Source: an optimization exercise on an open RTL-to-GDS flow (aim: small area, a short achievable clock period and few clock cycles per item). Production flows keep margins and buffers that such runs may drop.
Where RTL was checked, it was by simulation tests only, not by an equivalence proof against the original.
Not every run is shown, and edits may drop behaviour that the tests do not exercise.
Only the layout flow was run in runs 2 to 8; the RTL was not checked for function there.

File: design/flow/config.mk
export PLATFORM = sky130hd
export DESIGN_NAME = grn_farm
export DESIGN_NICKNAME = grn_farm
export VERILOG_FILES = /design/flow/design.v
export SDC_FILE = /design/flow/constraint.sdc
export NUM_CORES = 4
export LEC_CHECK = 0
export CAP_MARGIN = 20
export CORE_MARGIN = 2
export CORE_UTILIZATION = 45
export PLACE_DENSITY = 0.6
export SETUP_SLACK_MARGIN = 2.0
export SLEW_MARGIN = 20
File: design/flow/constraint.sdc
create_clock -name core_clock -period 5.0 [get_ports {clk}]
set_input_delay 1.0000 -clock core_clock [delete_from_list [all_inputs] [get_ports {clk}]]
set_output_delay 1.0000 -clock core_clock [all_outputs]
set_load 0.01 [all_outputs]
File: design/flow/design.v
module grn_step (input logic [68:0] v, output logic [68:0] y);
assign y[0] = v[40];
assign y[1] = v[40] & ~ v[32];
assign y[2] = v[35] & ~ (v[36] | v[6]);
assign y[3] = ((v[50] | v[33]) & v[36]) & ~ v[2];
assign y[4] = ~ (v[20] & 0);
assign y[5] = (v[48] | v[31]) & ~ (v[33] | v[36]);
assign y[6] = (v[7] | v[8]) & ~ v[21];
assign y[7] = v[17] & ~ (v[10] | v[32]);
assign y[8] = v[13] & ~ (v[21] | v[32]);
assign y[9] = v[46] & ~ v[47];
assign y[10] = v[31];
assign y[11] = v[42] & v[52];
assign y[12] = (v[4] | v[48] | v[26]) & ~ v[20];
assign y[13] = v[30];
assign y[14] = v[34];
assign y[15] = v[28];
assign y[16] = v[64];
assign y[17] = v[52] | v[16];
assign y[18] = v[15];
assign y[19] = v[59];
assign y[20] = ~ (v[14] | v[2]);
assign y[21] = (v[31] | v[48]) & ~ v[43];
assign y[22] = ~ v[23];
assign y[23] = (v[2] | (v[42] & v[52]));
assign y[24] = v[19] & ~ v[49];
assign y[25] = v[1] | v[29];
assign y[26] = ((v[4] | v[15]) & v[25]) & ~ v[20];
assign y[27] = (v[33] & v[2]) & ~ (v[20] | v[0]);
assign y[28] = v[38] | v[40];
assign y[29] = v[9] | v[51] | v[52];
assign y[30] = (v[3] | v[50] | v[9]) & ~ v[5];
assign y[31] = ~ v[22];
assign y[32] = (v[33] | v[44]) & ~ (v[20] | v[6]);
assign y[33] = (v[37] | v[25] | v[0]) & ~ v[27];
assign y[34] = v[11];
assign y[35] = (v[14] | v[39]) & ~ v[37];
assign y[36] = v[9] & ~ v[2];
assign y[37] = v[33] & ~ (v[31] | v[26]);
assign y[38] = v[9] | v[39];
assign y[39] = v[14] | v[19];
assign y[40] = v[52] & ~ v[41];
assign y[41] = v[31] | v[48];
assign y[42] = v[47];
assign y[43] = v[30];
assign y[44] = v[51] & ~ v[26];
assign y[45] = v[44] | v[31];
assign y[46] = v[33] | v[17];
assign y[47] = v[15] | v[52];
assign y[48] = v[24];
assign y[49] = v[48];
assign y[50] = v[7] & ~ v[5];
assign y[51] = v[57] & ~ v[45];
assign y[52] = v[54];
assign y[53] = (v[62] | v[65]) & ~ v[59];
assign y[54] = v[58];
assign y[55] = v[60] & ~ (v[63] | v[57]);
assign y[56] = (v[61] | v[63]) & ~ (v[62] | v[57] | v[60]);
assign y[57] = v[53];
assign y[58] = (v[63] | v[66]) & ~ v[62];
assign y[59] = v[58] | v[65] | v[31];
assign y[60] = v[65] | v[55];
assign y[61] = v[65] | v[58];
assign y[62] = v[53] | v[55];
assign y[63] = v[56] | v[64];
assign y[64] = v[63] & ~ v[57];
assign y[65] = (v[66] | v[54]) & ~ v[62];
assign y[66] = v[31];
assign y[67] = (v[18] & v[12]) & ~ (v[32] | v[6]);
assign y[68] = v[6];
endmodule
module grn_farm #(
	parameter VECTOR_SIZE = 69,
	parameter LS          = 2,          
	parameter LK          = 1           
) (
	input  logic                   clk,
	input  logic                   rst,
	input  logic                   in_valid,
	input  logic [VECTOR_SIZE-1:0] in_conf,
	output logic                   in_ready,
	output logic                   out_valid,
	output logic [VECTOR_SIZE-1:0] out_conf,
	output logic [31:0]            out_transient,
	output logic [31:0]            out_length
);
localparam int S  = 1 << LS;
localparam int K  = 1 << LK;
localparam int LU = LS + LK;
localparam int CW = 32 - LU;
localparam logic [1:0] P_EMPTY = 2'd0;
localparam logic [1:0] P_ONE   = 2'd1;     
localparam logic [1:0] P_TWO   = 2'd2;     
localparam logic [1:0] P_DONE  = 2'd3;
logic [1:0]             ph [S];
logic [VECTOR_SIZE-1:0] A  [S];
logic [VECTOR_SIZE-1:0] B  [S];
logic [VECTOR_SIZE-1:0] C  [S];
logic [CW-1:0]          c1 [S];
logic [CW-1:0]          c2 [S];
logic [LU-1:0]          u1 [S];
logic [LU-1:0]          dd [S];     
logic                   bw [S];     
logic                   fresh;      
logic [1:0]             ph_n [S];
logic [VECTOR_SIZE-1:0] A_n  [S];
logic [VECTOR_SIZE-1:0] B_n  [S];
logic [LU-1:0]          u1_n [S];
logic [LU-1:0]          dd_n [S];
logic                   bw_n [S];
genvar s, q;
generate
	for (s = 0; s < S; s = s + 1) begin : gen_stage
		logic [VECTOR_SIZE-1:0] a  [K+1];
		logic [VECTOR_SIZE-1:0] b  [K+1];
		logic [VECTOR_SIZE-1:0] bh [K];
		logic [K-1:0]           meet;
		assign a[0] = A[s];
		assign b[0] = B[s];
		for (q = 0; q < K; q = q + 1) begin : gen_sub
			grn_step step_a  (.v(a[q]),  .y(a[q+1]));
			grn_step step_b1 (.v(b[q]),  .y(bh[q]));
			grn_step step_b2 (.v(bh[q]), .y(b[q+1]));
			if (s == 0 && q == 0) begin : g_first
				assign meet[q] = (a[q] == b[q]) && !fresh;
			end else begin : g_rest
				assign meet[q] = (a[q] == b[q]);
			end
		end
		assign A_n[s] = a[K];
		assign B_n[s] = b[K];
		always_comb begin
			logic [1:0] p;
			p       = ph[s];
			u1_n[s] = u1[s];
			dd_n[s] = dd[s];
			bw_n[s] = bw[s];
			for (int k = 0; k < K; k = k + 1) begin
				if (meet[k] && p == P_TWO) begin
					p       = P_DONE;
					dd_n[s] = LU'(K*s + k) - u1_n[s];
					bw_n[s] = LU'(K*s + k) < u1_n[s];
				end
				if (meet[k] && p == P_ONE) begin
					p       = P_TWO;
					u1_n[s] = LU'(K*s + k);
				end
			end
			ph_n[s] = p;
		end
		if (s < S - 1) begin : g_pass
			always_ff @(posedge clk) begin
				if (rst) ph[s+1] <= P_EMPTY;
				else     ph[s+1] <= ph_n[s];
				A[s+1]  <= A_n[s];
				B[s+1]  <= B_n[s];
				C[s+1]  <= C[s];
				if (s == 0) begin
					c1[s+1] <= c1[s] + CW'(ph[s] == P_ONE && !fresh);
					c2[s+1] <= c2[s] + CW'(ph[s] == P_TWO);
				end else begin
					c1[s+1] <= c1[s];
					c2[s+1] <= c2[s];
				end
				u1[s+1] <= u1_n[s];
				dd[s+1] <= dd_n[s];
				bw[s+1] <= bw_n[s];
			end
		end
	end
endgenerate
logic free;
assign free     = (ph[S-1] == P_EMPTY) || (ph[S-1] == P_DONE);
assign in_ready = free;
always_ff @(posedge clk) begin
	if (rst) begin
		ph[0]     <= P_EMPTY;
		out_valid <= 1'b0;
	end else begin
		ph[0]     <= free ? (in_valid ? P_ONE : P_EMPTY) : ph_n[S-1];
		out_valid <= (ph[S-1] == P_DONE);
	end
	fresh <= free;
	if (free) begin
		A[0]  <= in_conf;
		B[0]  <= in_conf;
		C[0]  <= in_conf;
		c1[0] <= '0;
		c2[0] <= '0;
	end else begin
		A[0]  <= A_n[S-1];
		B[0]  <= B_n[S-1];
		C[0]  <= C[S-1];
		c1[0] <= c1[S-1];
		c2[0] <= c2[S-1];
	end
	u1[0] <= u1_n[S-1];
	dd[0] <= dd_n[S-1];
	bw[0] <= bw_n[S-1];
	out_conf      <= C[S-1];
	out_transient <= {c1[S-1], u1[S-1]};
	out_length    <= {c2[S-1] - CW'(bw[S-1]), dd[S-1]};
end
endmodule
File: design/flow/run.sh
#!/bin/bash
# synth_recipe.tcl (not shown) runs the flow's synth.tcl, then flattens the netlist and writes it again
# the make line also repeats each setting of config.mk as NAME=value (left out here)
make -C /OpenROAD-flow-scripts/flow DESIGN_CONFIG=/design/flow/config.mk WORK_HOME=/design/flow/orfs CLKGATE_MAP_FILE= SYNTH_SCRIPT=/design/flow/synth_recipe.tcl finish
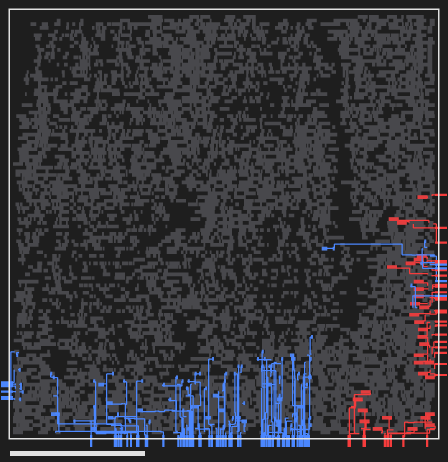
(run_1/io_fan.png)
Bar = 100 um.
legend:
  out_transient:
    color: red
    bits: 32
    direction: output
    edge: 22 east, 10 south
    end_cells: 32
    buffers: 32
    wire: 606 um
  in_conf:
    color: blue
    bits: 69
    direction: input
    edge: 59 south, 6 west, 4 east
    end_cells: 91
    buffers: 69
    wire: 2960 um
PortBufs: 206
io pins: 207

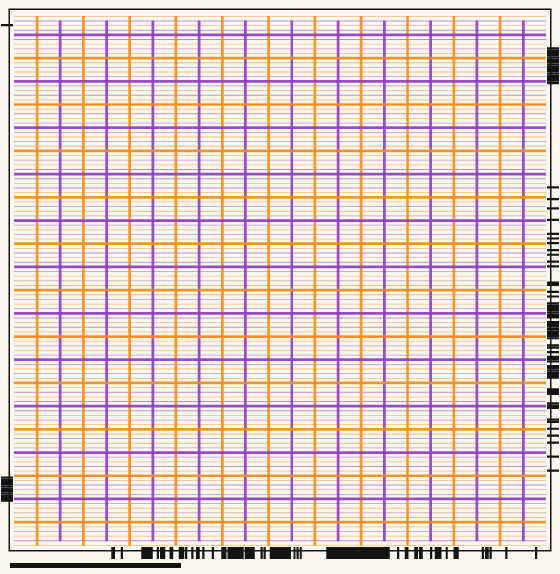
(run_1/power_grid.png)
Bar = 100 um. Pins as bars on the die edge.
legend:
  VSS:
    color: orange
  VDD:
    color: purple
met1 rails: 115
signal pins: 207
met4 straps: 22
Placeable Area: 0.0967 mm2
Die Ht: 317 um
die width: 317 um

==> notes.md, run 1 <==
- Outcome: finished clean
- Critical Path End: B[0][5]$_DFF_P_
- Clock sinks: between 1000 and 1500
- Simple-gate area share of the yosys netlist: approximately a fifth
- Most common cell after layout, fill and taps aside: dfxtp_1
- Reg2reg end: B[0][5]$_DFF_P_
- Post-route ant nets: 0
- Multi-input logic portion of the cell area: between 30 and 40%
- Adder-Cell Fraction of Synth Area: 0.427%
- Vias in the first global route: 35200
- Slew headroom: between 20% and 30%
- Final hold slack: 0.306 ns
- Largest family of logic cells by synthesized area: simple AND/OR/NAND/NOR gates
- Unique cell type count in the Yosys netlist: 104
- Post-synthesis mux area share: between 1 and 1.5%
- Delay-heaviest family, CP: buffers and inverters
- Tap cells: about 1300
- Fin area: approximately 0.053 mm2
- Worst setup path startpoint: ph[3][0]$_SDFF_PP0_
- Highest cell delay on the worst timing path: 0.94 ns
- Most Frequent Cell on Critical Path: buf_4
- HP Start: C[1][37]$_DFF_P_
- Mapped Area: around 0.044 mm2
- DRC viols: 0
- Syn-to-layout area delta: 20.9%
- Xor/xnor share of the synthesized area: roughly a tenth
- Post-Route Setup TNS: 0 ns
- CP Data Arrival Time: approximately 3.6 ns
- RSZ-0062 raised after global routing: true
- Fin. Hold Viols: 0
- Worst Hold End: C[2][37]$_DFF_P_
- Post-synth EDFFs: 0
- Slowest cell on crit path: o31ai_1
- Share of cells above drive strength 1: roughly 14%
- Pre-CTS setup slack: 1.23 ns
- Signal buffers: 290
- Global-route wire length before repair: 266 mm
- Pre-antenna DRT Iters: 7
- CP cell instances: inv_1, ha_4, buf_4, clkinv_1, buf_4, nand2_1, o31ai_1
- Critical Path Fanout Max: between 40 and 50
- Final Critical Period: between 3 and 4 ns
- Most frequent cells in the layout: 1108 x dfxtp_1, 394 x nor2_1, 285 x nand2_1, 269 x xor2_1, 248 x xnor2_1
- H-tree depth: 3
- CTS buffer count: 118
- Seq area share: a little under half
- Fin nets: between 4000 and 5000
- Clock buf/inv share: slightly below 8%
- CTS max path bufs: 3
- Multi-input combinational gate total: between 2000 and 3000
- Post-Syn Instances: roughly 4400
- Biggest Area Class: sequential cells
- Critical Path Stages: 7
- Crit Path Class: reg -> reg
- Max-slew violations: 0
- Largest net degree at the start of global routing: 142
- Post-synth ARST share: 0%
- Cell row count: between 100 and 150
- Synth Warn #: between 50 and 60
- Grt total ovfl: 0
- Skew-Pair Late Insertion Delay: ~0.74 ns
- Multi-input logic area: about 0.020 mm2
Testbench counts for the RTL of run 1, summed over its fixed seeds: cycles 6,145, items 1,280.
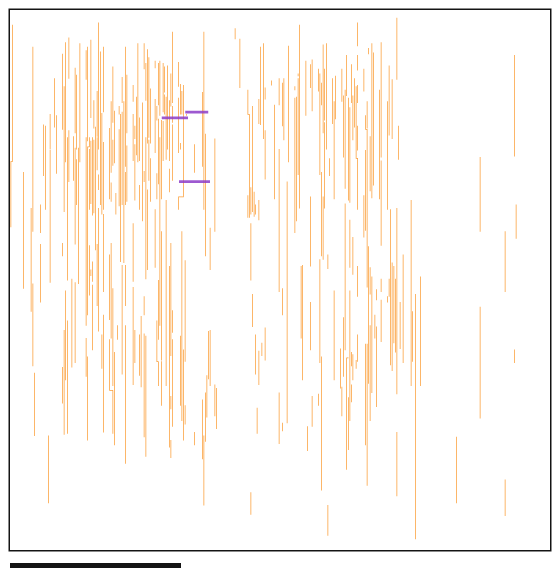
(run_1/wires.png)
Bar = 100 um. Only two layers are drawn.
legend:
  metal 4:
    color: orange
    wire_length: 12900 um
  metal 5:
    color: purple
    wire_length: 42.3 um
WL/cell: 31.9 um
Vias: 36700
DRT Wirelength: 194 mm

-- run 1: cell usage after synthesis, types with 21 or more instances --
cell and count:
xor2_1 270, nand2b_1 76, nor3b_1 51, o21bai_1 46, a31oi_1 23, nor4_1 125
nand2_1 285, xnor2_1 259, or3_1 38, nor2_1 409, or2_2 50, clkbuf_1 112
and2_1 34, o31ai_1 31, nor2b_1 149, a21oi_1 98, nand3_1 106, nand4_1 97
o21ai_0 181, or4_1 25, dfxtp_1 1212, a211oi_1 26, inv_1 165, o211ai_1 21
nor4b_1 24, mux2_2 26, nor3_1 165
-- run 1: layer usage --
metal | share of wire [%] | GRT usage (%) | vias to the layer above
met5 | 0.022 | 0 | -
met4 | 6.6 | 20.1 | 6
met3 | 11 | 11.6 | 723
met2 | 43 | 58.3 | 2482
met1 | 39 | 48.0 | 17600
li1 | - | - | 15800
-- run 1: repair_timing --
action	CTS	global route
endpoints found under the setup margin	40	40
buffers inserted	19	15
gates resized for setup	135	176
pin swaps	17	20
hold endpoints to repair	0	0
==> run_1/clk_routes.png <==
Bar = 100 um.
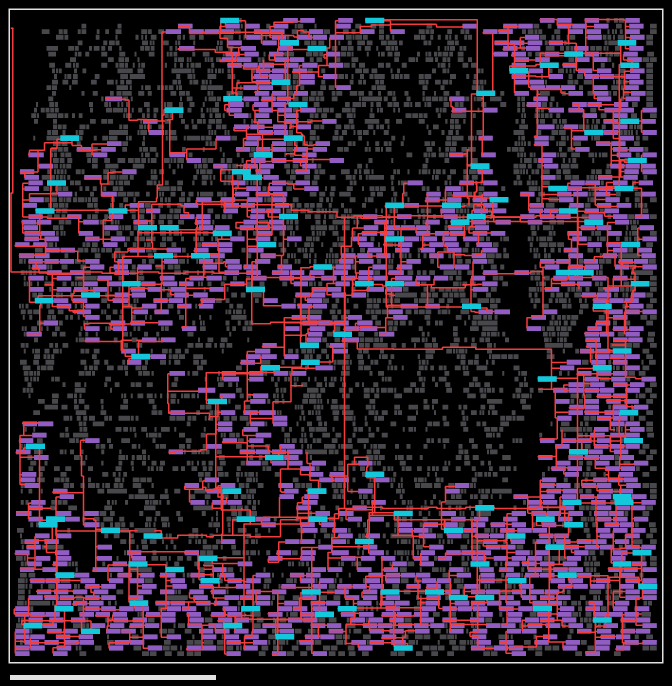

==> run 2, diff against run 1 <==
--- a/design/flow/design.v
+++ b/design/flow/design.v
@@ -72,6 +72,6 @@
 module grn_farm #(
 	parameter VECTOR_SIZE = 69,
-	parameter LS          = 2,          
-	parameter LK          = 1           
+	parameter LS          = 3,          
+	parameter LK          = 0           
 ) (
 	input  logic                   clk,
--- a/design/flow/config.mk
+++ b/design/flow/config.mk
@@ -10,4 +10,4 @@
 export CORE_UTILIZATION = 45
 export PLACE_DENSITY = 0.6
-export SETUP_SLACK_MARGIN = 2.0
+export SETUP_SLACK_MARGIN = 2.6
 export SLEW_MARGIN = 20
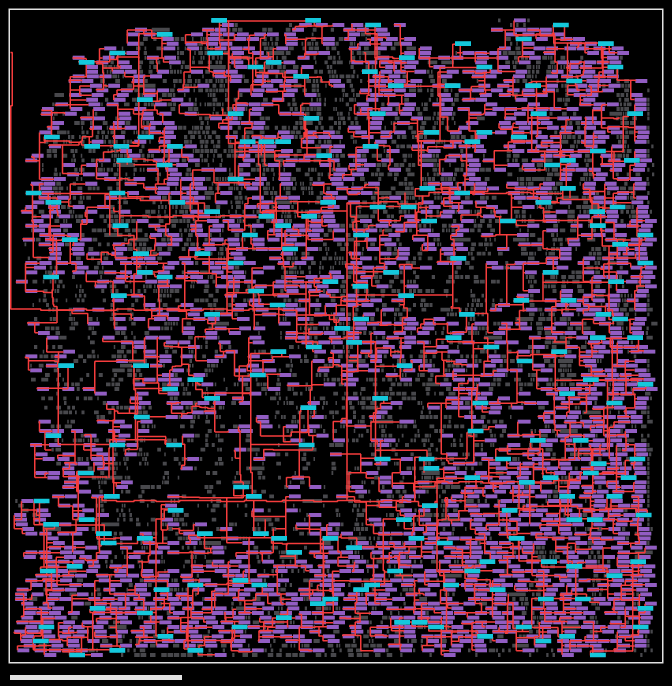
(run_2/clk_routes.png)
Bar = 100 um.
legend:
  flip-flops:
    color: purple
    count: 2284
  clock drivers:
    color: cyan
    count: 212
  clock wires:
    color: red
    length: 23.9 mm
flops lie: widely spread
routed clock nets: 213
Max Clock Skew: 0.0792 ns
Skew-Pair Late Insertion Delay: 0.86 ns

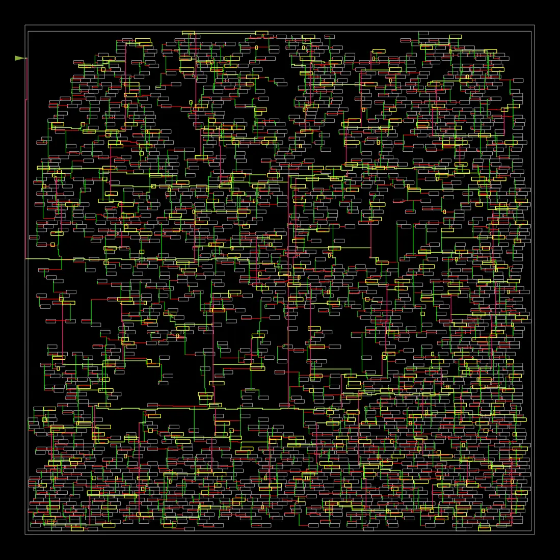
(run_2/clocks.png)
clk_buf instances: 284
CTS buffer count: 212
clock sinks: 2284

==> notes.md, run 2 <==
- Post-CTS Hold Buffers: 0
- Fin. Hold Viols: 0
- Most common cell after layout, fill and taps aside: dfxtp_1
- Post-synthesis compound-gate area fraction: under 10%
- Critical Path Fanout Max: 2
- Max Used Layer: met5
- Max-slew violations: 0
- Die area: roughly 0.14 mm2
- Post-synthesis net count: approximately 5300
- Worst Setup Start Kind: register
- HP Class: reg -> reg
- Worst Slack Setup Final: about 2.3 ns
- Met3 WL: 15.6 mm
- Grt total ovfl: 0
- Initial antenna violation count: 20
- Metal2 WL: between 90 and 100 mm
- Fin nets: 5716
- Die Ht: around 380 um
- Most frequent cells in the layout: 2220 x dfxtp_1, 441 x nor2_1, 332 x xnor2_1, 240 x xor2_1, 234 x inv_1
- Reg2Reg Setup Slack: 2.54 ns
- Fin area: 0.0758 mm2
- Largest net degree at the start of global routing: between 70 and 80
- DRC viols: 0
- Syn_area_per_cell: 12.2 um2
- Final core occ: between 50% and 60%
- H-tree depth: 4
- Final Critical Period: 2.68 ns
- Final hold slack: about 0.29 ns
- Met2 usage: 45.9%
- Unique cell type count in the Yosys netlist: 66
- Slew headroom: between 20% and 30%
- M1 GR Usage: about two fifths
- Simple-gate area share of the yosys netlist: roughly 14%
- Synth area leaders: dfxtp_1 72%, xnor2_1 4.7%, xor2_1 3.3%, nor2_1 2.6%, nor2b_1 1.8%
- Tcrit/Tclk final: 53.6%
- Post-Route Setup TNS: 0 ns
- Worst setup EP type: output pin
- Post-Syn Instances: 5229
- Synth area leader: dfxtp_1
- GR Util met3: under 10%
- Outcome: finished clean
- Mapped Area: about 0.064 mm2
- Global-route wire length before repair: ~300 mm
- Die width: 380 um
- Xor/xnor share of the synthesized area: ~8.0%
- CP cell instances: inv_2, ha_4, buf_6
- Largest register FFs: roughly 550
- Post-synth ARST share: 0%
- Post-synth EDFFs: 0
- Share of cells above drive strength 1: roughly 15%
- Pre-CTS setup slack: between 2 and 2.5 ns
- DRT iter0 DRCs: ~3600
- Io pins: 207
- Slowest cell on crit path: dfxtp_2
- RSZ-0062 raised after global routing: true
- WL/cell: 27.8 um
- Final Setup Violations: 0
- GRT Util Overall: 28.9%
- Adder-Cell Fraction of Synth Area: less than 1%
- Largest registers: C (552), B (531), A (530)
- Predominant post-synthesis flop cell: dfxtp_1
- Resize count post-CTS: around 600
- Max Cap Viol: 0
- CTS tree: built
- Number of placed instances, taps included: 7264
- PortBufs: a little over 200
- Post-synthesis mux area share: less than 1%
- GRT busiest layer: met2
- Vias: around 39000
- CTS max path bufs: 3
- Worst-Margin Slew: roughly 1.1 ns
- Syn-to-layout area delta: 19.0%
- Crit Path Class: reg -> out
- Post-synth top cells: 2284 x dfxtp_1, 447 x nor2_1, 340 x xnor2_1, 241 x xor2_1, 237 x inv_1
- Largest family of logic cells by synthesized area: simple AND/OR/NAND/NOR gates
- Cell row count: between 100 and 150
- Synth Warn #: a little over 70
- DRT Wirelength: approximately 210 mm
- Met1 wire length: 92.5 mm
- Worst path required time: about 4 ns
- Vias in the first global route: between 30000 and 40000
- Setup bufs post-CTS: 19
- Highest cell delay on the worst timing path: between 0.3 and 0.4 ns
- Placer congestion estimate: a little under 1
- Clock Pin Slew Worst Setup and Hold Paths: 0.07 ns
- Vias per cell: ~5
- DP HPWL: about 170 mm
- Starting Density: 45.5%
- Post-route ant nets: 0
- Share of the synthesized area in the top cell type: a little under three quarters
- Pre-antenna DRT Iters: 6
- Yosys reg bits: 2284
- Top reg by flops: C
- Fmax: about 370 MHz
- CTS Root Cell: clkbuf_16
- CP Data Arrival Time: 1.68 ns
- Non-filler cells, final: ~7700
- Count leader, synth: dfxtp_1
- Seq/Total Area, Yosys: around 72%
- Placed instance area: 0.0679 mm2
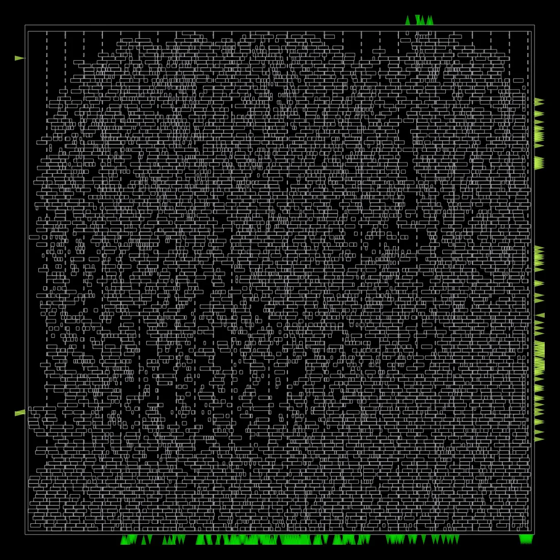
(run_2/placement.png)
Placeable Area: 0.140 mm2
FILL cells: 12100
Seq area share: 60.5%
number of sequential cells: 2284

## run 2: cell types whose count changed after synthesis, moves of 61 or more
cell,before,now
nand2_1,285,180
dfxtp_1,1212,2284
nand3_1,106,36
clkbuf_1,112,51
xnor2_1,259,340
or2_2,50,144
inv_1,165,237
## run 2: cell type report
class / instances / area [um2] / share of cell area [%]
Clock inverter: 108 / 1790 / 2.36
Tap cell: 1876 / 2350 / 3.10
Inverter: 238 / 897 / 1.18
Sequential cell: 2284 / 45800 / 60.5
Clock buffer: 284 / 5970 / 7.88
Antenna cell: 3 / 7.51 / 0.00991
Timing Repair Buffer: 244 / 1800 / 2.37
Multi-Input combinational cell: 2649 / 17100 / 22.6
## run 2: path summary, 6_finish.rpt
kind,to,startpoint,cells after the start
worst min register to register,C[6][66]$_DFF_P_,C[5][66]$_DFF_P_,0
worst max-delay path,in_ready,ph[7][0]$_SDFF_PP0_,3
worst max register to register,A[0][28]$_DFF_P_,ph[7][0]$_SDFF_PP0_,6
worst min-delay path,C[6][66]$_DFF_P_,C[5][66]$_DFF_P_,0
## run 2: critical path: cells and delay by family (launching register included)
family                     cells  cell delay (ns)
adders and majority gates      1             0.32
buffers and inverters          2             0.18
DFF                            1             0.35
==> run_2/power_grid.png <==
Bar = 100 um. Pins as bars on the die edge.
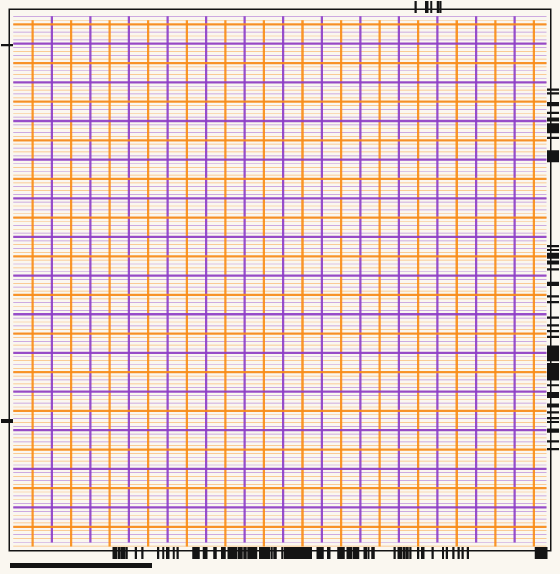

==> run 3, diff against run 2 <==
--- a/design/flow/design.v
+++ b/design/flow/design.v
@@ -72,6 +72,6 @@
 module grn_farm #(
 	parameter VECTOR_SIZE = 69,
-	parameter LS          = 3,          
-	parameter LK          = 0           
+	parameter LS          = 2,          
+	parameter LK          = 1           
 ) (
 	input  logic                   clk,
@@ -171,11 +171,12 @@
 endgenerate
 logic free;
-assign free     = (ph[S-1] == P_EMPTY) || (ph[S-1] == P_DONE);
 assign in_ready = free;
 always_ff @(posedge clk) begin
 	if (rst) begin
+		free      <= 1'b1;
 		ph[0]     <= P_EMPTY;
 		out_valid <= 1'b0;
 	end else begin
+		free      <= (ph_n[S-2] == P_EMPTY) || (ph_n[S-2] == P_DONE);
 		ph[0]     <= free ? (in_valid ? P_ONE : P_EMPTY) : ph_n[S-1];
 		out_valid <= (ph[S-1] == P_DONE);
--- a/design/flow/config.mk
+++ b/design/flow/config.mk
@@ -10,4 +10,4 @@
 export CORE_UTILIZATION = 45
 export PLACE_DENSITY = 0.6
-export SETUP_SLACK_MARGIN = 2.6
+export SETUP_SLACK_MARGIN = 2.5
 export SLEW_MARGIN = 20
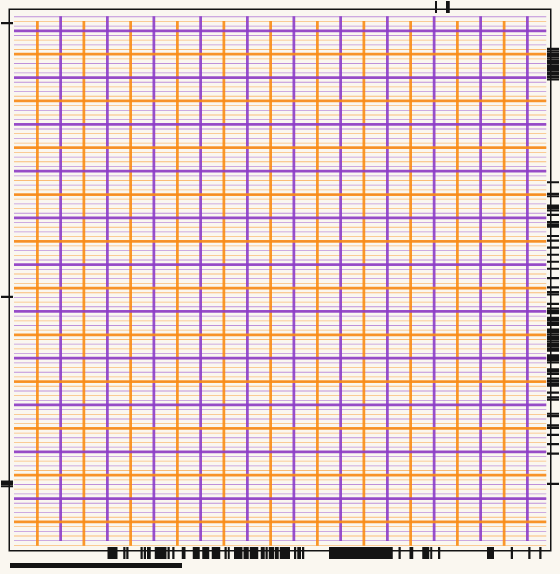
(run_3/power_grid.png)
Bar = 100 um. Pins as bars on the die edge.
legend:
  VSS:
    color: orange
  VDD:
    color: purple
met4 straps: 22
met5 straps: 22
signal pins: 207
met1 rails: 114
Placeable Area: 0.0952 mm2
die width: 314 um

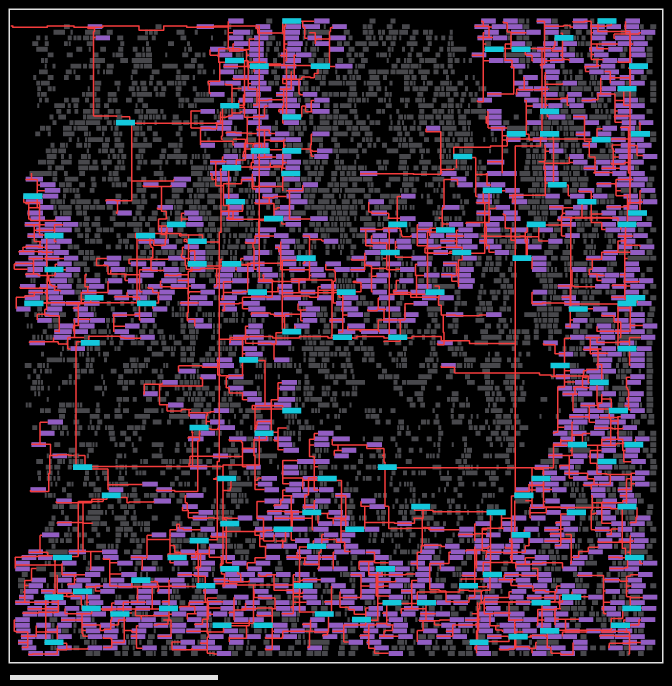
(run_3/clk_routes.png)
Bar = 100 um.
legend:
  clock drivers:
    color: cyan
    count: 116
  clock wires:
    color: red
    length: 13300 um
  flip-flops:
    color: purple
    count: 1213
routed clock nets: 117
Max Clock Skew: 0.0566 ns

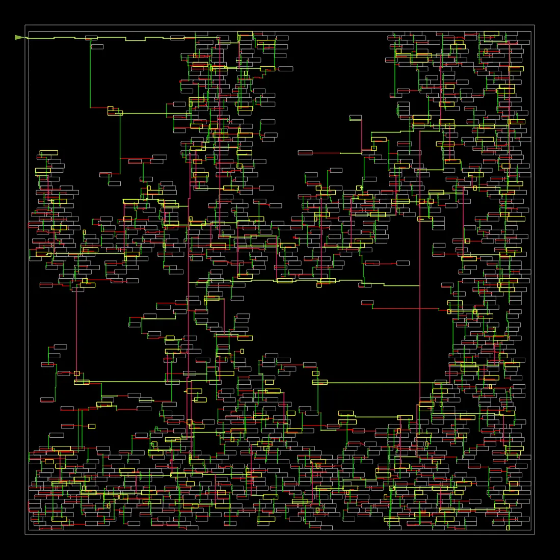
(run_3/clocks.png)
Skew-Pair Late Insertion Delay: 0.75 ns
CTS buffer count: 116
clock sinks: 1213

==> notes.md, run 3 <==
- DRC viols: 0
- Number of sequential cells: approximately 1200
- Vias per cell: around 5.9
- Share of the synthesized area in the top cell type: 56.1%
- Post-Route Setup TNS: 0 ns
- Post-synth EDFFs: 0
- Mapped Area: ~0.043 mm2
- Crit Path Class: reg -> reg
- Seq/Total Area, Yosys: between 50% and 60%
- Cell row count: between 100 and 150
- Post-CTS Hold Buffers: 0
- Yosys reg bits: roughly 1200
- DRT Wirelength: 191 mm
- Metal2 WL: ~82 mm
- Final Critical Period: about 3.0 ns
- Multi-input combinational gate total: roughly 2800
- CTS tree: built
- Clock Pin Slew Worst Setup and Hold Paths: 0.06 ns
- Io pins: ~210
- Signal buffers: 444
- Global-route wire length before repair: ~260 mm
- Largest net degree at the start of global routing: 112
- Multi-input logic area: slightly above 0.02 mm2
- CP cell instances: nand2b_2, xnor2_1, nand4_1, nor4_2, nand4_1, buf_4, or4_4, o21bai_4, mux2_2
- Syn-to-layout area delta: 28.8%
- Die area: a little under 0.1 mm2
- Final Setup Violations: 0
- Final hold slack: ~0.30 ns
- Top reg by flops: C
- Largest registers: C (276), B (267), A (266)
- Pre-CTS setup slack: approximately 0.90 ns
- Post-synth top cells: 1213 x dfxtp_1, 396 x nor2_1, 278 x xnor2_1, 260 x nand2_1, 256 x xor2_1
- Worst Slack Setup Final: about 2.0 ns
- Seq area share: between 40% and 50%
- Grt total ovfl: 0
- DRT iter0 DRCs: between 4000 and 5000
- Met2 usage: ~58%
- GRT busiest layer: met2
- Most common cell after layout, fill and taps aside: dfxtp_1
- GRT Util Overall: a little under two fifths
- Initial antenna violation count: 11
- Met3 WL: between 20 and 25 mm
- H-tree depth: 3
- Max Used Layer: met5
- Post-route ant nets: 0
- Final core occ: 58.5%
- Non-filler cells, final: roughly 6100
- Fin nets: ~4800
- WL/cell: 31.1 um
- Worst Setup Start Kind: register
- Post-synthesis net count: about 4400
- Synth area leaders: dfxtp_1 56%, xnor2_1 5.6%, xor2_1 5.2%, nor2_1 3.4%, nor2b_1 2.5%
- Tap cells: between 1000 and 1500
- Clk_buf instances: 156
- Biggest Area Class: sequential cells
- Met1 wire length: between 70 and 80 mm
- Most Frequent Cell on Critical Path: nand4_1
- Unique cell type count in the Yosys netlist: 92
- M1 GR Usage: about half
- Number of placed instances, taps included: between 5000 and 6000
- DP HPWL: 147 mm
- Worst path required time: roughly 5.6 ns
- Non-Clock Inverter Count: between 150 and 200
- HP Class: reg -> reg
- Pre-antenna DRT Iters: 6
- Count leader, synth: dfxtp_1
- Critical Path Fanout Max: 4
- Outcome: finished clean
- Share of cells above drive strength 1: between 20 and 25%
- Slowest cell on crit path: or4_4
- RSZ-0062 raised after global routing: true
- Vias in the first global route: between 30000 and 40000
- Worst setup EP type: register
- Delay-heaviest family, CP: simple AND/OR/NAND/NOR gates
- Fin. Hold Viols: 0
## run 3: cell types whose count changed after synthesis, moves of 51 or more
cell / before / now
dfxtp_1: 2284 / 1213
nor2_1: 447 / 396
or2_2: 144 / 44
xnor2_1: 340 / 278
clkbuf_1: 51 / 113
nand2_1: 180 / 260
inv_1: 237 / 174
## run 3: what timing repair did
item,4_1_cts,5_1_grt
resized for setup,667,338
buffers inserted,94,86
pin swaps,83,97
setup endpoints to repair,212,60
## run 3: worst paths after layout
kind                     from          endpoint  slack (ns)  cells after the start
min reg2reg  C[0][51]$_DFF_P_  C[1][51]$_DFF_P_        0.30                      0
min          C[0][51]$_DFF_P_  C[1][51]$_DFF_P_        0.30                      0
max reg2reg  B[3][48]$_DFF_P_  dd[0][1]$_DFF_P_        2.03                      9
max          B[3][48]$_DFF_P_  dd[0][1]$_DFF_P_        2.03                      9
## run 3: cells by family after synthesis
kind of cell / synth area share, %
muxes: 1.13
and+or+nand+nor: 19.9
AOI/OAI and AO/OA: 8.97
xor gates and xnor gates: 10.8
adders and majority gates: 0.347
buffers and inverters: 2.65
DFF: 56.1
==> run 4, diff against run 3 <==
--- a/design/flow/config.mk
+++ b/design/flow/config.mk
@@ -6,4 +6,5 @@
 export NUM_CORES = 4
 export LEC_CHECK = 0
+export ABC_CLOCK_PERIOD_IN_PS = 2500
 export CAP_MARGIN = 20
 export CORE_MARGIN = 2
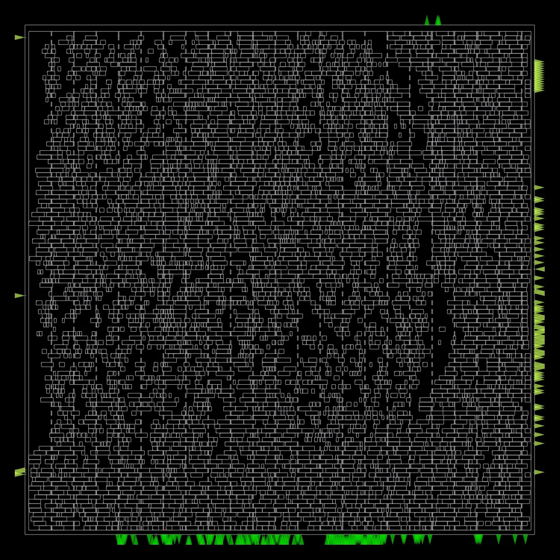
(run_4/placement.png)
FILL cells: 8228
tap cells: 1265
non-filler cells, final: 6124

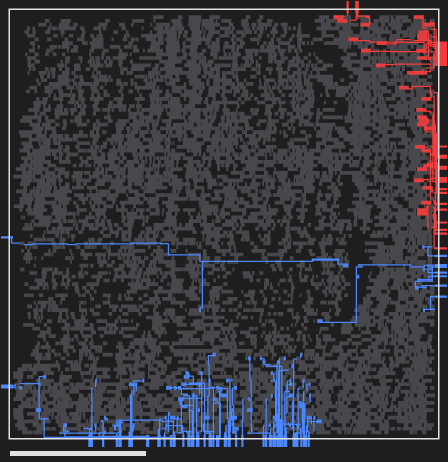
(run_4/io_fan.png)
Bar = 100 um.
legend:
  out_transient:
    color: red
    bits: 32
    direction: output
    edge: 29 east, 3 north
    end_cells: 32
    buffers: 32
    wire: 989 um
  in_conf:
    color: blue
    bits: 69
    direction: input
    edge: 59 south, 7 east, 3 west
    end_cells: 90
    buffers: 69
    wire: 2960 um

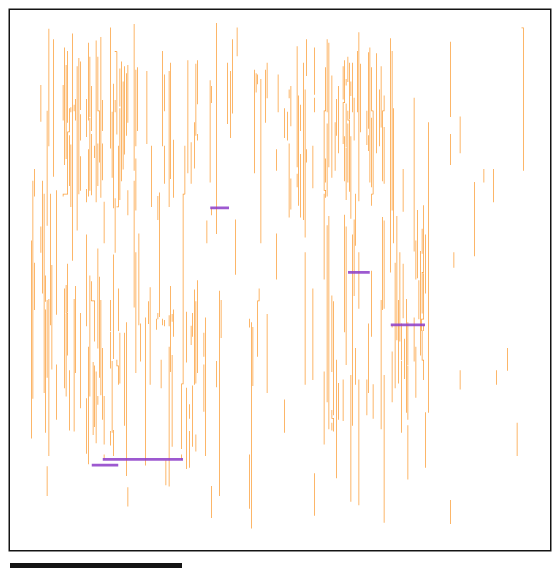
(run_4/wires.png)
Bar = 100 um. Only two layers are drawn.
legend:
  metal 4:
    color: orange
    wire_length: 13200 um
  metal 5:
    color: purple
    wire_length: 97.5 um
DRT Wirelength: 191 mm
WL/cell: 31.1 um
Vias: 36000
GRT Util Overall: 37.6%

==> notes.md, run 4 <==
- Setup bufs post-CTS: 94
- Post-synth top cells: 1213 x dfxtp_1, 396 x nor2_1, 278 x xnor2_1, 260 x nand2_1, 256 x xor2_1
- Post-CTS Hold Buffers: 0
- Post-synthesis net count: roughly 4400
- Placeable Area: approximately 0.095 mm2
- Fin. Hold Viols: 0
- Pre-CTS setup slack: 0.905 ns
- Synth Warn #: between 50 and 60
- DP HPWL: 147 mm
- Top reg by flops: C
- Worst path required time: around 5.6 ns
- Critical Path Stages: 9
- Worst Setup Start Kind: register
- Final hold slack: roughly 0.30 ns
- Critical Path Fanout Max: 4
- Seq/Total Area, Yosys: a little under three fifths
- Die area: approximately 0.099 mm2
- CTS tree: built
- Crit Path Class: reg -> reg
- Worst setup EP type: register
- Fmax: 337 MHz
- CTS Root Cell: clkbuf_16
- Most frequent cells in the layout: 957 x dfxtp_1, 356 x nor2_1, 257 x xnor2_1, 251 x nand2_1, 237 x xor2_1
- Tcrit/Tclk final: around 60%
- Final core occ: 58.5%
- Final Setup Violations: 0
- Cell row count: between 100 and 150
- Number of placed instances, taps included: approximately 5700
- WP buf/inv: 1
- Unique cell type count in the Yosys netlist: a little over 90
- Fin nets: between 4000 and 5000
- Largest net degree at the start of global routing: ~110
- Reg2reg path depth: 9
- Slowest cell on crit path: or4_4
- CTS buffer count: about 120
- Share of cells above drive strength 1: 24.4%
- Post-synth EDFFs: 0
- DRC viols: 0
- Count leader, synth: dfxtp_1
- Critical Path End: dd[0][1]$_DFF_P_
- Resize count post-CTS: approximately 670
- Worst Hold End: C[1][51]$_DFF_P_
- Post-route ant nets: 0
- Io pins: a little over 200
- Pre-antenna DRT Iters: 6
- Starting Density: between 40% and 50%
- Synth area leader: dfxtp_1
- Reg2Reg Setup Slack: 2.03 ns
- Share of the synthesized area in the top cell type: between 50% and 60%
- Outcome: finished clean
- CTS max path bufs: 3
- Vias per cell: 5.87
- Worst Slack Setup Final: approximately 2.0 ns
- Most Frequent Cell on Critical Path: nand4_1
- PortBufs: approximately 210
- Clock Pin Slew Worst Setup and Hold Paths: about 0.060 ns
- CP cell instances: nand2b_2, xnor2_1, nand4_1, nor4_2, nand4_1, buf_4, or4_4, o21bai_4, mux2_2
- Die Ht: around 310 um
- Mapped Area: 0.0432 mm2
- HP Class: reg -> reg
- Max Clock Skew: roughly 0.057 ns
- CP Data Arrival Time: about 3.6 ns
- Post-Route Setup TNS: 0 ns
- Skew-Pair Late Insertion Delay: approximately 0.75 ns
- Post-synth ARST share: 0%
- Syn_area_per_cell: ~10 um2
- Grt total ovfl: 0
- Clock sinks: around 1200
- Synth area leaders: dfxtp_1 56%, xnor2_1 5.6%, xor2_1 5.2%, nor2_1 3.4%, nor2b_1 2.5%
- Most common cell after layout, fill and taps aside: dfxtp_1
- Syn-to-layout area delta: 28.8%
- Initial antenna violation count: 11
- Max-slew violations: 0
- Predominant post-synthesis flop cell: dfxtp_1
- RSZ-0062 raised after global routing: true
- Largest registers: C (276), B (267), A (266)
- Final Critical Period: 2.97 ns
- Worst setup path startpoint: B[3][48]$_DFF_P_
- Largest register FFs: between 200 and 300
- Max Cap Viol: 0
- Vias in the first global route: roughly 34000
- Highest cell delay on the worst timing path: slightly below 0.6 ns
- H-tree depth: 3
- Yosys reg bits: between 1000 and 1500
- Worst-Margin Slew: between 1 and 1.5 ns
- Reg2reg end: dd[0][1]$_DFF_P_
[run 4: cell counts after synthesis]
No cell type changed its count.
[run 4: final cells by class]
type	instances	area [um2]
timing repair buffer	444	3950
antenna	4	10.0
inverter	174	661
multi-input combinational	2808	20500
fill	8228	39500
clock inverter	60	916
sequential	1213	24800
tap	1265	1580
clock buffer	156	3260
[run 4: cell families (layout without fill, tap and decap cells)]
logic type	after synthesis	count (layout)	share of synthesized area (%)
XOR/XNOR	534	534	10.8
other	0	4	0
AO/OA/AOI/OAI	588	588	8.97
adder cells (fa/ha/maj)	12	12	0.347
buffers and inverters	301	834	2.65
multiplexers	45	45	1.13
AND/OR/NAND/NOR	1629	1629	19.9
flip-flops	1213	1213	56.1
[run 4: worst reg2reg max path, delay by kind of cell (launching register included)]
| kind | cells | cell delay, ns |
|---|---|---|
| compound gates | 1 | 0.22 |
| xor+xnor | 1 | 0.17 |
| buf+inv | 1 | 0.17 |
| flops | 1 | 0.48 |
| mux | 1 | 0.28 |
| simple gates | 5 | 1.54 |
[run 4: metal layers]
metal	vias up	GRT usage [%]	routed length (um)
met3	695	9.69	20700
met5	-	0	97
met1	17300	48.0	74200
met2	2310	57.9	82500
li1	15600	-	-
met4	10	20.9	13200
==> run 5, diff against run 4 <==
--- a/design/flow/config.mk
+++ b/design/flow/config.mk
@@ -6,8 +6,10 @@
 export NUM_CORES = 4
 export LEC_CHECK = 0
-export ABC_CLOCK_PERIOD_IN_PS = 2500
+export ABC_CLOCK_PERIOD_IN_PS = 1500
 export CAP_MARGIN = 20
 export CORE_MARGIN = 2
 export CORE_UTILIZATION = 45
+export CTS_CLUSTER_DIAMETER = 80
+export CTS_CLUSTER_SIZE = 25
 export PLACE_DENSITY = 0.6
 export SETUP_SLACK_MARGIN = 2.5
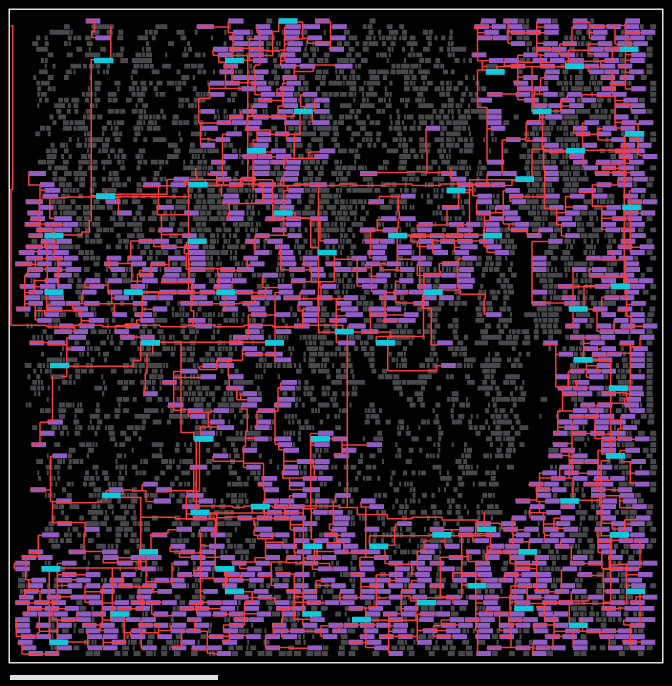
(run_5/clk_routes.png)
Bar = 100 um.
legend:
  clock wires:
    color: red
    length: 12000 um
  clock drivers:
    color: cyan
    count: 61
  flip-flops:
    color: purple
    count: 1213
flops lie: widely spread
Max Clock Skew: 0.0564 ns
Skew-Pair Late Insertion Delay: 0.74 ns

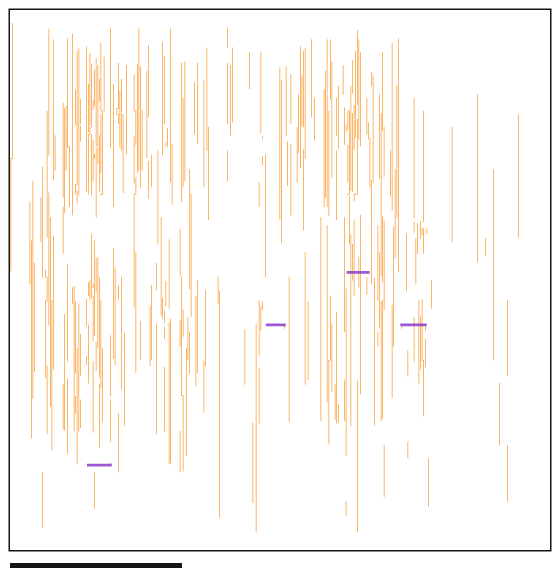
(run_5/wires.png)
Bar = 100 um. Only two layers are drawn.
legend:
  metal 4:
    color: orange
    wire_length: 12900 um
  metal 5:
    color: purple
    wire_length: 48.8 um
DRT Wirelength: 189 mm
GRT Util Overall: 37.3%
WL/cell: 31.7 um

==> notes.md, run 5 <==
- Outcome: finished clean
- Worst-Margin Slew: 1.13 ns
- Io pins: 207
- Grt total ovfl: 0
- Synth Warn #: a little over 50
- Critical Path Fanout Max: 4
- Vias: between 30000 and 40000
- Seq/Total Area, Yosys: a little under three fifths
- Die area: 0.0986 mm2
- Met3 WL: 18.7 mm
- Count leader, synth: dfxtp_1
- Clock Pin Slew Worst Setup and Hold Paths: around 0.10 ns
- Largest net degree at the start of global routing: ~110
- Die width: roughly 310 um
- H-tree depth: 2
- Cell row count: around 110
- Register Area: about 0.025 mm2
- GRT busiest layer: met2
- Synth area leaders: dfxtp_1 56%, xnor2_1 5.6%, xor2_1 5.2%, nor2_1 3.4%, nor2b_1 2.5%
- Worst Slack Setup Final: around 2.0 ns
- Post-synth ARST share: 0%
- Fin nets: about 4800
- Final Critical Period: 3.00 ns
- Placer congestion estimate: between 1 and 1.5
- Worst path required time: 5.60 ns
- CTS Root Cell: clkbuf_16
- WP buf/inv: 1
- Highest cell delay on the worst timing path: just under 0.6 ns
- Number of placed instances, taps included: about 5700
- GR Util met3: 9.08%
- HP Start: C[1][21]$_DFF_P_
- DP HPWL: ~150 mm
- Post-synth top cells: 1213 x dfxtp_1, 396 x nor2_1, 278 x xnor2_1, 260 x nand2_1, 256 x xor2_1
- Yosys reg bits: between 1000 and 1500
- Syn-to-layout area delta: 22.4%
- Unique cell type count in the Yosys netlist: 92
- FILL cells: between 8000 and 9000
- Top reg by flops: C
- Post-Syn Instances: ~4300
- Vias per cell: about 5.9
- Largest register FFs: approximately 280
- Post-synthesis net count: 4406
- Post-synthesis mux area share: under 10%
- Clock sinks: between 1000 and 1500
- Adder-Cell Fraction of Synth Area: less than 1%
- Most frequent cells in the layout: 972 x dfxtp_1, 365 x nor2_1, 259 x xnor2_1, 252 x nand2_1, 243 x xor2_1
- Syn_area_per_cell: between 10 and 15 um2
- Slowest cell on crit path: or4_4
- Placed instance area: between 0.04 and 0.05 mm2
- Share of cells above drive strength 1: 21.2%
- Max-slew violations: 0
- Worst setup EP type: register
- RSZ-0062 raised after global routing: true
- PortBufs: between 200 and 250
- Final core occ: between 50% and 60%
- Most Frequent Cell on Critical Path: nand4_1
- Mapped Area: 0.0432 mm2
- Global-route wire length before repair: roughly 260 mm
- CTS max path bufs: 3
- Post-Route Setup TNS: 0 ns
- Fmax: about 330 MHz
- Worst setup path startpoint: B[3][48]$_DFF_P_
- Share of the synthesized area in the top cell type: 56.1%
- HP Class: reg -> reg
- Synth area leader: dfxtp_1
- Fin. Hold Viols: 0
- M1 GR Usage: between 40 and 50%
- Multi-input logic area: 0.0202 mm2
- DRT iter0 DRCs: between 4000 and 5000
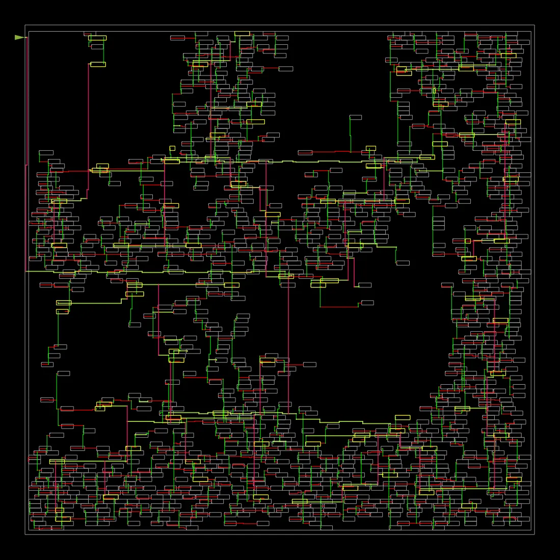
(run_5/clocks.png)
clk_buf instances: 65
CTS buffer count: 61
number of sequential cells: 1213

## run 5: cell counts after synthesis
No cell type changed its count.
## run 5: path summary, 6_finish.rpt
check                          end  slack [ns]  cells after the start
setup reg to reg  dd[0][1]$_DFF_P_        2.00                      9
setup / recovery  dd[0][1]$_DFF_P_        2.00                      9
hold reg to reg   C[2][21]$_DFF_P_        0.32                      0
hold / removal    C[2][21]$_DFF_P_        0.32                      0
## run 5: cell type report
class / instances / area share (%)
inverter: 174 / 1.24
sequential: 1213 / 46.9
timing repair buffer: 428 / 7.22
clock buffer: 65 / 3.01
antenna: 6 / 0.0284
clock inverter: 13 / 0.496
tap: 1265 / 2.99
multi-input combinational: 2808 / 38.1
## run 5: repair_timing
action                                  CTS  global route
endpoints found under the setup margin  213            56
pin swaps                                87            48
gates cloned                              0             0
gates resized for setup                 720           215
setup buffers                           120            44
==> run_5/io_fan.png <==
Bar = 100 um.
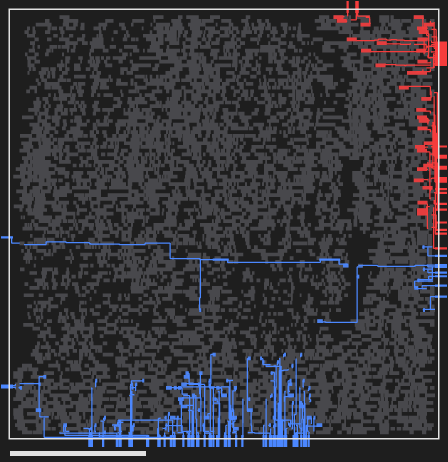

==> run 6, diff against run 5 <==
--- a/design/flow/design.v
+++ b/design/flow/design.v
@@ -97,4 +97,5 @@
 logic [VECTOR_SIZE-1:0] B  [S];
 logic [VECTOR_SIZE-1:0] C  [S];
+logic [K-1:0]           E  [S];     
 logic [CW-1:0]          c1 [S];
 logic [CW-1:0]          c2 [S];
@@ -106,4 +107,5 @@
 logic [VECTOR_SIZE-1:0] A_n  [S];
 logic [VECTOR_SIZE-1:0] B_n  [S];
+logic [K-1:0]           E_n  [S];
 logic [LU-1:0]          u1_n [S];
 logic [LU-1:0]          dd_n [S];
@@ -112,8 +114,8 @@
 generate
 	for (s = 0; s < S; s = s + 1) begin : gen_stage
+		localparam int SP = (s + S - 1) % S;    
 		logic [VECTOR_SIZE-1:0] a  [K+1];
 		logic [VECTOR_SIZE-1:0] b  [K+1];
 		logic [VECTOR_SIZE-1:0] bh [K];
-		logic [K-1:0]           meet;
 		assign a[0] = A[s];
 		assign b[0] = B[s];
@@ -123,7 +125,7 @@
 			grn_step step_b2 (.v(bh[q]), .y(b[q+1]));
 			if (s == 0 && q == 0) begin : g_first
-				assign meet[q] = (a[q] == b[q]) && !fresh;
+				assign E_n[s][q] = (a[q] == b[q]) && !fresh;
 			end else begin : g_rest
-				assign meet[q] = (a[q] == b[q]);
+				assign E_n[s][q] = (a[q] == b[q]);
 			end
 		end
@@ -137,12 +139,12 @@
 			bw_n[s] = bw[s];
 			for (int k = 0; k < K; k = k + 1) begin
-				if (meet[k] && p == P_TWO) begin
+				if (E[s][k] && p == P_TWO) begin
 					p       = P_DONE;
-					dd_n[s] = LU'(K*s + k) - u1_n[s];
-					bw_n[s] = LU'(K*s + k) < u1_n[s];
+					dd_n[s] = LU'(K*SP + k) - u1_n[s];
+					bw_n[s] = LU'(K*SP + k) < u1_n[s];
 				end
-				if (meet[k] && p == P_ONE) begin
+				if (E[s][k] && p == P_ONE) begin
 					p       = P_TWO;
-					u1_n[s] = LU'(K*s + k);
+					u1_n[s] = LU'(K*SP + k);
 				end
 			end
@@ -156,7 +158,8 @@
 				B[s+1]  <= B_n[s];
 				C[s+1]  <= C[s];
+				E[s+1]  <= E_n[s];
 				if (s == 0) begin
-					c1[s+1] <= c1[s] + CW'(ph[s] == P_ONE && !fresh);
-					c2[s+1] <= c2[s] + CW'(ph[s] == P_TWO);
+					c1[s+1] <= c1[s] + CW'(ph_n[s] == P_ONE && !fresh);
+					c2[s+1] <= c2[s] + CW'(ph_n[s] == P_TWO);
 				end else begin
 					c1[s+1] <= c1[s];
@@ -170,4 +173,15 @@
 	end
 endgenerate
+function automatic logic [1:0] next_phase(input logic [1:0] p, input logic [K-1:0] e);
+	logic [1:0] r;
+	r = p;
+	for (int k = 0; k < K; k = k + 1) begin
+		if (e[k] && r == P_TWO)      r = P_DONE;
+		else if (e[k] && r == P_ONE) r = P_TWO;
+	end
+	next_phase = r;
+endfunction
+logic [1:0] ph_ahead;
+assign ph_ahead = next_phase(ph_n[S-2], E_n[S-2]);
 logic free;
 assign in_ready = free;
@@ -178,7 +192,7 @@
 		out_valid <= 1'b0;
 	end else begin
-		free      <= (ph_n[S-2] == P_EMPTY) || (ph_n[S-2] == P_DONE);
+		free      <= (ph_ahead == P_EMPTY) || (ph_ahead == P_DONE);
 		ph[0]     <= free ? (in_valid ? P_ONE : P_EMPTY) : ph_n[S-1];
-		out_valid <= (ph[S-1] == P_DONE);
+		out_valid <= (ph_n[S-1] == P_DONE);
 	end
 	fresh <= free;
@@ -187,4 +201,5 @@
 		B[0]  <= in_conf;
 		C[0]  <= in_conf;
+		E[0]  <= '0;
 		c1[0] <= '0;
 		c2[0] <= '0;
@@ -193,4 +208,5 @@
 		B[0]  <= B_n[S-1];
 		C[0]  <= C[S-1];
+		E[0]  <= E_n[S-1];
 		c1[0] <= c1[S-1];
 		c2[0] <= c2[S-1];
@@ -200,6 +216,6 @@
 	bw[0] <= bw_n[S-1];
 	out_conf      <= C[S-1];
-	out_transient <= {c1[S-1], u1[S-1]};
-	out_length    <= {c2[S-1] - CW'(bw[S-1]), dd[S-1]};
+	out_transient <= {c1[S-1], u1_n[S-1]};
+	out_length    <= {c2[S-1] - CW'(bw_n[S-1]), dd_n[S-1]};
 end
 endmodule
--- a/design/flow/config.mk
+++ b/design/flow/config.mk
@@ -6,5 +6,4 @@
 export NUM_CORES = 4
 export LEC_CHECK = 0
-export ABC_CLOCK_PERIOD_IN_PS = 1500
 export CAP_MARGIN = 20
 export CORE_MARGIN = 2
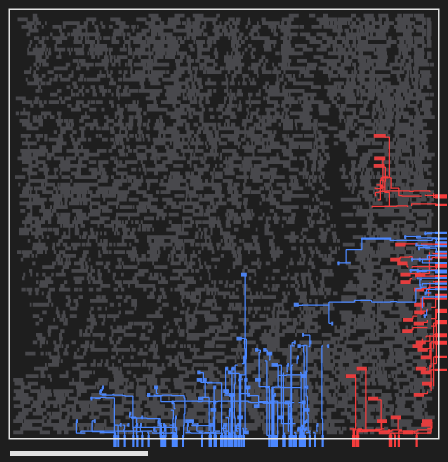
(run_6/io_fan.png)
Bar = 100 um.
legend:
  out_transient:
    color: red
    bits: 32
    direction: output
    edge: 23 east, 9 south
    end_cells: 32
    buffers: 32
    wire: 1020 um
  in_conf:
    color: blue
    bits: 69
    direction: input
    edge: 56 south, 13 east
    end_cells: 92
    buffers: 69
    wire: 2980 um

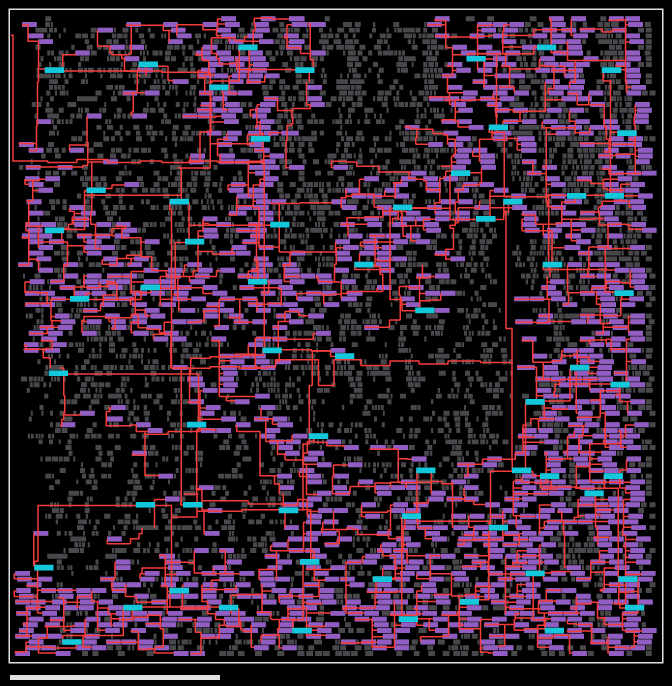
(run_6/clk_routes.png)
Bar = 100 um.
legend:
  flip-flops:
    color: purple
    count: 1215
  clock wires:
    color: red
    length: 12300 um
  clock drivers:
    color: cyan
    count: 61
flops lie: widely spread
routed clock nets: 62
Max Clock Skew: 0.0483 ns

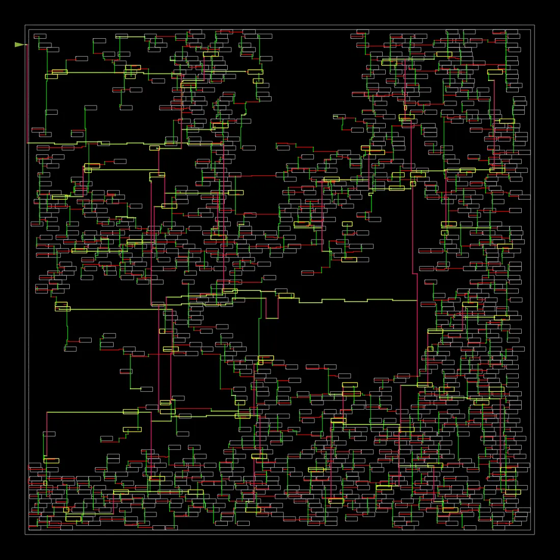
(run_6/clocks.png)
clk_buf instances: 63
clock sinks: 1215
number of sequential cells: 1215

==> notes.md, run 6 <==
- Outcome: finished clean
- Mapped Area: between 0.04 and 0.05 mm2
- Worst Setup Start Kind: register
- Post-Route Setup TNS: 0 ns
- GR Util met3: ~7.6%
- Die width: approximately 310 um
- Tcrit/Tclk final: 53.4%
- Vias in the first global route: approximately 32000
- Max Used Layer: met5
- DRT Wirelength: around 180 mm
- Skew-Pair Late Insertion Delay: ~0.74 ns
- Met2 usage: between 50% and 60%
- Max-slew violations: 0
- Worst path required time: between 5 and 6 ns
- Post-synthesis net count: between 4000 and 5000
- Metal2 WL: 78.2 mm
- Vias per cell: roughly 5.8
- Grt total ovfl: 0
- HP Class: reg -> reg
- Placed instance area: between 0.04 and 0.05 mm2
- DP HPWL: 141 mm
- Reg2reg path depth: 20
- Pre-CTS setup slack: approximately 1.8 ns
- Count leader, synth: dfxtp_1
- CTS buffer count: a little over 60
- Met1 wire length: approximately 73 mm
- Worst-Margin Slew: 1.13 ns
- CTS tree: built
- Die Ht: 310 um
- Largest registers: C (276), B (267), A (266)
- Most Frequent Cell on Critical Path: buf_4
- H-tree depth: 2
- Post-synth ARST share: 0%
- Slowest cell on crit path: dfxtp_4
- Synth Warn #: 55
- Cell row count: 112
- Worst setup EP type: register
- Share of cells above drive strength 1: 11.8%
- Share of the synthesized area in the top cell type: between 50 and 60%
- Worst Hold End: C[1][31]$_DFF_P_
- Fin area: 0.0491 mm2
- GRT busiest layer: met2
- Largest net degree at the start of global routing: between 100 and 150
- Hold Path Depth: 0
- Register Area: 0.0244 mm2
- Resize count post-CTS: 291
- Fin. Hold Viols: 0
- CP Data Arrival Time: 3.28 ns
- Syn-to-layout area delta: 16.4%
- CTS Root Cell: clkbuf_16
- Reg2reg end: out_length[2]$_DFF_P_
- Seq/Total Area, Yosys: 57.7%
- Number of placed instances, taps included: 5611
- Placer congestion estimate: around 1.1
- Worst setup path startpoint: ph[3][0]$_SDFF_PP0_
- Critical Path End: out_length[2]$_DFF_P_
- Initial antenna violation count: 7
- Syn_area_per_cell: 9.95 um2
- Synth area leaders: dfxtp_1 58%, xnor2_1 6.4%, xor2_1 4.2%, nor2_1 3.7%, nand2_1 2.6%
- Global-route wire length before repair: 245 mm
- Yosys reg bits: about 1200
- Starting Density: 45.3%
- DRC viols: 0
- WL/cell: between 30 and 40 um
- Vias: about 33000
- Die area: 0.0962 mm2
- Most common cell after layout, fill and taps aside: dfxtp_1
- Slew headroom: between 20% and 30%
- Reg2Reg Setup Slack: about 2.3 ns
- CP cell instances: nor2b_4, nand2_2, o21ai_2, nand2_2, buf_6, buf_4, buf_4, buf_4, buf_4, buf_4, buf_4, buf_4, buf_4, buf_4, buf_4, buf_4, buf_4, buf_4, nand2_1, o21ai_1
- Final core occ: between 50% and 60%
- Fin nets: 4583
- Post-route ant nets: 0
- Final Critical Period: roughly 2.7 ns
- Unique cell type count in the Yosys netlist: between 90 and 100
- Highest cell delay on the worst timing path: approximately 0.37 ns
- Predominant post-synthesis flop cell: dfxtp_1
- Final Setup Violations: 0
- Setup bufs post-CTS: 44
- DRT iter0 DRCs: approximately 4200
- Fmax: roughly 370 MHz
- Top reg by flops: C
- Clock Pin Slew Worst Setup and Hold Paths: about 0.10 ns
- Reg2reg start: ph[3][0]$_SDFF_PP0_
- Worst Slack Setup Final: approximately 2.3 ns
- Synth area leader: dfxtp_1
- FILL cells: 8602
- Final hold slack: around 0.32 ns
- M1 GR Usage: between 40% and 50%
- Crit Path Class: reg -> reg
- Pre-antenna DRT Iters: 6
- Critical Path Fanout Max: 5
- Placeable Area: 0.0930 mm2
- Post-CTS Hold Buffers: 0
- Non-filler cells, final: 5779
- Post-Syn Instances: 4238
- Post-synth EDFFs: 0
- HP Start: C[0][31]$_DFF_P_
- RSZ-0062 raised after global routing: true
- Met3 WL: 16.2 mm
- Io pins: about 210
- Post-synth top cells: 1215 x dfxtp_1, 417 x nor2_1, 310 x xnor2_1, 296 x nand2_1, 204 x o21ai_0
- Multi-input logic area: ~0.018 mm2
- CTS max path bufs: 3
- Most frequent cells in the layout: 1139 x dfxtp_1, 397 x nor2_1, 304 x xnor2_1, 283 x nand2_1, 199 x xor2_1
- PortBufs: roughly 200
- Max Cap Viol: 0
- GRT Util Overall: 36.5%
- Largest register FFs: 276
[run 6: cell count changes in the layout (fill, tap and decap cells not counted), sizes merged, moves of 19 or more]
cell	before	now
buf	221	107
xor2	256	202
nand2	261	297
xnor2	278	311
o21bai	53	23
a21oi	100	128
inv	180	203
nand2b	78	55
nor2	396	419
o21ai	186	209
or4	26	5
o31ai	33	13
o22ai	11	30
[run 6: kinds of logic (layout without fill, tap and decap cells)]
family	Yosys count	after routing	share of synthesized area [%]
other cells	0	7	0
fa+ha+maj	13	13	0.380
simple gates	1561	1561	18.8
xor+xnor	513	513	10.7
mux	25	25	0.653
buf+inv	308	588	2.83
flops	1215	1215	57.7
compound gates	603	603	9.02
[run 6: layout make-up]
class / count / share of cell area (%)
Clock buffer: 63 / 3.14
Sequential cell: 1215 / 49.8
Inverter: 193 / 1.48
Tap cell: 1254 / 3.20
Antenna cell: 7 / 0.0357
Multi-Input combinational cell: 2715 / 36.1
Timing Repair Buffer: 313 / 5.68
Clock inverter: 19 / 0.586
[run 6: critical path: cells and delay by family, from the launching register on]
kind / cells / cell delay, ns
DFF: 1 / 0.37
buffers and inverters: 14 / 1.70
AOI/OAI and AO/OA: 2 / 0.12
and+or+nand+nor: 4 / 0.39
==> run_6/wires.png <==
Bar = 100 um. Only two layers are drawn.
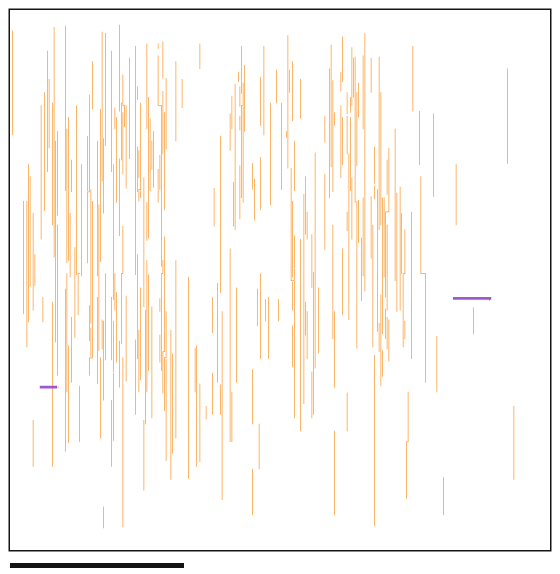

==> run 7, diff against run 6 <==
--- a/design/flow/design.v
+++ b/design/flow/design.v
@@ -111,4 +111,8 @@
 logic [LU-1:0]          dd_n [S];
 logic                   bw_n [S];
+logic [CW-1:0] c1_inc, c2_inc, c2_dec;
+assign c1_inc = c1[0] + 1'b1;
+assign c2_inc = c2[0] + 1'b1;
+assign c2_dec = c2[S-1] - 1'b1;
 genvar s, q;
 generate
@@ -160,6 +164,6 @@
 				E[s+1]  <= E_n[s];
 				if (s == 0) begin
-					c1[s+1] <= c1[s] + CW'(ph_n[s] == P_ONE && !fresh);
-					c2[s+1] <= c2[s] + CW'(ph_n[s] == P_TWO);
+					c1[s+1] <= (ph_n[s] == P_ONE && !fresh) ? c1_inc : c1[s];
+					c2[s+1] <= (ph_n[s] == P_TWO) ? c2_inc : c2[s];
 				end else begin
 					c1[s+1] <= c1[s];
@@ -217,5 +221,5 @@
 	out_conf      <= C[S-1];
 	out_transient <= {c1[S-1], u1_n[S-1]};
-	out_length    <= {c2[S-1] - CW'(bw_n[S-1]), dd_n[S-1]};
+	out_length    <= {bw_n[S-1] ? c2_dec : c2[S-1], dd_n[S-1]};
 end
 endmodule
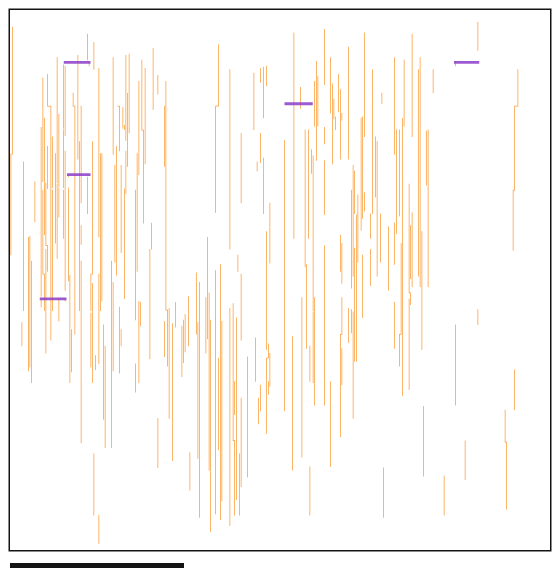
(run_7/wires.png)
Bar = 100 um. Only two layers are drawn.
legend:
  metal 5:
    color: purple
    wire_length: 67.2 um
  metal 4:
    color: orange
    wire_length: 11100 um
Vias: 33200
GRT Util Overall: 35.5%
WL/cell: 30.7 um
DRT Wirelength: 177 mm

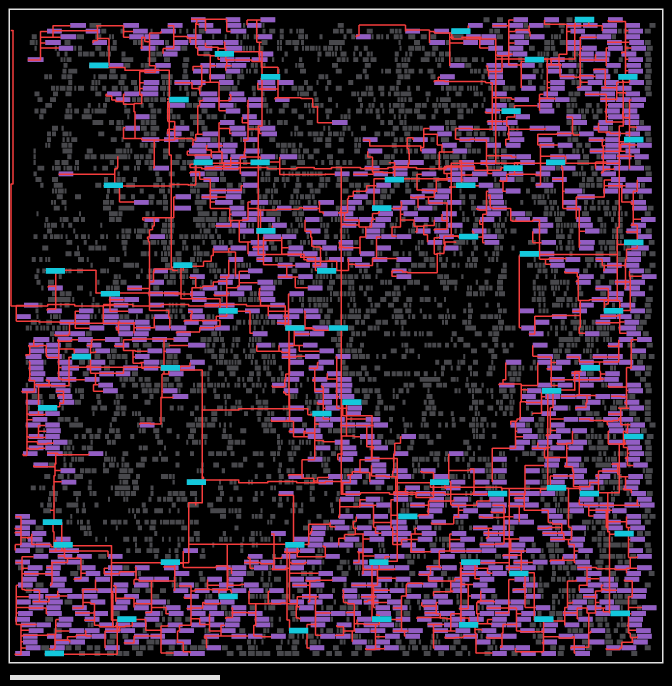
(run_7/clk_routes.png)
Bar = 100 um.
legend:
  flip-flops:
    color: purple
    count: 1215
  clock wires:
    color: red
    length: 11900 um
  clock drivers:
    color: cyan
    count: 60
flops lie: widely spread
routed clock nets: 61
Max Clock Skew: 0.0409 ns
Skew-Pair Late Insertion Delay: 0.73 ns

==> notes.md, run 7 <==
- Multi-input logic area: about 0.017 mm2
- Highest cell delay on the worst timing path: just over 0.6 ns
- Die area: 0.0965 mm2
- Syn-to-layout area delta: 14.6%
- Count leader, synth: dfxtp_1
- Mapped Area: roughly 0.042 mm2
- Vias per cell: ~5.8
- Post-synthesis net count: between 4000 and 5000
- Post-Route Setup TNS: 0 ns
- CP Data Arrival Time: 3.33 ns
- Post-synth ARST share: 0%
- CP cell instances: xor2_1, nor3_1, nand4_1, nor3_4, buf_6, nor4_1, o31ai_2, a21o_1
- Synth area leader: dfxtp_1
- DRT iter0 DRCs: 4124
- CTS max path bufs: 3
- Starting Density: a little under half
- Cell row count: roughly 110
- FILL cells: about 8700
- Outcome: finished clean
- Number of placed instances, taps included: about 5600
- Fmax: roughly 370 MHz
- Worst-Margin Slew: between 1 and 1.5 ns
- Yosys reg bits: between 1000 and 1500
- DRC viols: 0
- Top reg by flops: C
- Unique cell type count in the Yosys netlist: 78
- Placeable Area: 0.0932 mm2
- Largest registers: C (276), B (267), A (266)
- Placer congestion estimate: between 1 and 1.5
- Fin. Hold Viols: 0
- Grt total ovfl: 0
- Die width: between 300 and 400 um
- RSZ-0062 raised after global routing: true
- WP buf/inv: 1
- Crit Path Class: reg -> reg
- Synth area leaders: dfxtp_1 57%, xnor2_1 6.1%, xor2_1 4.9%, nor2_1 3.8%, nand2_1 2.6%
- PortBufs: roughly 210
- Global-route wire length before repair: between 200 and 250 mm
- Max-slew violations: 0
- Share of the synthesized area in the top cell type: 57.5%
- Slew headroom: 15.9%
- Max Cap Viol: 0
- Predominant post-synthesis flop cell: dfxtp_1
- Pre-CTS setup slack: about 1.5 ns
- Final hold slack: between 0.3 and 0.4 ns
- Worst setup EP type: register
- Worst Setup Start Kind: register
- Die Ht: roughly 310 um
- Seq/Total Area, Yosys: a little under three fifths
- Setup bufs post-CTS: 11
- Largest register FFs: 276
- Pre-antenna DRT Iters: 7
- Post-synthesis compound-gate area fraction: approximately 8.7%
- Critical Path Fanout Max: 8
- Xor/xnor share of the synthesized area: 11.0%
- Final Setup Violations: 0
- Delay-heaviest family, CP: simple AND/OR/NAND/NOR gates
- Synth Warn #: 55
- Post-Syn Instances: about 4300
- Worst Slack Setup Final: about 2.3 ns
- Initial antenna violation count: 10
- Most frequent cells in the layout: 1115 x dfxtp_1, 407 x nor2_1, 294 x nand2_1, 284 x xnor2_1, 238 x xor2_1
- DP HPWL: 140 mm
- Post-synth top cells: 1215 x dfxtp_1, 424 x nor2_1, 296 x nand2_1, 295 x xnor2_1, 238 x xor2_1
- Tcrit/Tclk final: between 50% and 60%
- Clock sinks: approximately 1200
- Post-route ant nets: 0
- HP Class: reg -> reg
- Vias in the first global route: approximately 32000
- Syn_area_per_cell: roughly 9.9 um2
- Share of cells above drive strength 1: between 10% and 20%
- Placed instance area: 0.0458 mm2
- Clock Pin Slew Worst Setup and Hold Paths: 0.11 ns
- Non-filler cells, final: roughly 5800
- Simple-gate area share of the yosys netlist: about a fifth
- Fin area: 0.0485 mm2
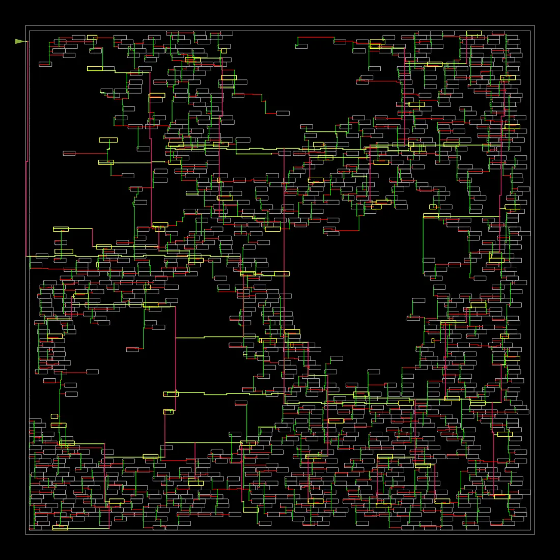
(run_7/clocks.png)
CTS buffer count: 60
clk_buf instances: 67

==> run 7: cell types whose count changed after synthesis, sizes merged, moves of 11 or more <==
cell,before,now
o21ai,209,197
nor4,104,115
xor2,202,238
nand2b,55,67
nand3,73,61
xnor2,311,295
o31ai,13,28
clkbuf,98,111
==> run 7: area by class of cell <==
cell class                 count  share of cell area [%]
tap                         1254                    3.24
antenna                        4                  0.0206
clock inverter                14                   0.472
inverter                     187                    1.45
sequential                  1215                    50.6
timing repair buffer         278                    5.10
multi-input combinational   2733                    36.0
clock buffer                  67                    3.17
==> run 7: path summary, 6_finish.rpt <==
check / startpoint / end / depth (start not counted)
min: C[2][4]$_DFF_P_ / C[3][4]$_DFF_P_ / 0
min reg2reg: C[2][4]$_DFF_P_ / C[3][4]$_DFF_P_ / 0
max reg2reg: A[2][2]$_DFF_P_ / free$_SDFF_PP1_ / 8
max: A[2][2]$_DFF_P_ / free$_SDFF_PP1_ / 8
==> run 7: per-layer routing <==
metal	global-route usage, %	share of wire, %	up-vias	wire [um]
met4	18.3	6.3	10	11100
met2	53.9	43	1868	75800
met5	0	0.038	-	67
met3	8.56	9.5	486	16700
li1	-	-	14700	-
met1	47.0	41	16100	72900
==> run_7/io_fan.png <==
Bar = 100 um.
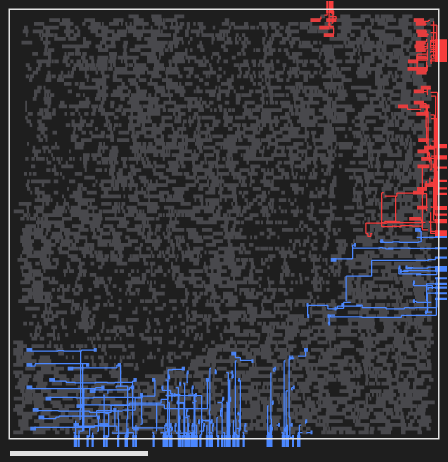

==> run 8, diff against run 7 <==
--- a/design/flow/config.mk
+++ b/design/flow/config.mk
@@ -8,8 +8,8 @@
 export CAP_MARGIN = 20
 export CORE_MARGIN = 2
-export CORE_UTILIZATION = 45
+export CORE_UTILIZATION = 55
 export CTS_CLUSTER_DIAMETER = 80
 export CTS_CLUSTER_SIZE = 25
-export PLACE_DENSITY = 0.6
-export SETUP_SLACK_MARGIN = 2.5
+export PLACE_DENSITY = 0.65
+export SETUP_SLACK_MARGIN = 3.0
 export SLEW_MARGIN = 20
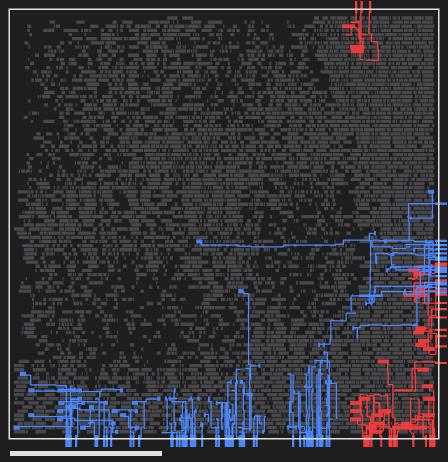
(run_8/io_fan.png)
Bar = 100 um.
legend:
  in_conf:
    color: blue
    bits: 69
    direction: input
    edge: 54 south, 15 east
    end_cells: 91
    buffers: 69
    wire: 3210 um
  out_transient:
    color: red
    bits: 32
    direction: output
    edge: 17 south, 12 east, 3 north
    end_cells: 32
    buffers: 32
    wire: 1080 um

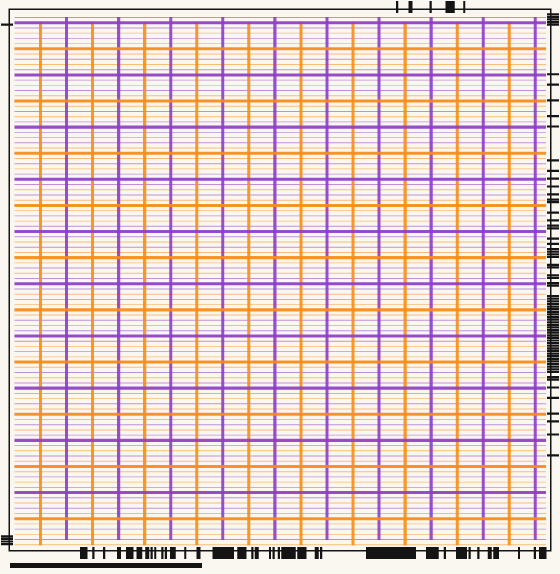
(run_8/power_grid.png)
Bar = 100 um. Pins as bars on the die edge.
legend:
  VDD:
    color: purple
  VSS:
    color: orange
rows: 101
met4 straps: 20
Placeable Area: 0.0761 mm2
Die Ht: 281 um

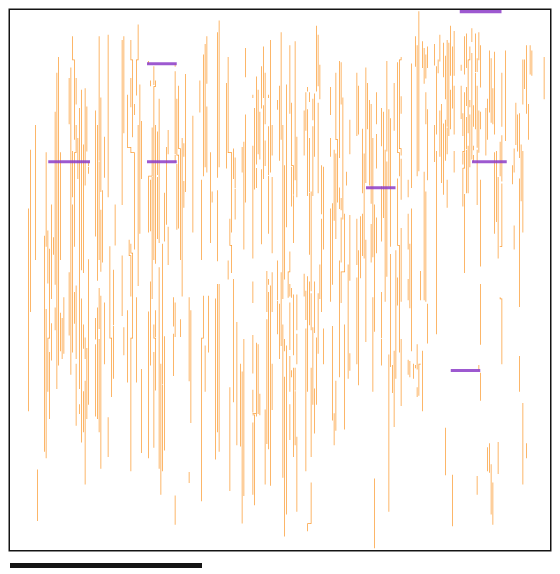
(run_8/wires.png)
Bar = 100 um. Only two layers are drawn.
legend:
  metal 5:
    color: purple
    wire_length: 112 um
  metal 4:
    color: orange
    wire_length: 16900 um
GRT Util Overall: 45.1%
DRT Wirelength: 191 mm
Vias: 36700
WL/cell: 34.0 um

==> notes.md, run 8 <==
- Post-CTS Hold Buffers: 0
- Worst path required time: approximately 5.6 ns
- CTS max path bufs: 3
- Post-Route Setup TNS: 0 ns
- Post-synth ARST share: 0%
- Non-filler cells, final: ~5600
- Signal buffers: a little under 400
- CP cell instances: or3_4, or2_4, nor4_4, nor4b_4, nor3b_4, nand2_4, nor4_4, xor2_1
- Seq area share: between 40 and 50%
- Predominant post-synthesis flop cell: dfxtp_1
- Clock sinks: 1215
- CP Data Arrival Time: about 3.4 ns
- Largest register FFs: 276
- Largest net degree at the start of global routing: 110
- Max-slew violations: 0
- Post-Syn Instances: 4262
- Top reg by flops: C
- Multi-input combinational gate total: between 2000 and 3000
- Most Frequent Cell on Critical Path: nor4_4
- Share of the synthesized area in the top cell type: 57.5%
- Post-synth EDFFs: 0
- Non-Clock Inverter Count: roughly 190
- Simple-gate area share of the yosys netlist: between 10% and 20%
- Post-synthesis net count: 4343
- Grt total ovfl: 0
- Synth Warn #: 55
- Fin. Hold Viols: 0
- Resize count post-CTS: between 1000 and 1500
- Vias per cell: around 6.5
- Post-synth top cells: 1215 x dfxtp_1, 424 x nor2_1, 296 x nand2_1, 295 x xnor2_1, 238 x xor2_1
- Global-route wire length before repair: 252 mm
- Final Setup Violations: 0
- Reg2Reg Setup Slack: about 2.2 ns
- DP HPWL: around 140 mm
- Crit Path Class: reg -> reg
- Yosys reg bits: 1215
- WP buf/inv: 0
- Pre-antenna DRT Iters: 9
- Vias in the first global route: 34700
- PortBufs: about 210
- Count leader, synth: dfxtp_1
- HP Class: reg -> reg
- Io pins: 207
- Syn-to-layout area delta: 21.4%
- Setup bufs post-CTS: between 100 and 150
- Syn_area_per_cell: 9.93 um2
- Delay-heaviest family, CP: simple AND/OR/NAND/NOR gates
- DRT iter0 DRCs: approximately 5600
- Worst Slack Setup Final: 2.18 ns
- Starting Density: between 50% and 60%
- Critical Path Fanout Max: 2
- Clock buf/inv share: roughly 3.4%
- Die area: a little under 0.08 mm2
- Initial antenna violation count: 10
- Clk_buf instances: 62
- Post-route ant nets: 0
- Number of placed instances, taps included: around 5400
- Worst setup EP type: register
- Fmax: between 300 and 400 MHz
- Non-clock buffer share of cell area: under 10%
- Outcome: finished clean
- Tcrit/Tclk final: between 50% and 60%
- Post-synthesis mux area share: less than 1%
- Largest family of logic cells by synthesized area: simple AND/OR/NAND/NOR gates
- Seq/Total Area, Yosys: a little under three fifths
- HP Start: c2[2][9]$_DFF_P_
- Worst setup path startpoint: c2[3][9]$_DFF_P_
- DRC viols: 0
- Synth area leader: dfxtp_1
- Largest registers: C (276), B (267), A (266)
- Slew headroom: between 20% and 30%
- Tap cells: 1030
- Unique cell type count in the Yosys netlist: 78
- Most common cell after layout, fill and taps aside: dfxtp_1
- Number of sequential cells: about 1200
- Cell row count: 101
- CTS buffer count: between 50 and 60
- N_diodes: 5
- Worst Setup Start Kind: register
- Placed instance area: 0.0456 mm2
- Highest cell delay on the worst timing path: about 0.38 ns
- Register Area: 0.0248 mm2
- Mapped Area: 0.0423 mm2
- CTS Root Cell: clkbuf_16
- Biggest Area Class: sequential cells
- Most frequent cells in the layout: 979 x dfxtp_1, 369 x nor2_1, 280 x nand2_1, 277 x xnor2_1, 230 x xor2_1
- Reg2reg start: c2[3][9]$_DFF_P_
- Synth area leaders: dfxtp_1 57%, xnor2_1 6.1%, xor2_1 4.9%, nor2_1 3.8%, nand2_1 2.6%
- Skew-Pair Late Insertion Delay: around 0.73 ns
- Multi-input logic portion of the cell area: about 37%
- Fin area: 0.0513 mm2
- Placer congestion estimate: 1.11
- FILL cells: between 5000 and 6000
- Post-synthesis compound-gate area fraction: slightly below 9%
- Clock Pin Slew Worst Setup and Hold Paths: 0.12 ns
- Xor/xnor share of the synthesized area: between 10 and 15%
- Max Cap Viol: 0
- Share of cells above drive strength 1: between 20% and 30%
- Final Critical Period: around 2.8 ns
- Fin nets: 4666
- Multi-input logic area: 0.0192 mm2
- Pre-CTS setup slack: approximately 1.6 ns
- Worst-Margin Slew: between 1 and 1.5 ns
- Die width: 281 um
- CTS tree: built
- Slowest cell on crit path: or3_4
- H-tree depth: 2
- Max Clock Skew: ~0.028 ns
- Adder-Cell Fraction of Synth Area: less than 1%
- RSZ-0062 raised after global routing: true
[run 8: cell counts after synthesis]
No cell type changed its count.
[run 8: path summary, 6_finish.rpt]
kind	to	cells after the start
setup / recovery	out_length[26]$_DFF_P_	8
hold / removal	c2[3][9]$_DFF_P_	0
setup reg to reg	out_length[26]$_DFF_P_	8
hold reg to reg	c2[3][9]$_DFF_P_	0
[run 8: per-layer routing]
| layer | vias to the layer above | share of wire [%] | wire length [um] | GRT usage (%) |
|---|---|---|---|---|
| li1 | 15000 | - | - | - |
| met1 | 17500 | 36 | 69300 | 55.7 |
| met2 | 3178 | 42 | 80900 | 68.4 |
| met3 | 996 | 13 | 24300 | 13.9 |
| met4 | 14 | 8.8 | 16900 | 28.9 |
| met5 | - | 0.058 | 112 | 0 |
[run 8: per-stage QoR]
stage | util (%) | hold WS, ns
2_1_floorplan | - | 0.310
3_3_place_gp | 59.9 | 0.310
3_5_place_dp | 59.9 | 0.312
4_1_cts | 65.2 | 0.323
5_1_grt | 67.5 | 0.330
6_report | 67.5 | 0.320
==> run_8/clocks.png <==
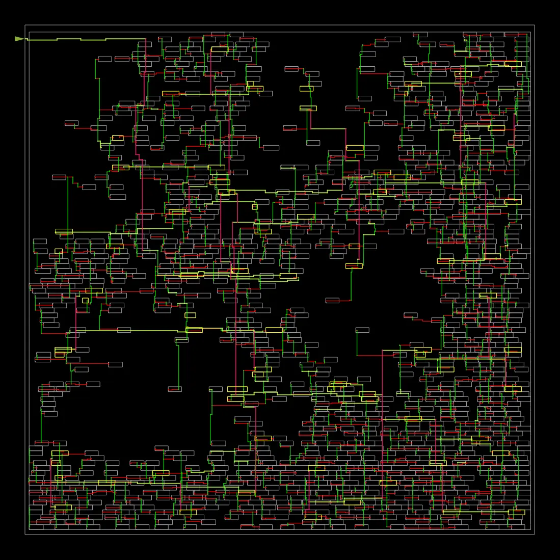

==> run 9, diff against run 8 <==
--- a/design/flow/design.v
+++ b/design/flow/design.v
@@ -73,5 +73,6 @@
 	parameter VECTOR_SIZE = 69,
 	parameter LS          = 2,          
-	parameter LK          = 1           
+	parameter LK          = 1,          
+	parameter G           = 6           
 ) (
 	input  logic                   clk,
@@ -89,4 +90,5 @@
 localparam int LU = LS + LK;
 localparam int CW = 32 - LU;
+localparam int EW = 1 + (K - 1) * G;    
 localparam logic [1:0] P_EMPTY = 2'd0;
 localparam logic [1:0] P_ONE   = 2'd1;     
@@ -97,5 +99,5 @@
 logic [VECTOR_SIZE-1:0] B  [S];
 logic [VECTOR_SIZE-1:0] C  [S];
-logic [K-1:0]           E  [S];     
+logic [EW-1:0]          E  [S];     
 logic [CW-1:0]          c1 [S];
 logic [CW-1:0]          c2 [S];
@@ -107,5 +109,5 @@
 logic [VECTOR_SIZE-1:0] A_n  [S];
 logic [VECTOR_SIZE-1:0] B_n  [S];
-logic [K-1:0]           E_n  [S];
+logic [EW-1:0]          E_n  [S];
 logic [LU-1:0]          u1_n [S];
 logic [LU-1:0]          dd_n [S];
@@ -128,12 +130,26 @@
 			grn_step step_b1 (.v(b[q]),  .y(bh[q]));
 			grn_step step_b2 (.v(bh[q]), .y(b[q+1]));
-			if (s == 0 && q == 0) begin : g_first
-				assign E_n[s][q] = (a[q] == b[q]) && !fresh;
-			end else begin : g_rest
-				assign E_n[s][q] = (a[q] == b[q]);
+			if (q == 0) begin : g_first
+				if (s == 0) begin : g_s0
+					assign E_n[s][0] = (a[0] == b[0]) && !fresh;
+				end else begin : g_sn
+					assign E_n[s][0] = (a[0] == b[0]);
+				end
+			end else begin : g_late
+				genvar g;
+				for (g = 0; g < G; g = g + 1) begin : gen_grp
+					localparam int LO = g * VECTOR_SIZE / G;
+					localparam int HI = (g + 1) * VECTOR_SIZE / G - 1;
+					assign E_n[s][1 + (q - 1) * G + g] = (a[q][HI:LO] == b[q][HI:LO]);
+				end
 			end
 		end
 		assign A_n[s] = a[K];
 		assign B_n[s] = b[K];
+		logic [K-1:0] meet;
+		assign meet[0] = E[s][0];
+		for (q = 1; q < K; q = q + 1) begin : gen_meet
+			assign meet[q] = &E[s][1 + (q - 1) * G +: G];
+		end
 		always_comb begin
 			logic [1:0] p;
@@ -143,10 +159,10 @@
 			bw_n[s] = bw[s];
 			for (int k = 0; k < K; k = k + 1) begin
-				if (E[s][k] && p == P_TWO) begin
+				if (meet[k] && p == P_TWO) begin
 					p       = P_DONE;
 					dd_n[s] = LU'(K*SP + k) - u1_n[s];
 					bw_n[s] = LU'(K*SP + k) < u1_n[s];
 				end
-				if (E[s][k] && p == P_ONE) begin
+				if (meet[k] && p == P_ONE) begin
 					p       = P_TWO;
 					u1_n[s] = LU'(K*SP + k);
@@ -177,15 +193,10 @@
 	end
 endgenerate
-function automatic logic [1:0] next_phase(input logic [1:0] p, input logic [K-1:0] e);
-	logic [1:0] r;
-	r = p;
-	for (int k = 0; k < K; k = k + 1) begin
-		if (e[k] && r == P_TWO)      r = P_DONE;
-		else if (e[k] && r == P_ONE) r = P_TWO;
-	end
-	next_phase = r;
-endfunction
 logic [1:0] ph_ahead;
-assign ph_ahead = next_phase(ph_n[S-2], E_n[S-2]);
+always_comb begin
+	ph_ahead = ph_n[S-2];
+	if (E_n[S-2][0] && ph_ahead == P_TWO)      ph_ahead = P_DONE;
+	else if (E_n[S-2][0] && ph_ahead == P_ONE) ph_ahead = P_TWO;
+end
 logic free;
 assign in_ready = free;
@@ -198,5 +209,5 @@
 		free      <= (ph_ahead == P_EMPTY) || (ph_ahead == P_DONE);
 		ph[0]     <= free ? (in_valid ? P_ONE : P_EMPTY) : ph_n[S-1];
-		out_valid <= (ph_n[S-1] == P_DONE);
+		out_valid <= free && (ph_n[S-1] == P_DONE);
 	end
 	fresh <= free;
--- a/design/flow/config.mk
+++ b/design/flow/config.mk
@@ -8,8 +8,8 @@
 export CAP_MARGIN = 20
 export CORE_MARGIN = 2
-export CORE_UTILIZATION = 55
+export CORE_UTILIZATION = 35
 export CTS_CLUSTER_DIAMETER = 80
 export CTS_CLUSTER_SIZE = 25
-export PLACE_DENSITY = 0.65
-export SETUP_SLACK_MARGIN = 3.0
+export PLACE_DENSITY = 0.55
+export SETUP_SLACK_MARGIN = 2.6
 export SLEW_MARGIN = 20
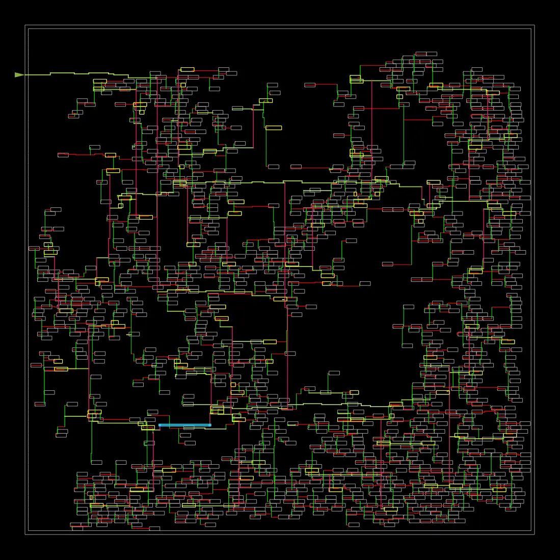
(run_9/clocks.png)
clk_buf instances: 74
clock sinks: 1235
CTS buffer count: 68

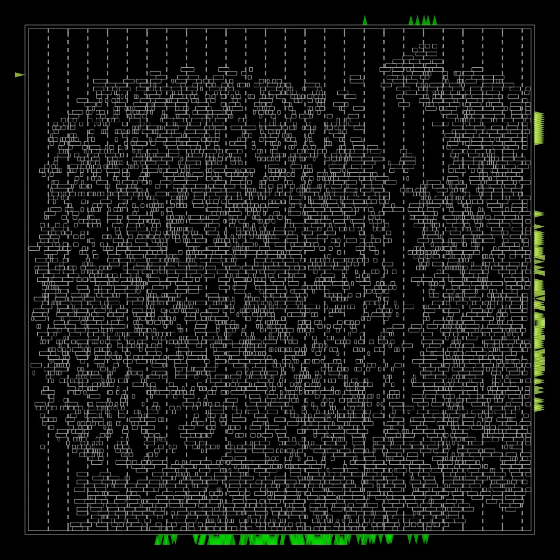
(run_9/placement.png)
cell row count: 129
final core occ: 40.2%

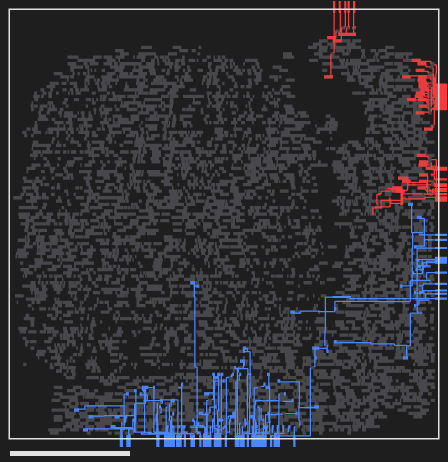
(run_9/io_fan.png)
Bar = 100 um.
legend:
  in_conf:
    color: blue
    bits: 69
    direction: input
    edge: 57 south, 12 east
    end_cells: 94
    buffers: 69
    wire: 3180 um
  out_transient:
    color: red
    bits: 32
    direction: output
    edge: 27 east, 5 north
    end_cells: 32
    buffers: 32
    wire: 872 um

==> notes.md, run 9 <==
- DRC viols: 0
- Final Critical Period: between 2 and 3 ns
- Syn-to-layout area delta: 14.2%
- Die Ht: ~360 um
- Reg2reg end: B[0][37]$_DFF_P_
- Pre-antenna DRT Iters: 6
- Starting Density: 35.2%
- CTS max path bufs: 3
- Post-synthesis net count: ~4400
- Largest register FFs: roughly 280
- Largest registers: C (276), B (267), A (266)
- Worst Slack Setup Final: ~2.4 ns
- CTS tree: built
- Initial antenna violation count: 8
- Slew headroom: between 10% and 20%
- HP Start: c1[2][22]$_DFF_P_
- Most Frequent Cell on Critical Path: buf_4
- Fin. Hold Viols: 0
- Fin area: ~0.050 mm2
- Final Setup Violations: 0
- Pre-CTS setup slack: 2.28 ns
- Grt total ovfl: 0
- Reg2reg path depth: 6
- Crit Path Class: reg -> reg
- Worst Setup Start Kind: register
- Outcome: finished clean
- Max-slew violations: 0
- RSZ-0062 raised after global routing: true
- Largest net degree at the start of global routing: about 180
- Critical Path End: B[0][37]$_DFF_P_
- DRT Wirelength: ~180 mm
- PortBufs: 206
- Post-Route Setup TNS: 0 ns
- WL/cell: around 30 um
- Post-synth top cells: 1235 x dfxtp_1, 372 x nor2_1, 295 x xnor2_1, 279 x nand2_1, 269 x xor2_1
- DP HPWL: around 150 mm
- Delay-heaviest family, CP: compound AO/OA/AOI/OAI gates
- WP buf/inv: 3
- CP cell instances: buf_4, buf_4, nor3_1, buf_4, o21ai_0, o21ai_0
- Post-CTS Hold Buffers: 0
- Skew-Pair Late Insertion Delay: 0.69 ns
- Seq/Total Area, Yosys: a little under three fifths
- Io pins: just over 200
- Hold Path Depth: 0
- Post-route ant nets: 0
- CP Data Arrival Time: 3.05 ns
- Top reg by flops: C
- Placer congestion estimate: 0.998
- Placeable Area: 0.123 mm2
- Reg2Reg Setup Slack: between 2 and 2.5 ns
- Vias: around 33000
- Die width: 356 um
- Worst setup EP type: register
- Share of cells above drive strength 1: around 6.6%
- Final hold slack: about 0.32 ns
- Max Cap Viol: 0
- Clock Pin Slew Worst Setup and Hold Paths: around 0.090 ns
- Slowest cell on crit path: o21ai_0
- Predominant post-synthesis flop cell: dfxtp_1
- Syn_area_per_cell: a little over 10 um2
- Post-synth ARST share: 0%
- Worst setup path startpoint: free$_SDFF_PP1_
- Critical Path Stages: 6
- Vias per cell: 5.41
- Fin nets: about 4600
- Tcrit/Tclk final: between 50 and 60%
- Vias in the first global route: around 32000
- Number of placed instances, taps included: 6037
- Critical Path Fanout Max: 54
- Reg2reg start: free$_SDFF_PP1_
- Unique cell type count in the Yosys netlist: 89
- Highest cell delay on the worst timing path: slightly above 0.7 ns
- Fmax: 392 MHz
- Placed instance area: roughly 0.047 mm2
- Most frequent cells in the layout: 1221 x dfxtp_1, 369 x nor2_1, 295 x xnor2_1, 279 x nand2_1, 268 x xor2_1
- Worst Hold End: c1[3][22]$_DFF_P_
- Most common cell after layout, fill and taps aside: dfxtp_1
- Synth Warn #: between 50 and 60
- HP Class: reg -> reg
- DRT iter0 DRCs: between 3000 and 4000
- GRT Util Overall: ~28%
- H-tree depth: 3
- Worst path required time: roughly 5.5 ns
- CTS Root Cell: clkbuf_16
- Non-filler cells, final: ~6200
- Synth area leaders: dfxtp_1 57%, xnor2_1 6.0%, xor2_1 5.4%, nor2_1 3.2%, nor2b_1 2.4%
- Count leader, synth: dfxtp_1
- Share of the synthesized area in the top cell type: between 50% and 60%
- Die area: roughly 0.13 mm2
- Max Clock Skew: roughly 0.034 ns
- Post-synth EDFFs: 0
- Yosys reg bits: around 1200
- Mapped Area: 0.0434 mm2
- Global-route wire length before repair: between 200 and 300 mm
- Post-Syn Instances: 4317
- Worst-Margin Slew: approximately 1.2 ns
- Synth area leader: dfxtp_1
Testbench counts for the RTL of run 9, summed over its fixed seeds: cycles 6,150, items 1,280.
## run 9: logic make-up after synthesis
group / synth area share, %
simple gates: 18.8
xor+xnor: 11.4
buf+inv: 2.69
compound gates: 9.20
fa+ha+maj: 0.259
flops: 57.0
mux: 0.761
## run 9: timing repair
item	in CTS	in global routing
resized for setup	170	44
gates cloned	0	0
pin swaps	3	3
endpoints found under the setup margin	164	56
buffers inserted	8	3
endpoints found under the hold margin	0	0
## run 9: final cells by class
cell class                 instances  area [um2]
sequential                      1235       24700
inverter                         156         586
antenna                            2        5.00
clock inverter                    26         379
multi-input combinational       2777       17800
tap                             1637        2050
timing repair buffer             243        2210
fill                           12400       73700
clock buffer                      74        1800
## run 9: layer usage
| metal | global-route usage, % | up-vias | wire length (um) | part of all wire, % |
|---|---|---|---|---|
| li1 | - | 14900 | - | - |
| met1 | 37.5 | 16300 | 79200 | 43 |
| met2 | 44.7 | 1620 | 82100 | 45 |
| met3 | 5.74 | 414 | 13700 | 7.4 |
| met4 | 11.9 | 8 | 9080 | 4.9 |
| met5 | 0 | - | 71 | 0.039 |
==> run_9/clk_routes.png <==
Bar = 100 um.
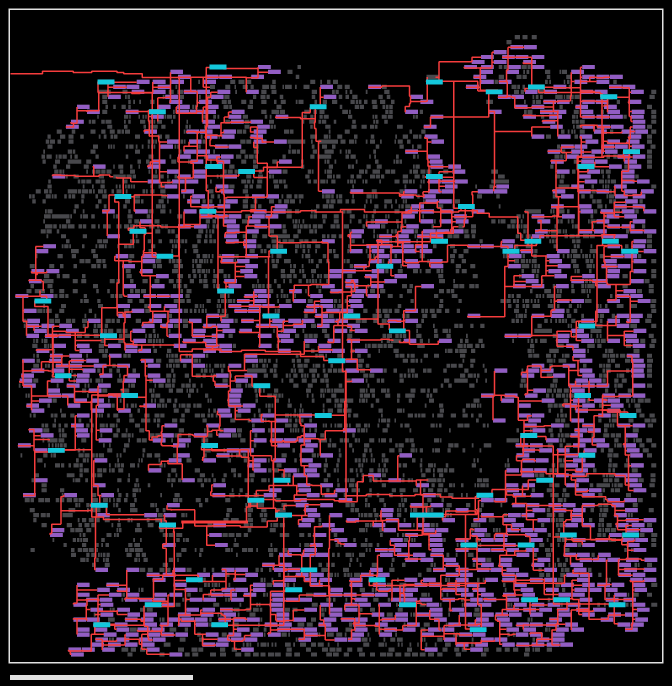

==> run 10, diff against run 9 <==
--- a/design/flow/config.mk
+++ b/design/flow/config.mk
@@ -8,8 +8,8 @@
 export CAP_MARGIN = 20
 export CORE_MARGIN = 2
-export CORE_UTILIZATION = 35
+export CORE_UTILIZATION = 60
 export CTS_CLUSTER_DIAMETER = 80
 export CTS_CLUSTER_SIZE = 25
-export PLACE_DENSITY = 0.55
+export PLACE_DENSITY = 0.7
 export SETUP_SLACK_MARGIN = 2.6
 export SLEW_MARGIN = 20
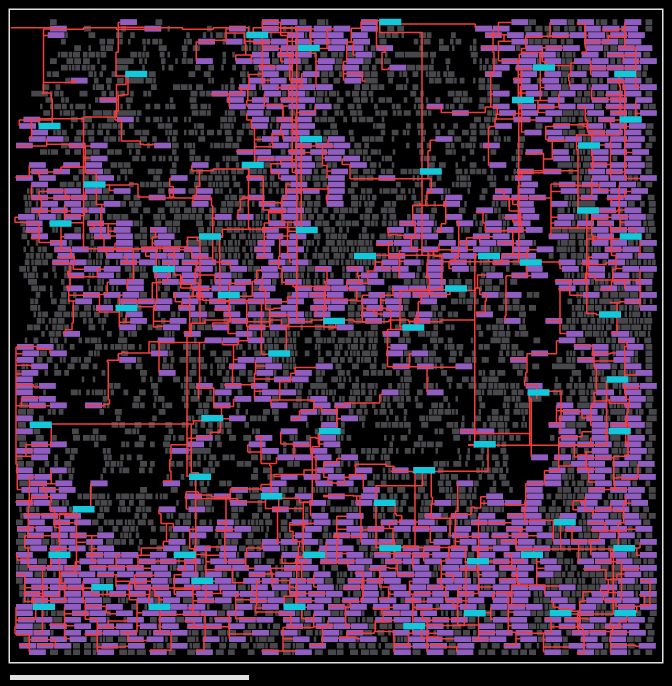
(run_10/clk_routes.png)
Bar = 100 um.
legend:
  clock drivers:
    color: cyan
    count: 59
  clock wires:
    color: red
    length: 11400 um
  flip-flops:
    color: purple
    count: 1235
flops lie: widely spread
Max Clock Skew: 0.0342 ns

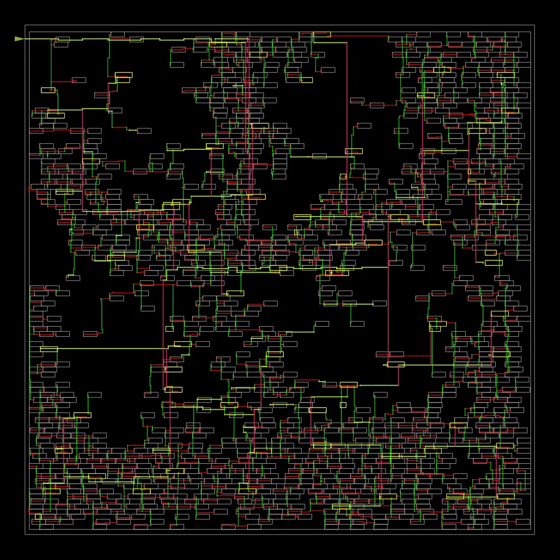
(run_10/clocks.png)
Skew-Pair Late Insertion Delay: 0.69 ns
number of sequential cells: 1235
CTS buffer count: 59

==> notes.md, run 10 <==
- Synth area leaders: dfxtp_1 57%, xnor2_1 6.0%, xor2_1 5.4%, nor2_1 3.2%, nor2b_1 2.4%
- Worst setup path startpoint: B[2][23]$_DFF_P_
- Simple-gate area share of the yosys netlist: about a fifth
- Post-route ant nets: 0
- Reg2reg path depth: 5
- Critical Path Fanout Max: 10
- CTS Root Cell: clkbuf_16
- Max-slew violations: 0
- WP buf/inv: 0
- Post-synth ARST share: 0%
- Xor/xnor share of the synthesized area: 11.4%
- Post-synth EDFFs: 0
- CTS tree: built
- Starting Density: 60.6%
- GRT Util Overall: between 40% and 50%
- Initial antenna violation count: 8
- Placer congestion estimate: 1.11
- Vias in the first global route: around 34000
- Resize count post-CTS: approximately 150
- Post-Route Setup TNS: 0 ns
- HP Start: c1[2][24]$_DFF_P_
- Top reg by flops: C
- Fin. Hold Viols: 0
- Tcrit/Tclk final: between 40 and 50%
- Pre-antenna DRT Iters: 6
- Highest cell delay on the worst timing path: ~0.9 ns
- Syn-to-layout area delta: 10.7%
- HP Class: reg -> reg
- Placeable Area: ~0.072 mm2
- Placed instance area: 0.0463 mm2
- Syn_area_per_cell: slightly above 10 um2
- Cell row count: about 100
- Share of the synthesized area in the top cell type: 57.0%
- DRT Wirelength: about 170 mm
- FILL cells: 5549
- Clock Pin Slew Worst Setup and Hold Paths: ~0.10 ns
- CP Data Arrival Time: around 3.0 ns
- Post-synth top cells: 1235 x dfxtp_1, 372 x nor2_1, 295 x xnor2_1, 279 x nand2_1, 269 x xor2_1
- RSZ-0062 raised after global routing: true
- Worst setup EP type: register
- Post-synthesis net count: 4398
- Mapped Area: ~0.043 mm2
- Worst-Margin Slew: 1.26 ns
- Final Setup Violations: 0
- Fin area: just under 0.05 mm2
- WL/cell: 30.7 um
- Vias per cell: ~6.4
- Worst path required time: around 5.6 ns
- Largest family of logic cells by synthesized area: simple AND/OR/NAND/NOR gates
- Final core occ: roughly two thirds
- Pre-CTS setup slack: roughly 2.4 ns
- Most frequent cells in the layout: 1227 x dfxtp_1, 372 x nor2_1, 295 x xnor2_1, 279 x nand2_1, 269 x xor2_1
- Adder-Cell Fraction of Synth Area: less than 1%
- Clock sinks: 1235
- Slowest cell on crit path: dfxtp_1
- Largest net degree at the start of global routing: roughly 170
- Non-filler cells, final: about 5400
- Crit Path Class: reg -> reg
- DRT iter0 DRCs: 5480
- Yosys reg bits: between 1000 and 1500
- Hold Path Depth: 0
- Max Cap Viol: 0
- Number of placed instances, taps included: roughly 5300
- CTS max path bufs: 3
- Post-synthesis mux area share: 0.761%
- Worst Slack Setup Final: ~2.6 ns
- Share of cells above drive strength 1: 5.29%
- H-tree depth: 2
- Predominant post-synthesis flop cell: dfxtp_1
- Final hold slack: around 0.32 ns
- Critical Path Stages: 5
- CP cell instances: xnor2_1, nand4_1, nor4_1, nand3_1, o311ai_0
- Worst Setup Start Kind: register
- Fin nets: 4547
- Delay-heaviest family, CP: flip-flops
- Largest register FFs: between 200 and 300
- Setup bufs post-CTS: 6
- Final Critical Period: between 2 and 2.5 ns
- Die area: ~0.075 mm2
- Slew headroom: 15.8%
- Vias: roughly 35000
- Post-CTS Hold Buffers: 0
- Count leader, synth: dfxtp_1
- Most common cell after layout, fill and taps aside: dfxtp_1
- Unique cell type count in the Yosys netlist: 89
- Seq/Total Area, Yosys: 57.0%
- Io pins: ~210
- Reg2reg start: B[2][23]$_DFF_P_
- Synth area leader: dfxtp_1
- Largest registers: C (276), B (267), A (266)
- Fmax: a little over 400 MHz
- Grt total ovfl: 0
- Post-synthesis compound-gate area fraction: roughly 9.2%
- Global-route wire length before repair: between 200 and 250 mm
- Outcome: finished clean
- Synth Warn #: between 50 and 60
- DP HPWL: ~130 mm
- DRC viols: 0
- Post-Syn Instances: between 4000 and 5000
- PortBufs: around 210
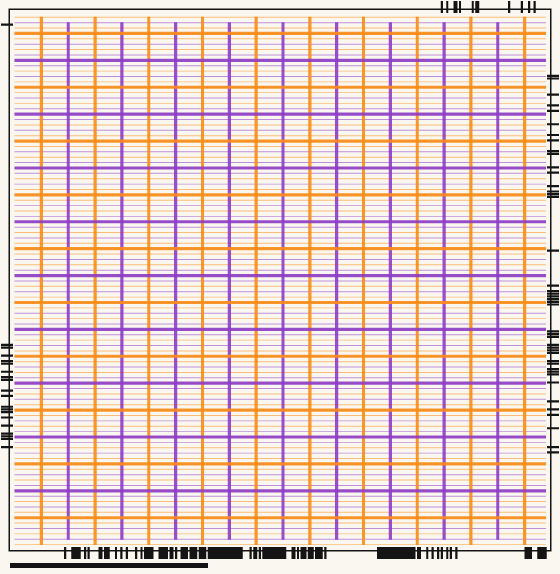
(run_10/power_grid.png)
Bar = 100 um. Pins as bars on the die edge.
legend:
  VSS:
    color: orange
  VDD:
    color: purple
signal pins: 207
met5 straps: 19
die width: 273 um

-- run 10: cell counts after synthesis --
No cell type changed its count.
-- run 10: routing by layer --
layer	part of all wire (%)	GRT usage (%)	vias up
met5	0.014	0	-
met4	7.6	27.1	4
met3	12	12.9	673
met2	43	66.6	2655
met1	37	54.2	16600
li1	-	-	14900
-- run 10: layout make-up --
class / count / area [um2] / share of cell area (%)
sequential: 1235 / 24700 / 51.5
multi-input combinational: 2777 / 17700 / 36.8
timing repair buffer: 237 / 2180 / 4.54
clock buffer: 63 / 1530 / 3.19
tap: 950 / 1190 / 2.47
inverter: 156 / 586 / 1.22
clock inverter: 10 / 135 / 0.281
antenna: 6 / 15.0 / 0.0312
-- run 10: path summary, 6_finish.rpt --
path                       endpoint  slack, ns
setup / recovery    free$_SDFF_PP1_       2.58
hold / removal    c1[3][24]$_DFF_P_       0.32
setup reg to reg    free$_SDFF_PP1_       2.58
hold reg to reg   c1[3][24]$_DFF_P_       0.32
==> run_10/placement.png <==
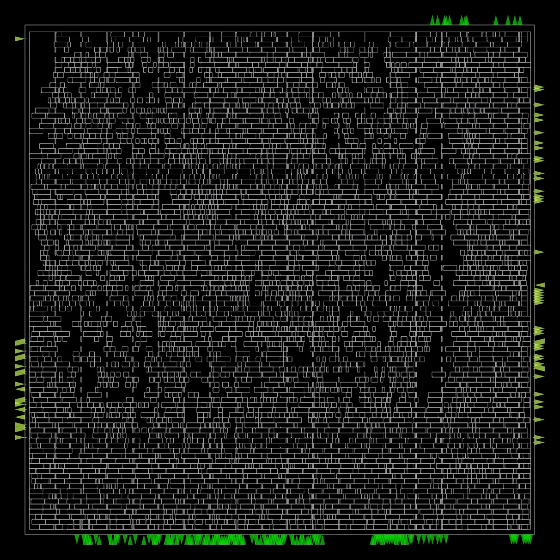

==> run 11, diff against run 10 <==
--- a/design/flow/config.mk
+++ b/design/flow/config.mk
@@ -12,4 +12,4 @@
 export CTS_CLUSTER_SIZE = 25
 export PLACE_DENSITY = 0.7
-export SETUP_SLACK_MARGIN = 2.6
+export SETUP_SLACK_MARGIN = 2.9
 export SLEW_MARGIN = 20
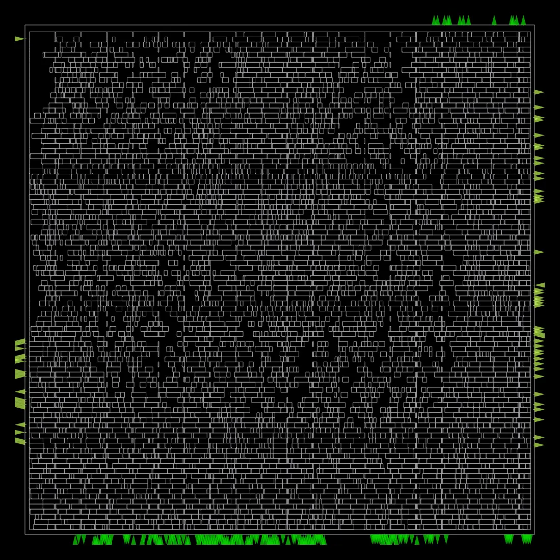
(run_11/placement.png)
non-filler cells, final: 5476
Seq area share: 50.5%
final core occ: 69.0%
Placeable Area: 0.0716 mm2

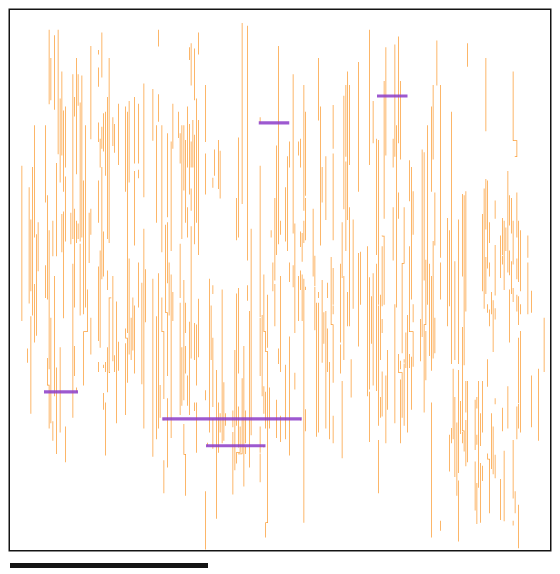
(run_11/wires.png)
Bar = 100 um. Only two layers are drawn.
legend:
  metal 4:
    color: orange
    wire_length: 14900 um
  metal 5:
    color: purple
    wire_length: 141 um
WL/cell: 33.8 um
GRT Util Overall: 47.5%
DRT Wirelength: 185 mm
Vias: 36600

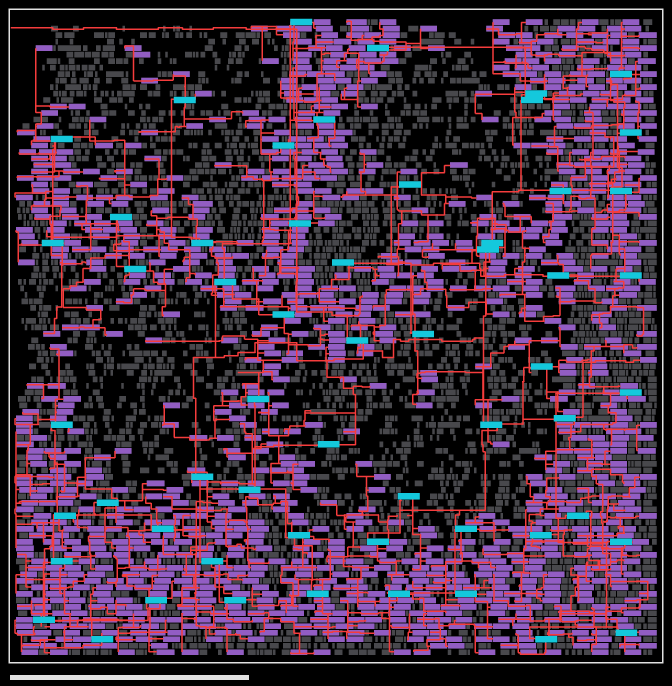
(run_11/clk_routes.png)
Bar = 100 um.
legend:
  clock wires:
    color: red
    length: 11700 um
  clock drivers:
    color: cyan
    count: 57
  flip-flops:
    color: purple
    count: 1235
flops lie: widely spread
routed clock nets: 58
Max Clock Skew: 0.0337 ns

==> notes.md, run 11 <==
- Final Critical Period: ~2.4 ns
- CTS max path bufs: 3
- Cell row count: a little under 100
- Critical Path Stages: 5
- Global-route wire length before repair: about 250 mm
- Critical Path Fanout Max: 12
- Clk_buf instances: 63
- Fin nets: about 4600
- Grt total ovfl: 0
- Share of cells above drive strength 1: between 10% and 20%
- Final hold slack: around 0.31 ns
- Max Cap Viol: 0
- Max-slew violations: 0
- Highest cell delay on the worst timing path: between 0.6 and 0.7 ns
- Number of placed instances, taps included: ~5400
- Fin. Hold Viols: 0
- Synth area leader: dfxtp_1
- M1 GR Usage: a little under 60%
- Reg2reg end: c2[1][26]$_DFF_P_
- Post-synth top cells: 1235 x dfxtp_1, 372 x nor2_1, 295 x xnor2_1, 279 x nand2_1, 269 x xor2_1
- Met1 wire length: about 66 mm
- Critical Path End: c2[1][26]$_DFF_P_
- FILL cells: approximately 5200
- Multi-input logic area: approximately 0.019 mm2
- Die width: 273 um
- Reg2reg start: c2[0][1]$_SDFF_PP0_
- Most frequent cells in the layout: 1089 x dfxtp_1, 359 x nor2_1, 293 x xnor2_1, 278 x nand2_1, 266 x xor2_1
- Predominant post-synthesis flop cell: dfxtp_1
- Crit Path Class: reg -> reg
- Die Ht: around 270 um
- Largest registers: C (276), B (267), A (266)
- Placed instance area: about 0.046 mm2
- Placer congestion estimate: between 1 and 1.5
- Multi-input logic portion of the cell area: between 30 and 40%
- Clock sinks: ~1200
- Share of the synthesized area in the top cell type: 57.0%
- Reg2Reg Setup Slack: around 2.6 ns
- Met3 WL: 24.3 mm
- Metal2 WL: between 70 and 80 mm
- Final Setup Violations: 0
- Post-synthesis net count: 4398
- Tcrit/Tclk final: approximately 47%
- Post-CTS Hold Buffers: 0
- Post-Route Setup TNS: 0 ns
- Post-route ant nets: 0
- Max Used Layer: met5
- Post-Syn Instances: 4317
- N_diodes: 8
- Worst-Margin Slew: around 1.3 ns
- GRT busiest layer: met2
- Register Area: 0.0249 mm2
- H-tree depth: 2
- Io pins: between 200 and 250
- CTS buffer count: between 50 and 60
- RSZ-0062 raised after global routing: true
- CP cell instances: ha_2, nand2_1, or4b_4, a211oi_1, xor2_1
- Unique cell type count in the Yosys netlist: between 80 and 90
- Worst setup EP type: register
- Clock buf/inv share: 3.32%
- Yosys reg bits: 1235
- Fin area: ~0.05 mm2
- Mapped Area: 0.0434 mm2
- Tap cells: 950
- Delay-heaviest family, CP: simple AND/OR/NAND/NOR gates
- DRT iter0 DRCs: 6179
- Multi-input combinational gate total: between 2000 and 3000
- Slew headroom: between 10% and 20%
- Signal buffers: around 280
- Top reg by flops: C
- Post-synth ARST share: 0%
- Reg2reg path depth: 5
- Largest register FFs: roughly 280
- Syn_area_per_cell: between 10 and 15 um2
- Syn-to-layout area delta: 13.8%
- DRC viols: 0
- Number of sequential cells: 1235
- CTS tree: built
- CP Data Arrival Time: between 2 and 3 ns
- PortBufs: about 200
- Vias per cell: approximately 6.7
- Biggest Area Class: sequential cells
- Non-Clock Inverter Count: about 160
- Worst Setup Start Kind: register
- Seq/Total Area, Yosys: between 50% and 60%
- Initial antenna violation count: 16
- Die area: ~0.075 mm2
- Pre-antenna DRT Iters: 8
- HP Class: reg -> reg
- Clock Pin Slew Worst Setup and Hold Paths: about 0.11 ns
- Starting Density: 60.6%
- DP HPWL: roughly 140 mm
- Outcome: finished clean
- Synth Warn #: 55
- Synth area leaders: dfxtp_1 57%, xnor2_1 6.0%, xor2_1 5.4%, nor2_1 3.2%, nor2b_1 2.4%
- CTS Root Cell: clkbuf_16
- Most common cell after layout, fill and taps aside: dfxtp_1
- GR Util met3: 15.2%
- Count leader, synth: dfxtp_1
- Worst path required time: 5.58 ns
- Fmax: between 400 and 500 MHz
- Met2 usage: around three quarters
[run 11: kinds of logic (layout without fill, tap and decap cells)]
group	count (synthesis)	after routing	synth area share (%)
xor+xnor	564	564	11.4
simple gates	1568	1568	18.8
flops	1235	1235	57.0
fa+ha+maj	9	9	0.259
compound gates	606	608	9.20
other cells	0	8	0
buf+inv	305	504	2.69
mux	30	30	0.761
[run 11: worst min path at each step]
stage	from	to	slack, ns	cells after the start
final	C[2][57]$_DFF_P_	C[3][57]$_DFF_P_	0.31	0
after floorplan	C[0][0]$_DFF_P_	C[1][0]$_DFF_P_	0.31	0
after detailed placement	C[0][0]$_DFF_P_	C[1][0]$_DFF_P_	0.31	0
after CTS	C[2][57]$_DFF_P_	C[3][57]$_DFF_P_	0.32	0
after global routing	C[2][57]$_DFF_P_	C[3][57]$_DFF_P_	0.33	0
after global placement	c2[1][26]$_DFF_P_	c2[2][26]$_DFF_P_	0.31	0
[run 11: what timing repair did]
item | CTS | global route
buffers inserted | 30 | 13
resized for setup | 815 | 205
pin swaps | 14 | 17
cloned | 2 | 0
endpoints found under the setup margin | 468 | 280

==> screenshots <==
Supply network.
Bar = 100 um. Pins as bars on the die edge.
image #1
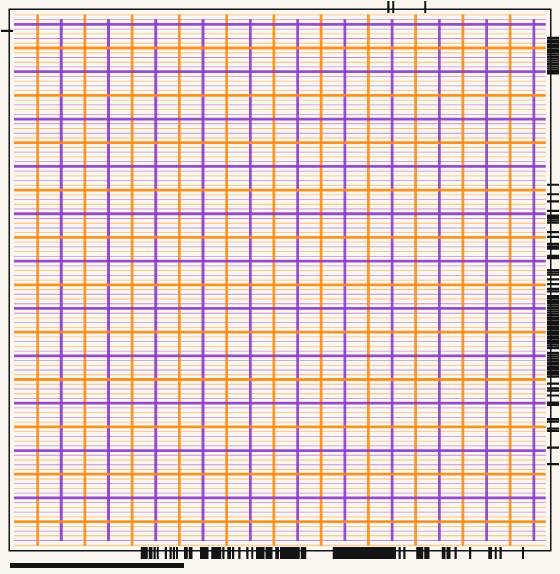
image #2
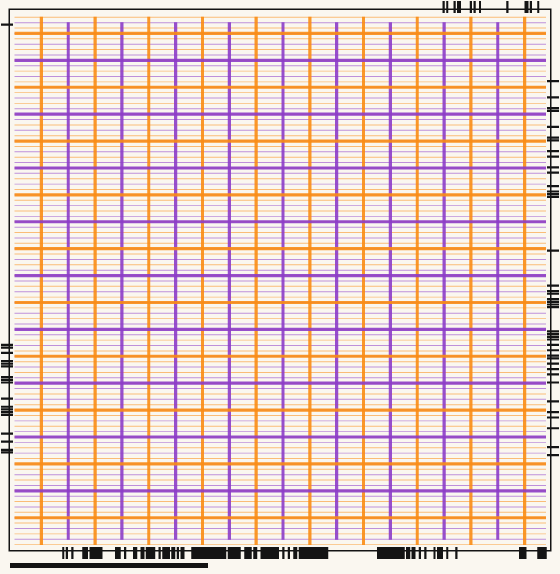
Image #2 comes from run 11.
Image #1 comes from run 6.

Key to image #2:
legend:
  VDD:
    color: purple
  VSS:
    color: orange
rows: 98
met1 rails: 99
met5 straps: 19
met4 straps: 19

afterwards: timing with drivers on the ports:
The flow's constraints put no driver on any port. The routed layouts listed below were extracted and timed again, unchanged, in two steps. Step 1 assumes that a clkbuf_16 drives the clock port and a buf_2 every other input. Step 2 moves the port delays by t, midway between the first and last clock arrival at a register: inputs arrive t later, outputs are due t later. That takes back most of the time a late clock gives input paths. Slacks: no drivers / after step 1 / after step 2; pairs: no drivers / after step 1.
run | t, ns | slack for setup (ns) | hold slack, ns | worst setup path at the end
run 1 | 0.779 | 1.892 / 1.892 / 1.892 | 0.306 / 0.306 / 0.306 | register to register
run 2 | 0.901 | 2.321 / 2.247 / 2.391 | 0.292 / 0.292 / 0.292 | input to register
run 3 | 0.798 | 2.030 / 2.030 / 2.030 | 0.297 / 0.297 / 0.297 | register to register
run 4 | 0.798 | 2.030 / 2.030 / 2.030 | 0.297 / 0.297 / 0.297 | register to register
run 5 | 0.778 | 1.995 / 1.995 / 1.995 | 0.318 / 0.318 / 0.318 | register to register
run 6 | 0.789 | 2.328 / 2.328 / 2.328 | 0.322 / 0.322 / 0.322 | register to register
run 7 | 0.777 | 2.331 / 2.331 / 2.331 | 0.327 / 0.327 / 0.327 | register to register
run 8 | 0.781 | 2.181 / 2.181 / 2.181 | 0.320 / 0.320 / 0.320 | register to register
run 9 | 0.750 | 2.447 / 2.447 / 2.447 | 0.320 / 0.320 / 0.320 | register to register
run 10 | 0.737 | 2.584 / 2.584 / 2.584 | 0.320 / 0.320 / 0.320 | register to register
run 11 | 0.747 | 2.631 / 2.631 / 2.631 | 0.314 / 0.314 / 0.314 | register to register
After both steps setup and hold are still met in every run listed.
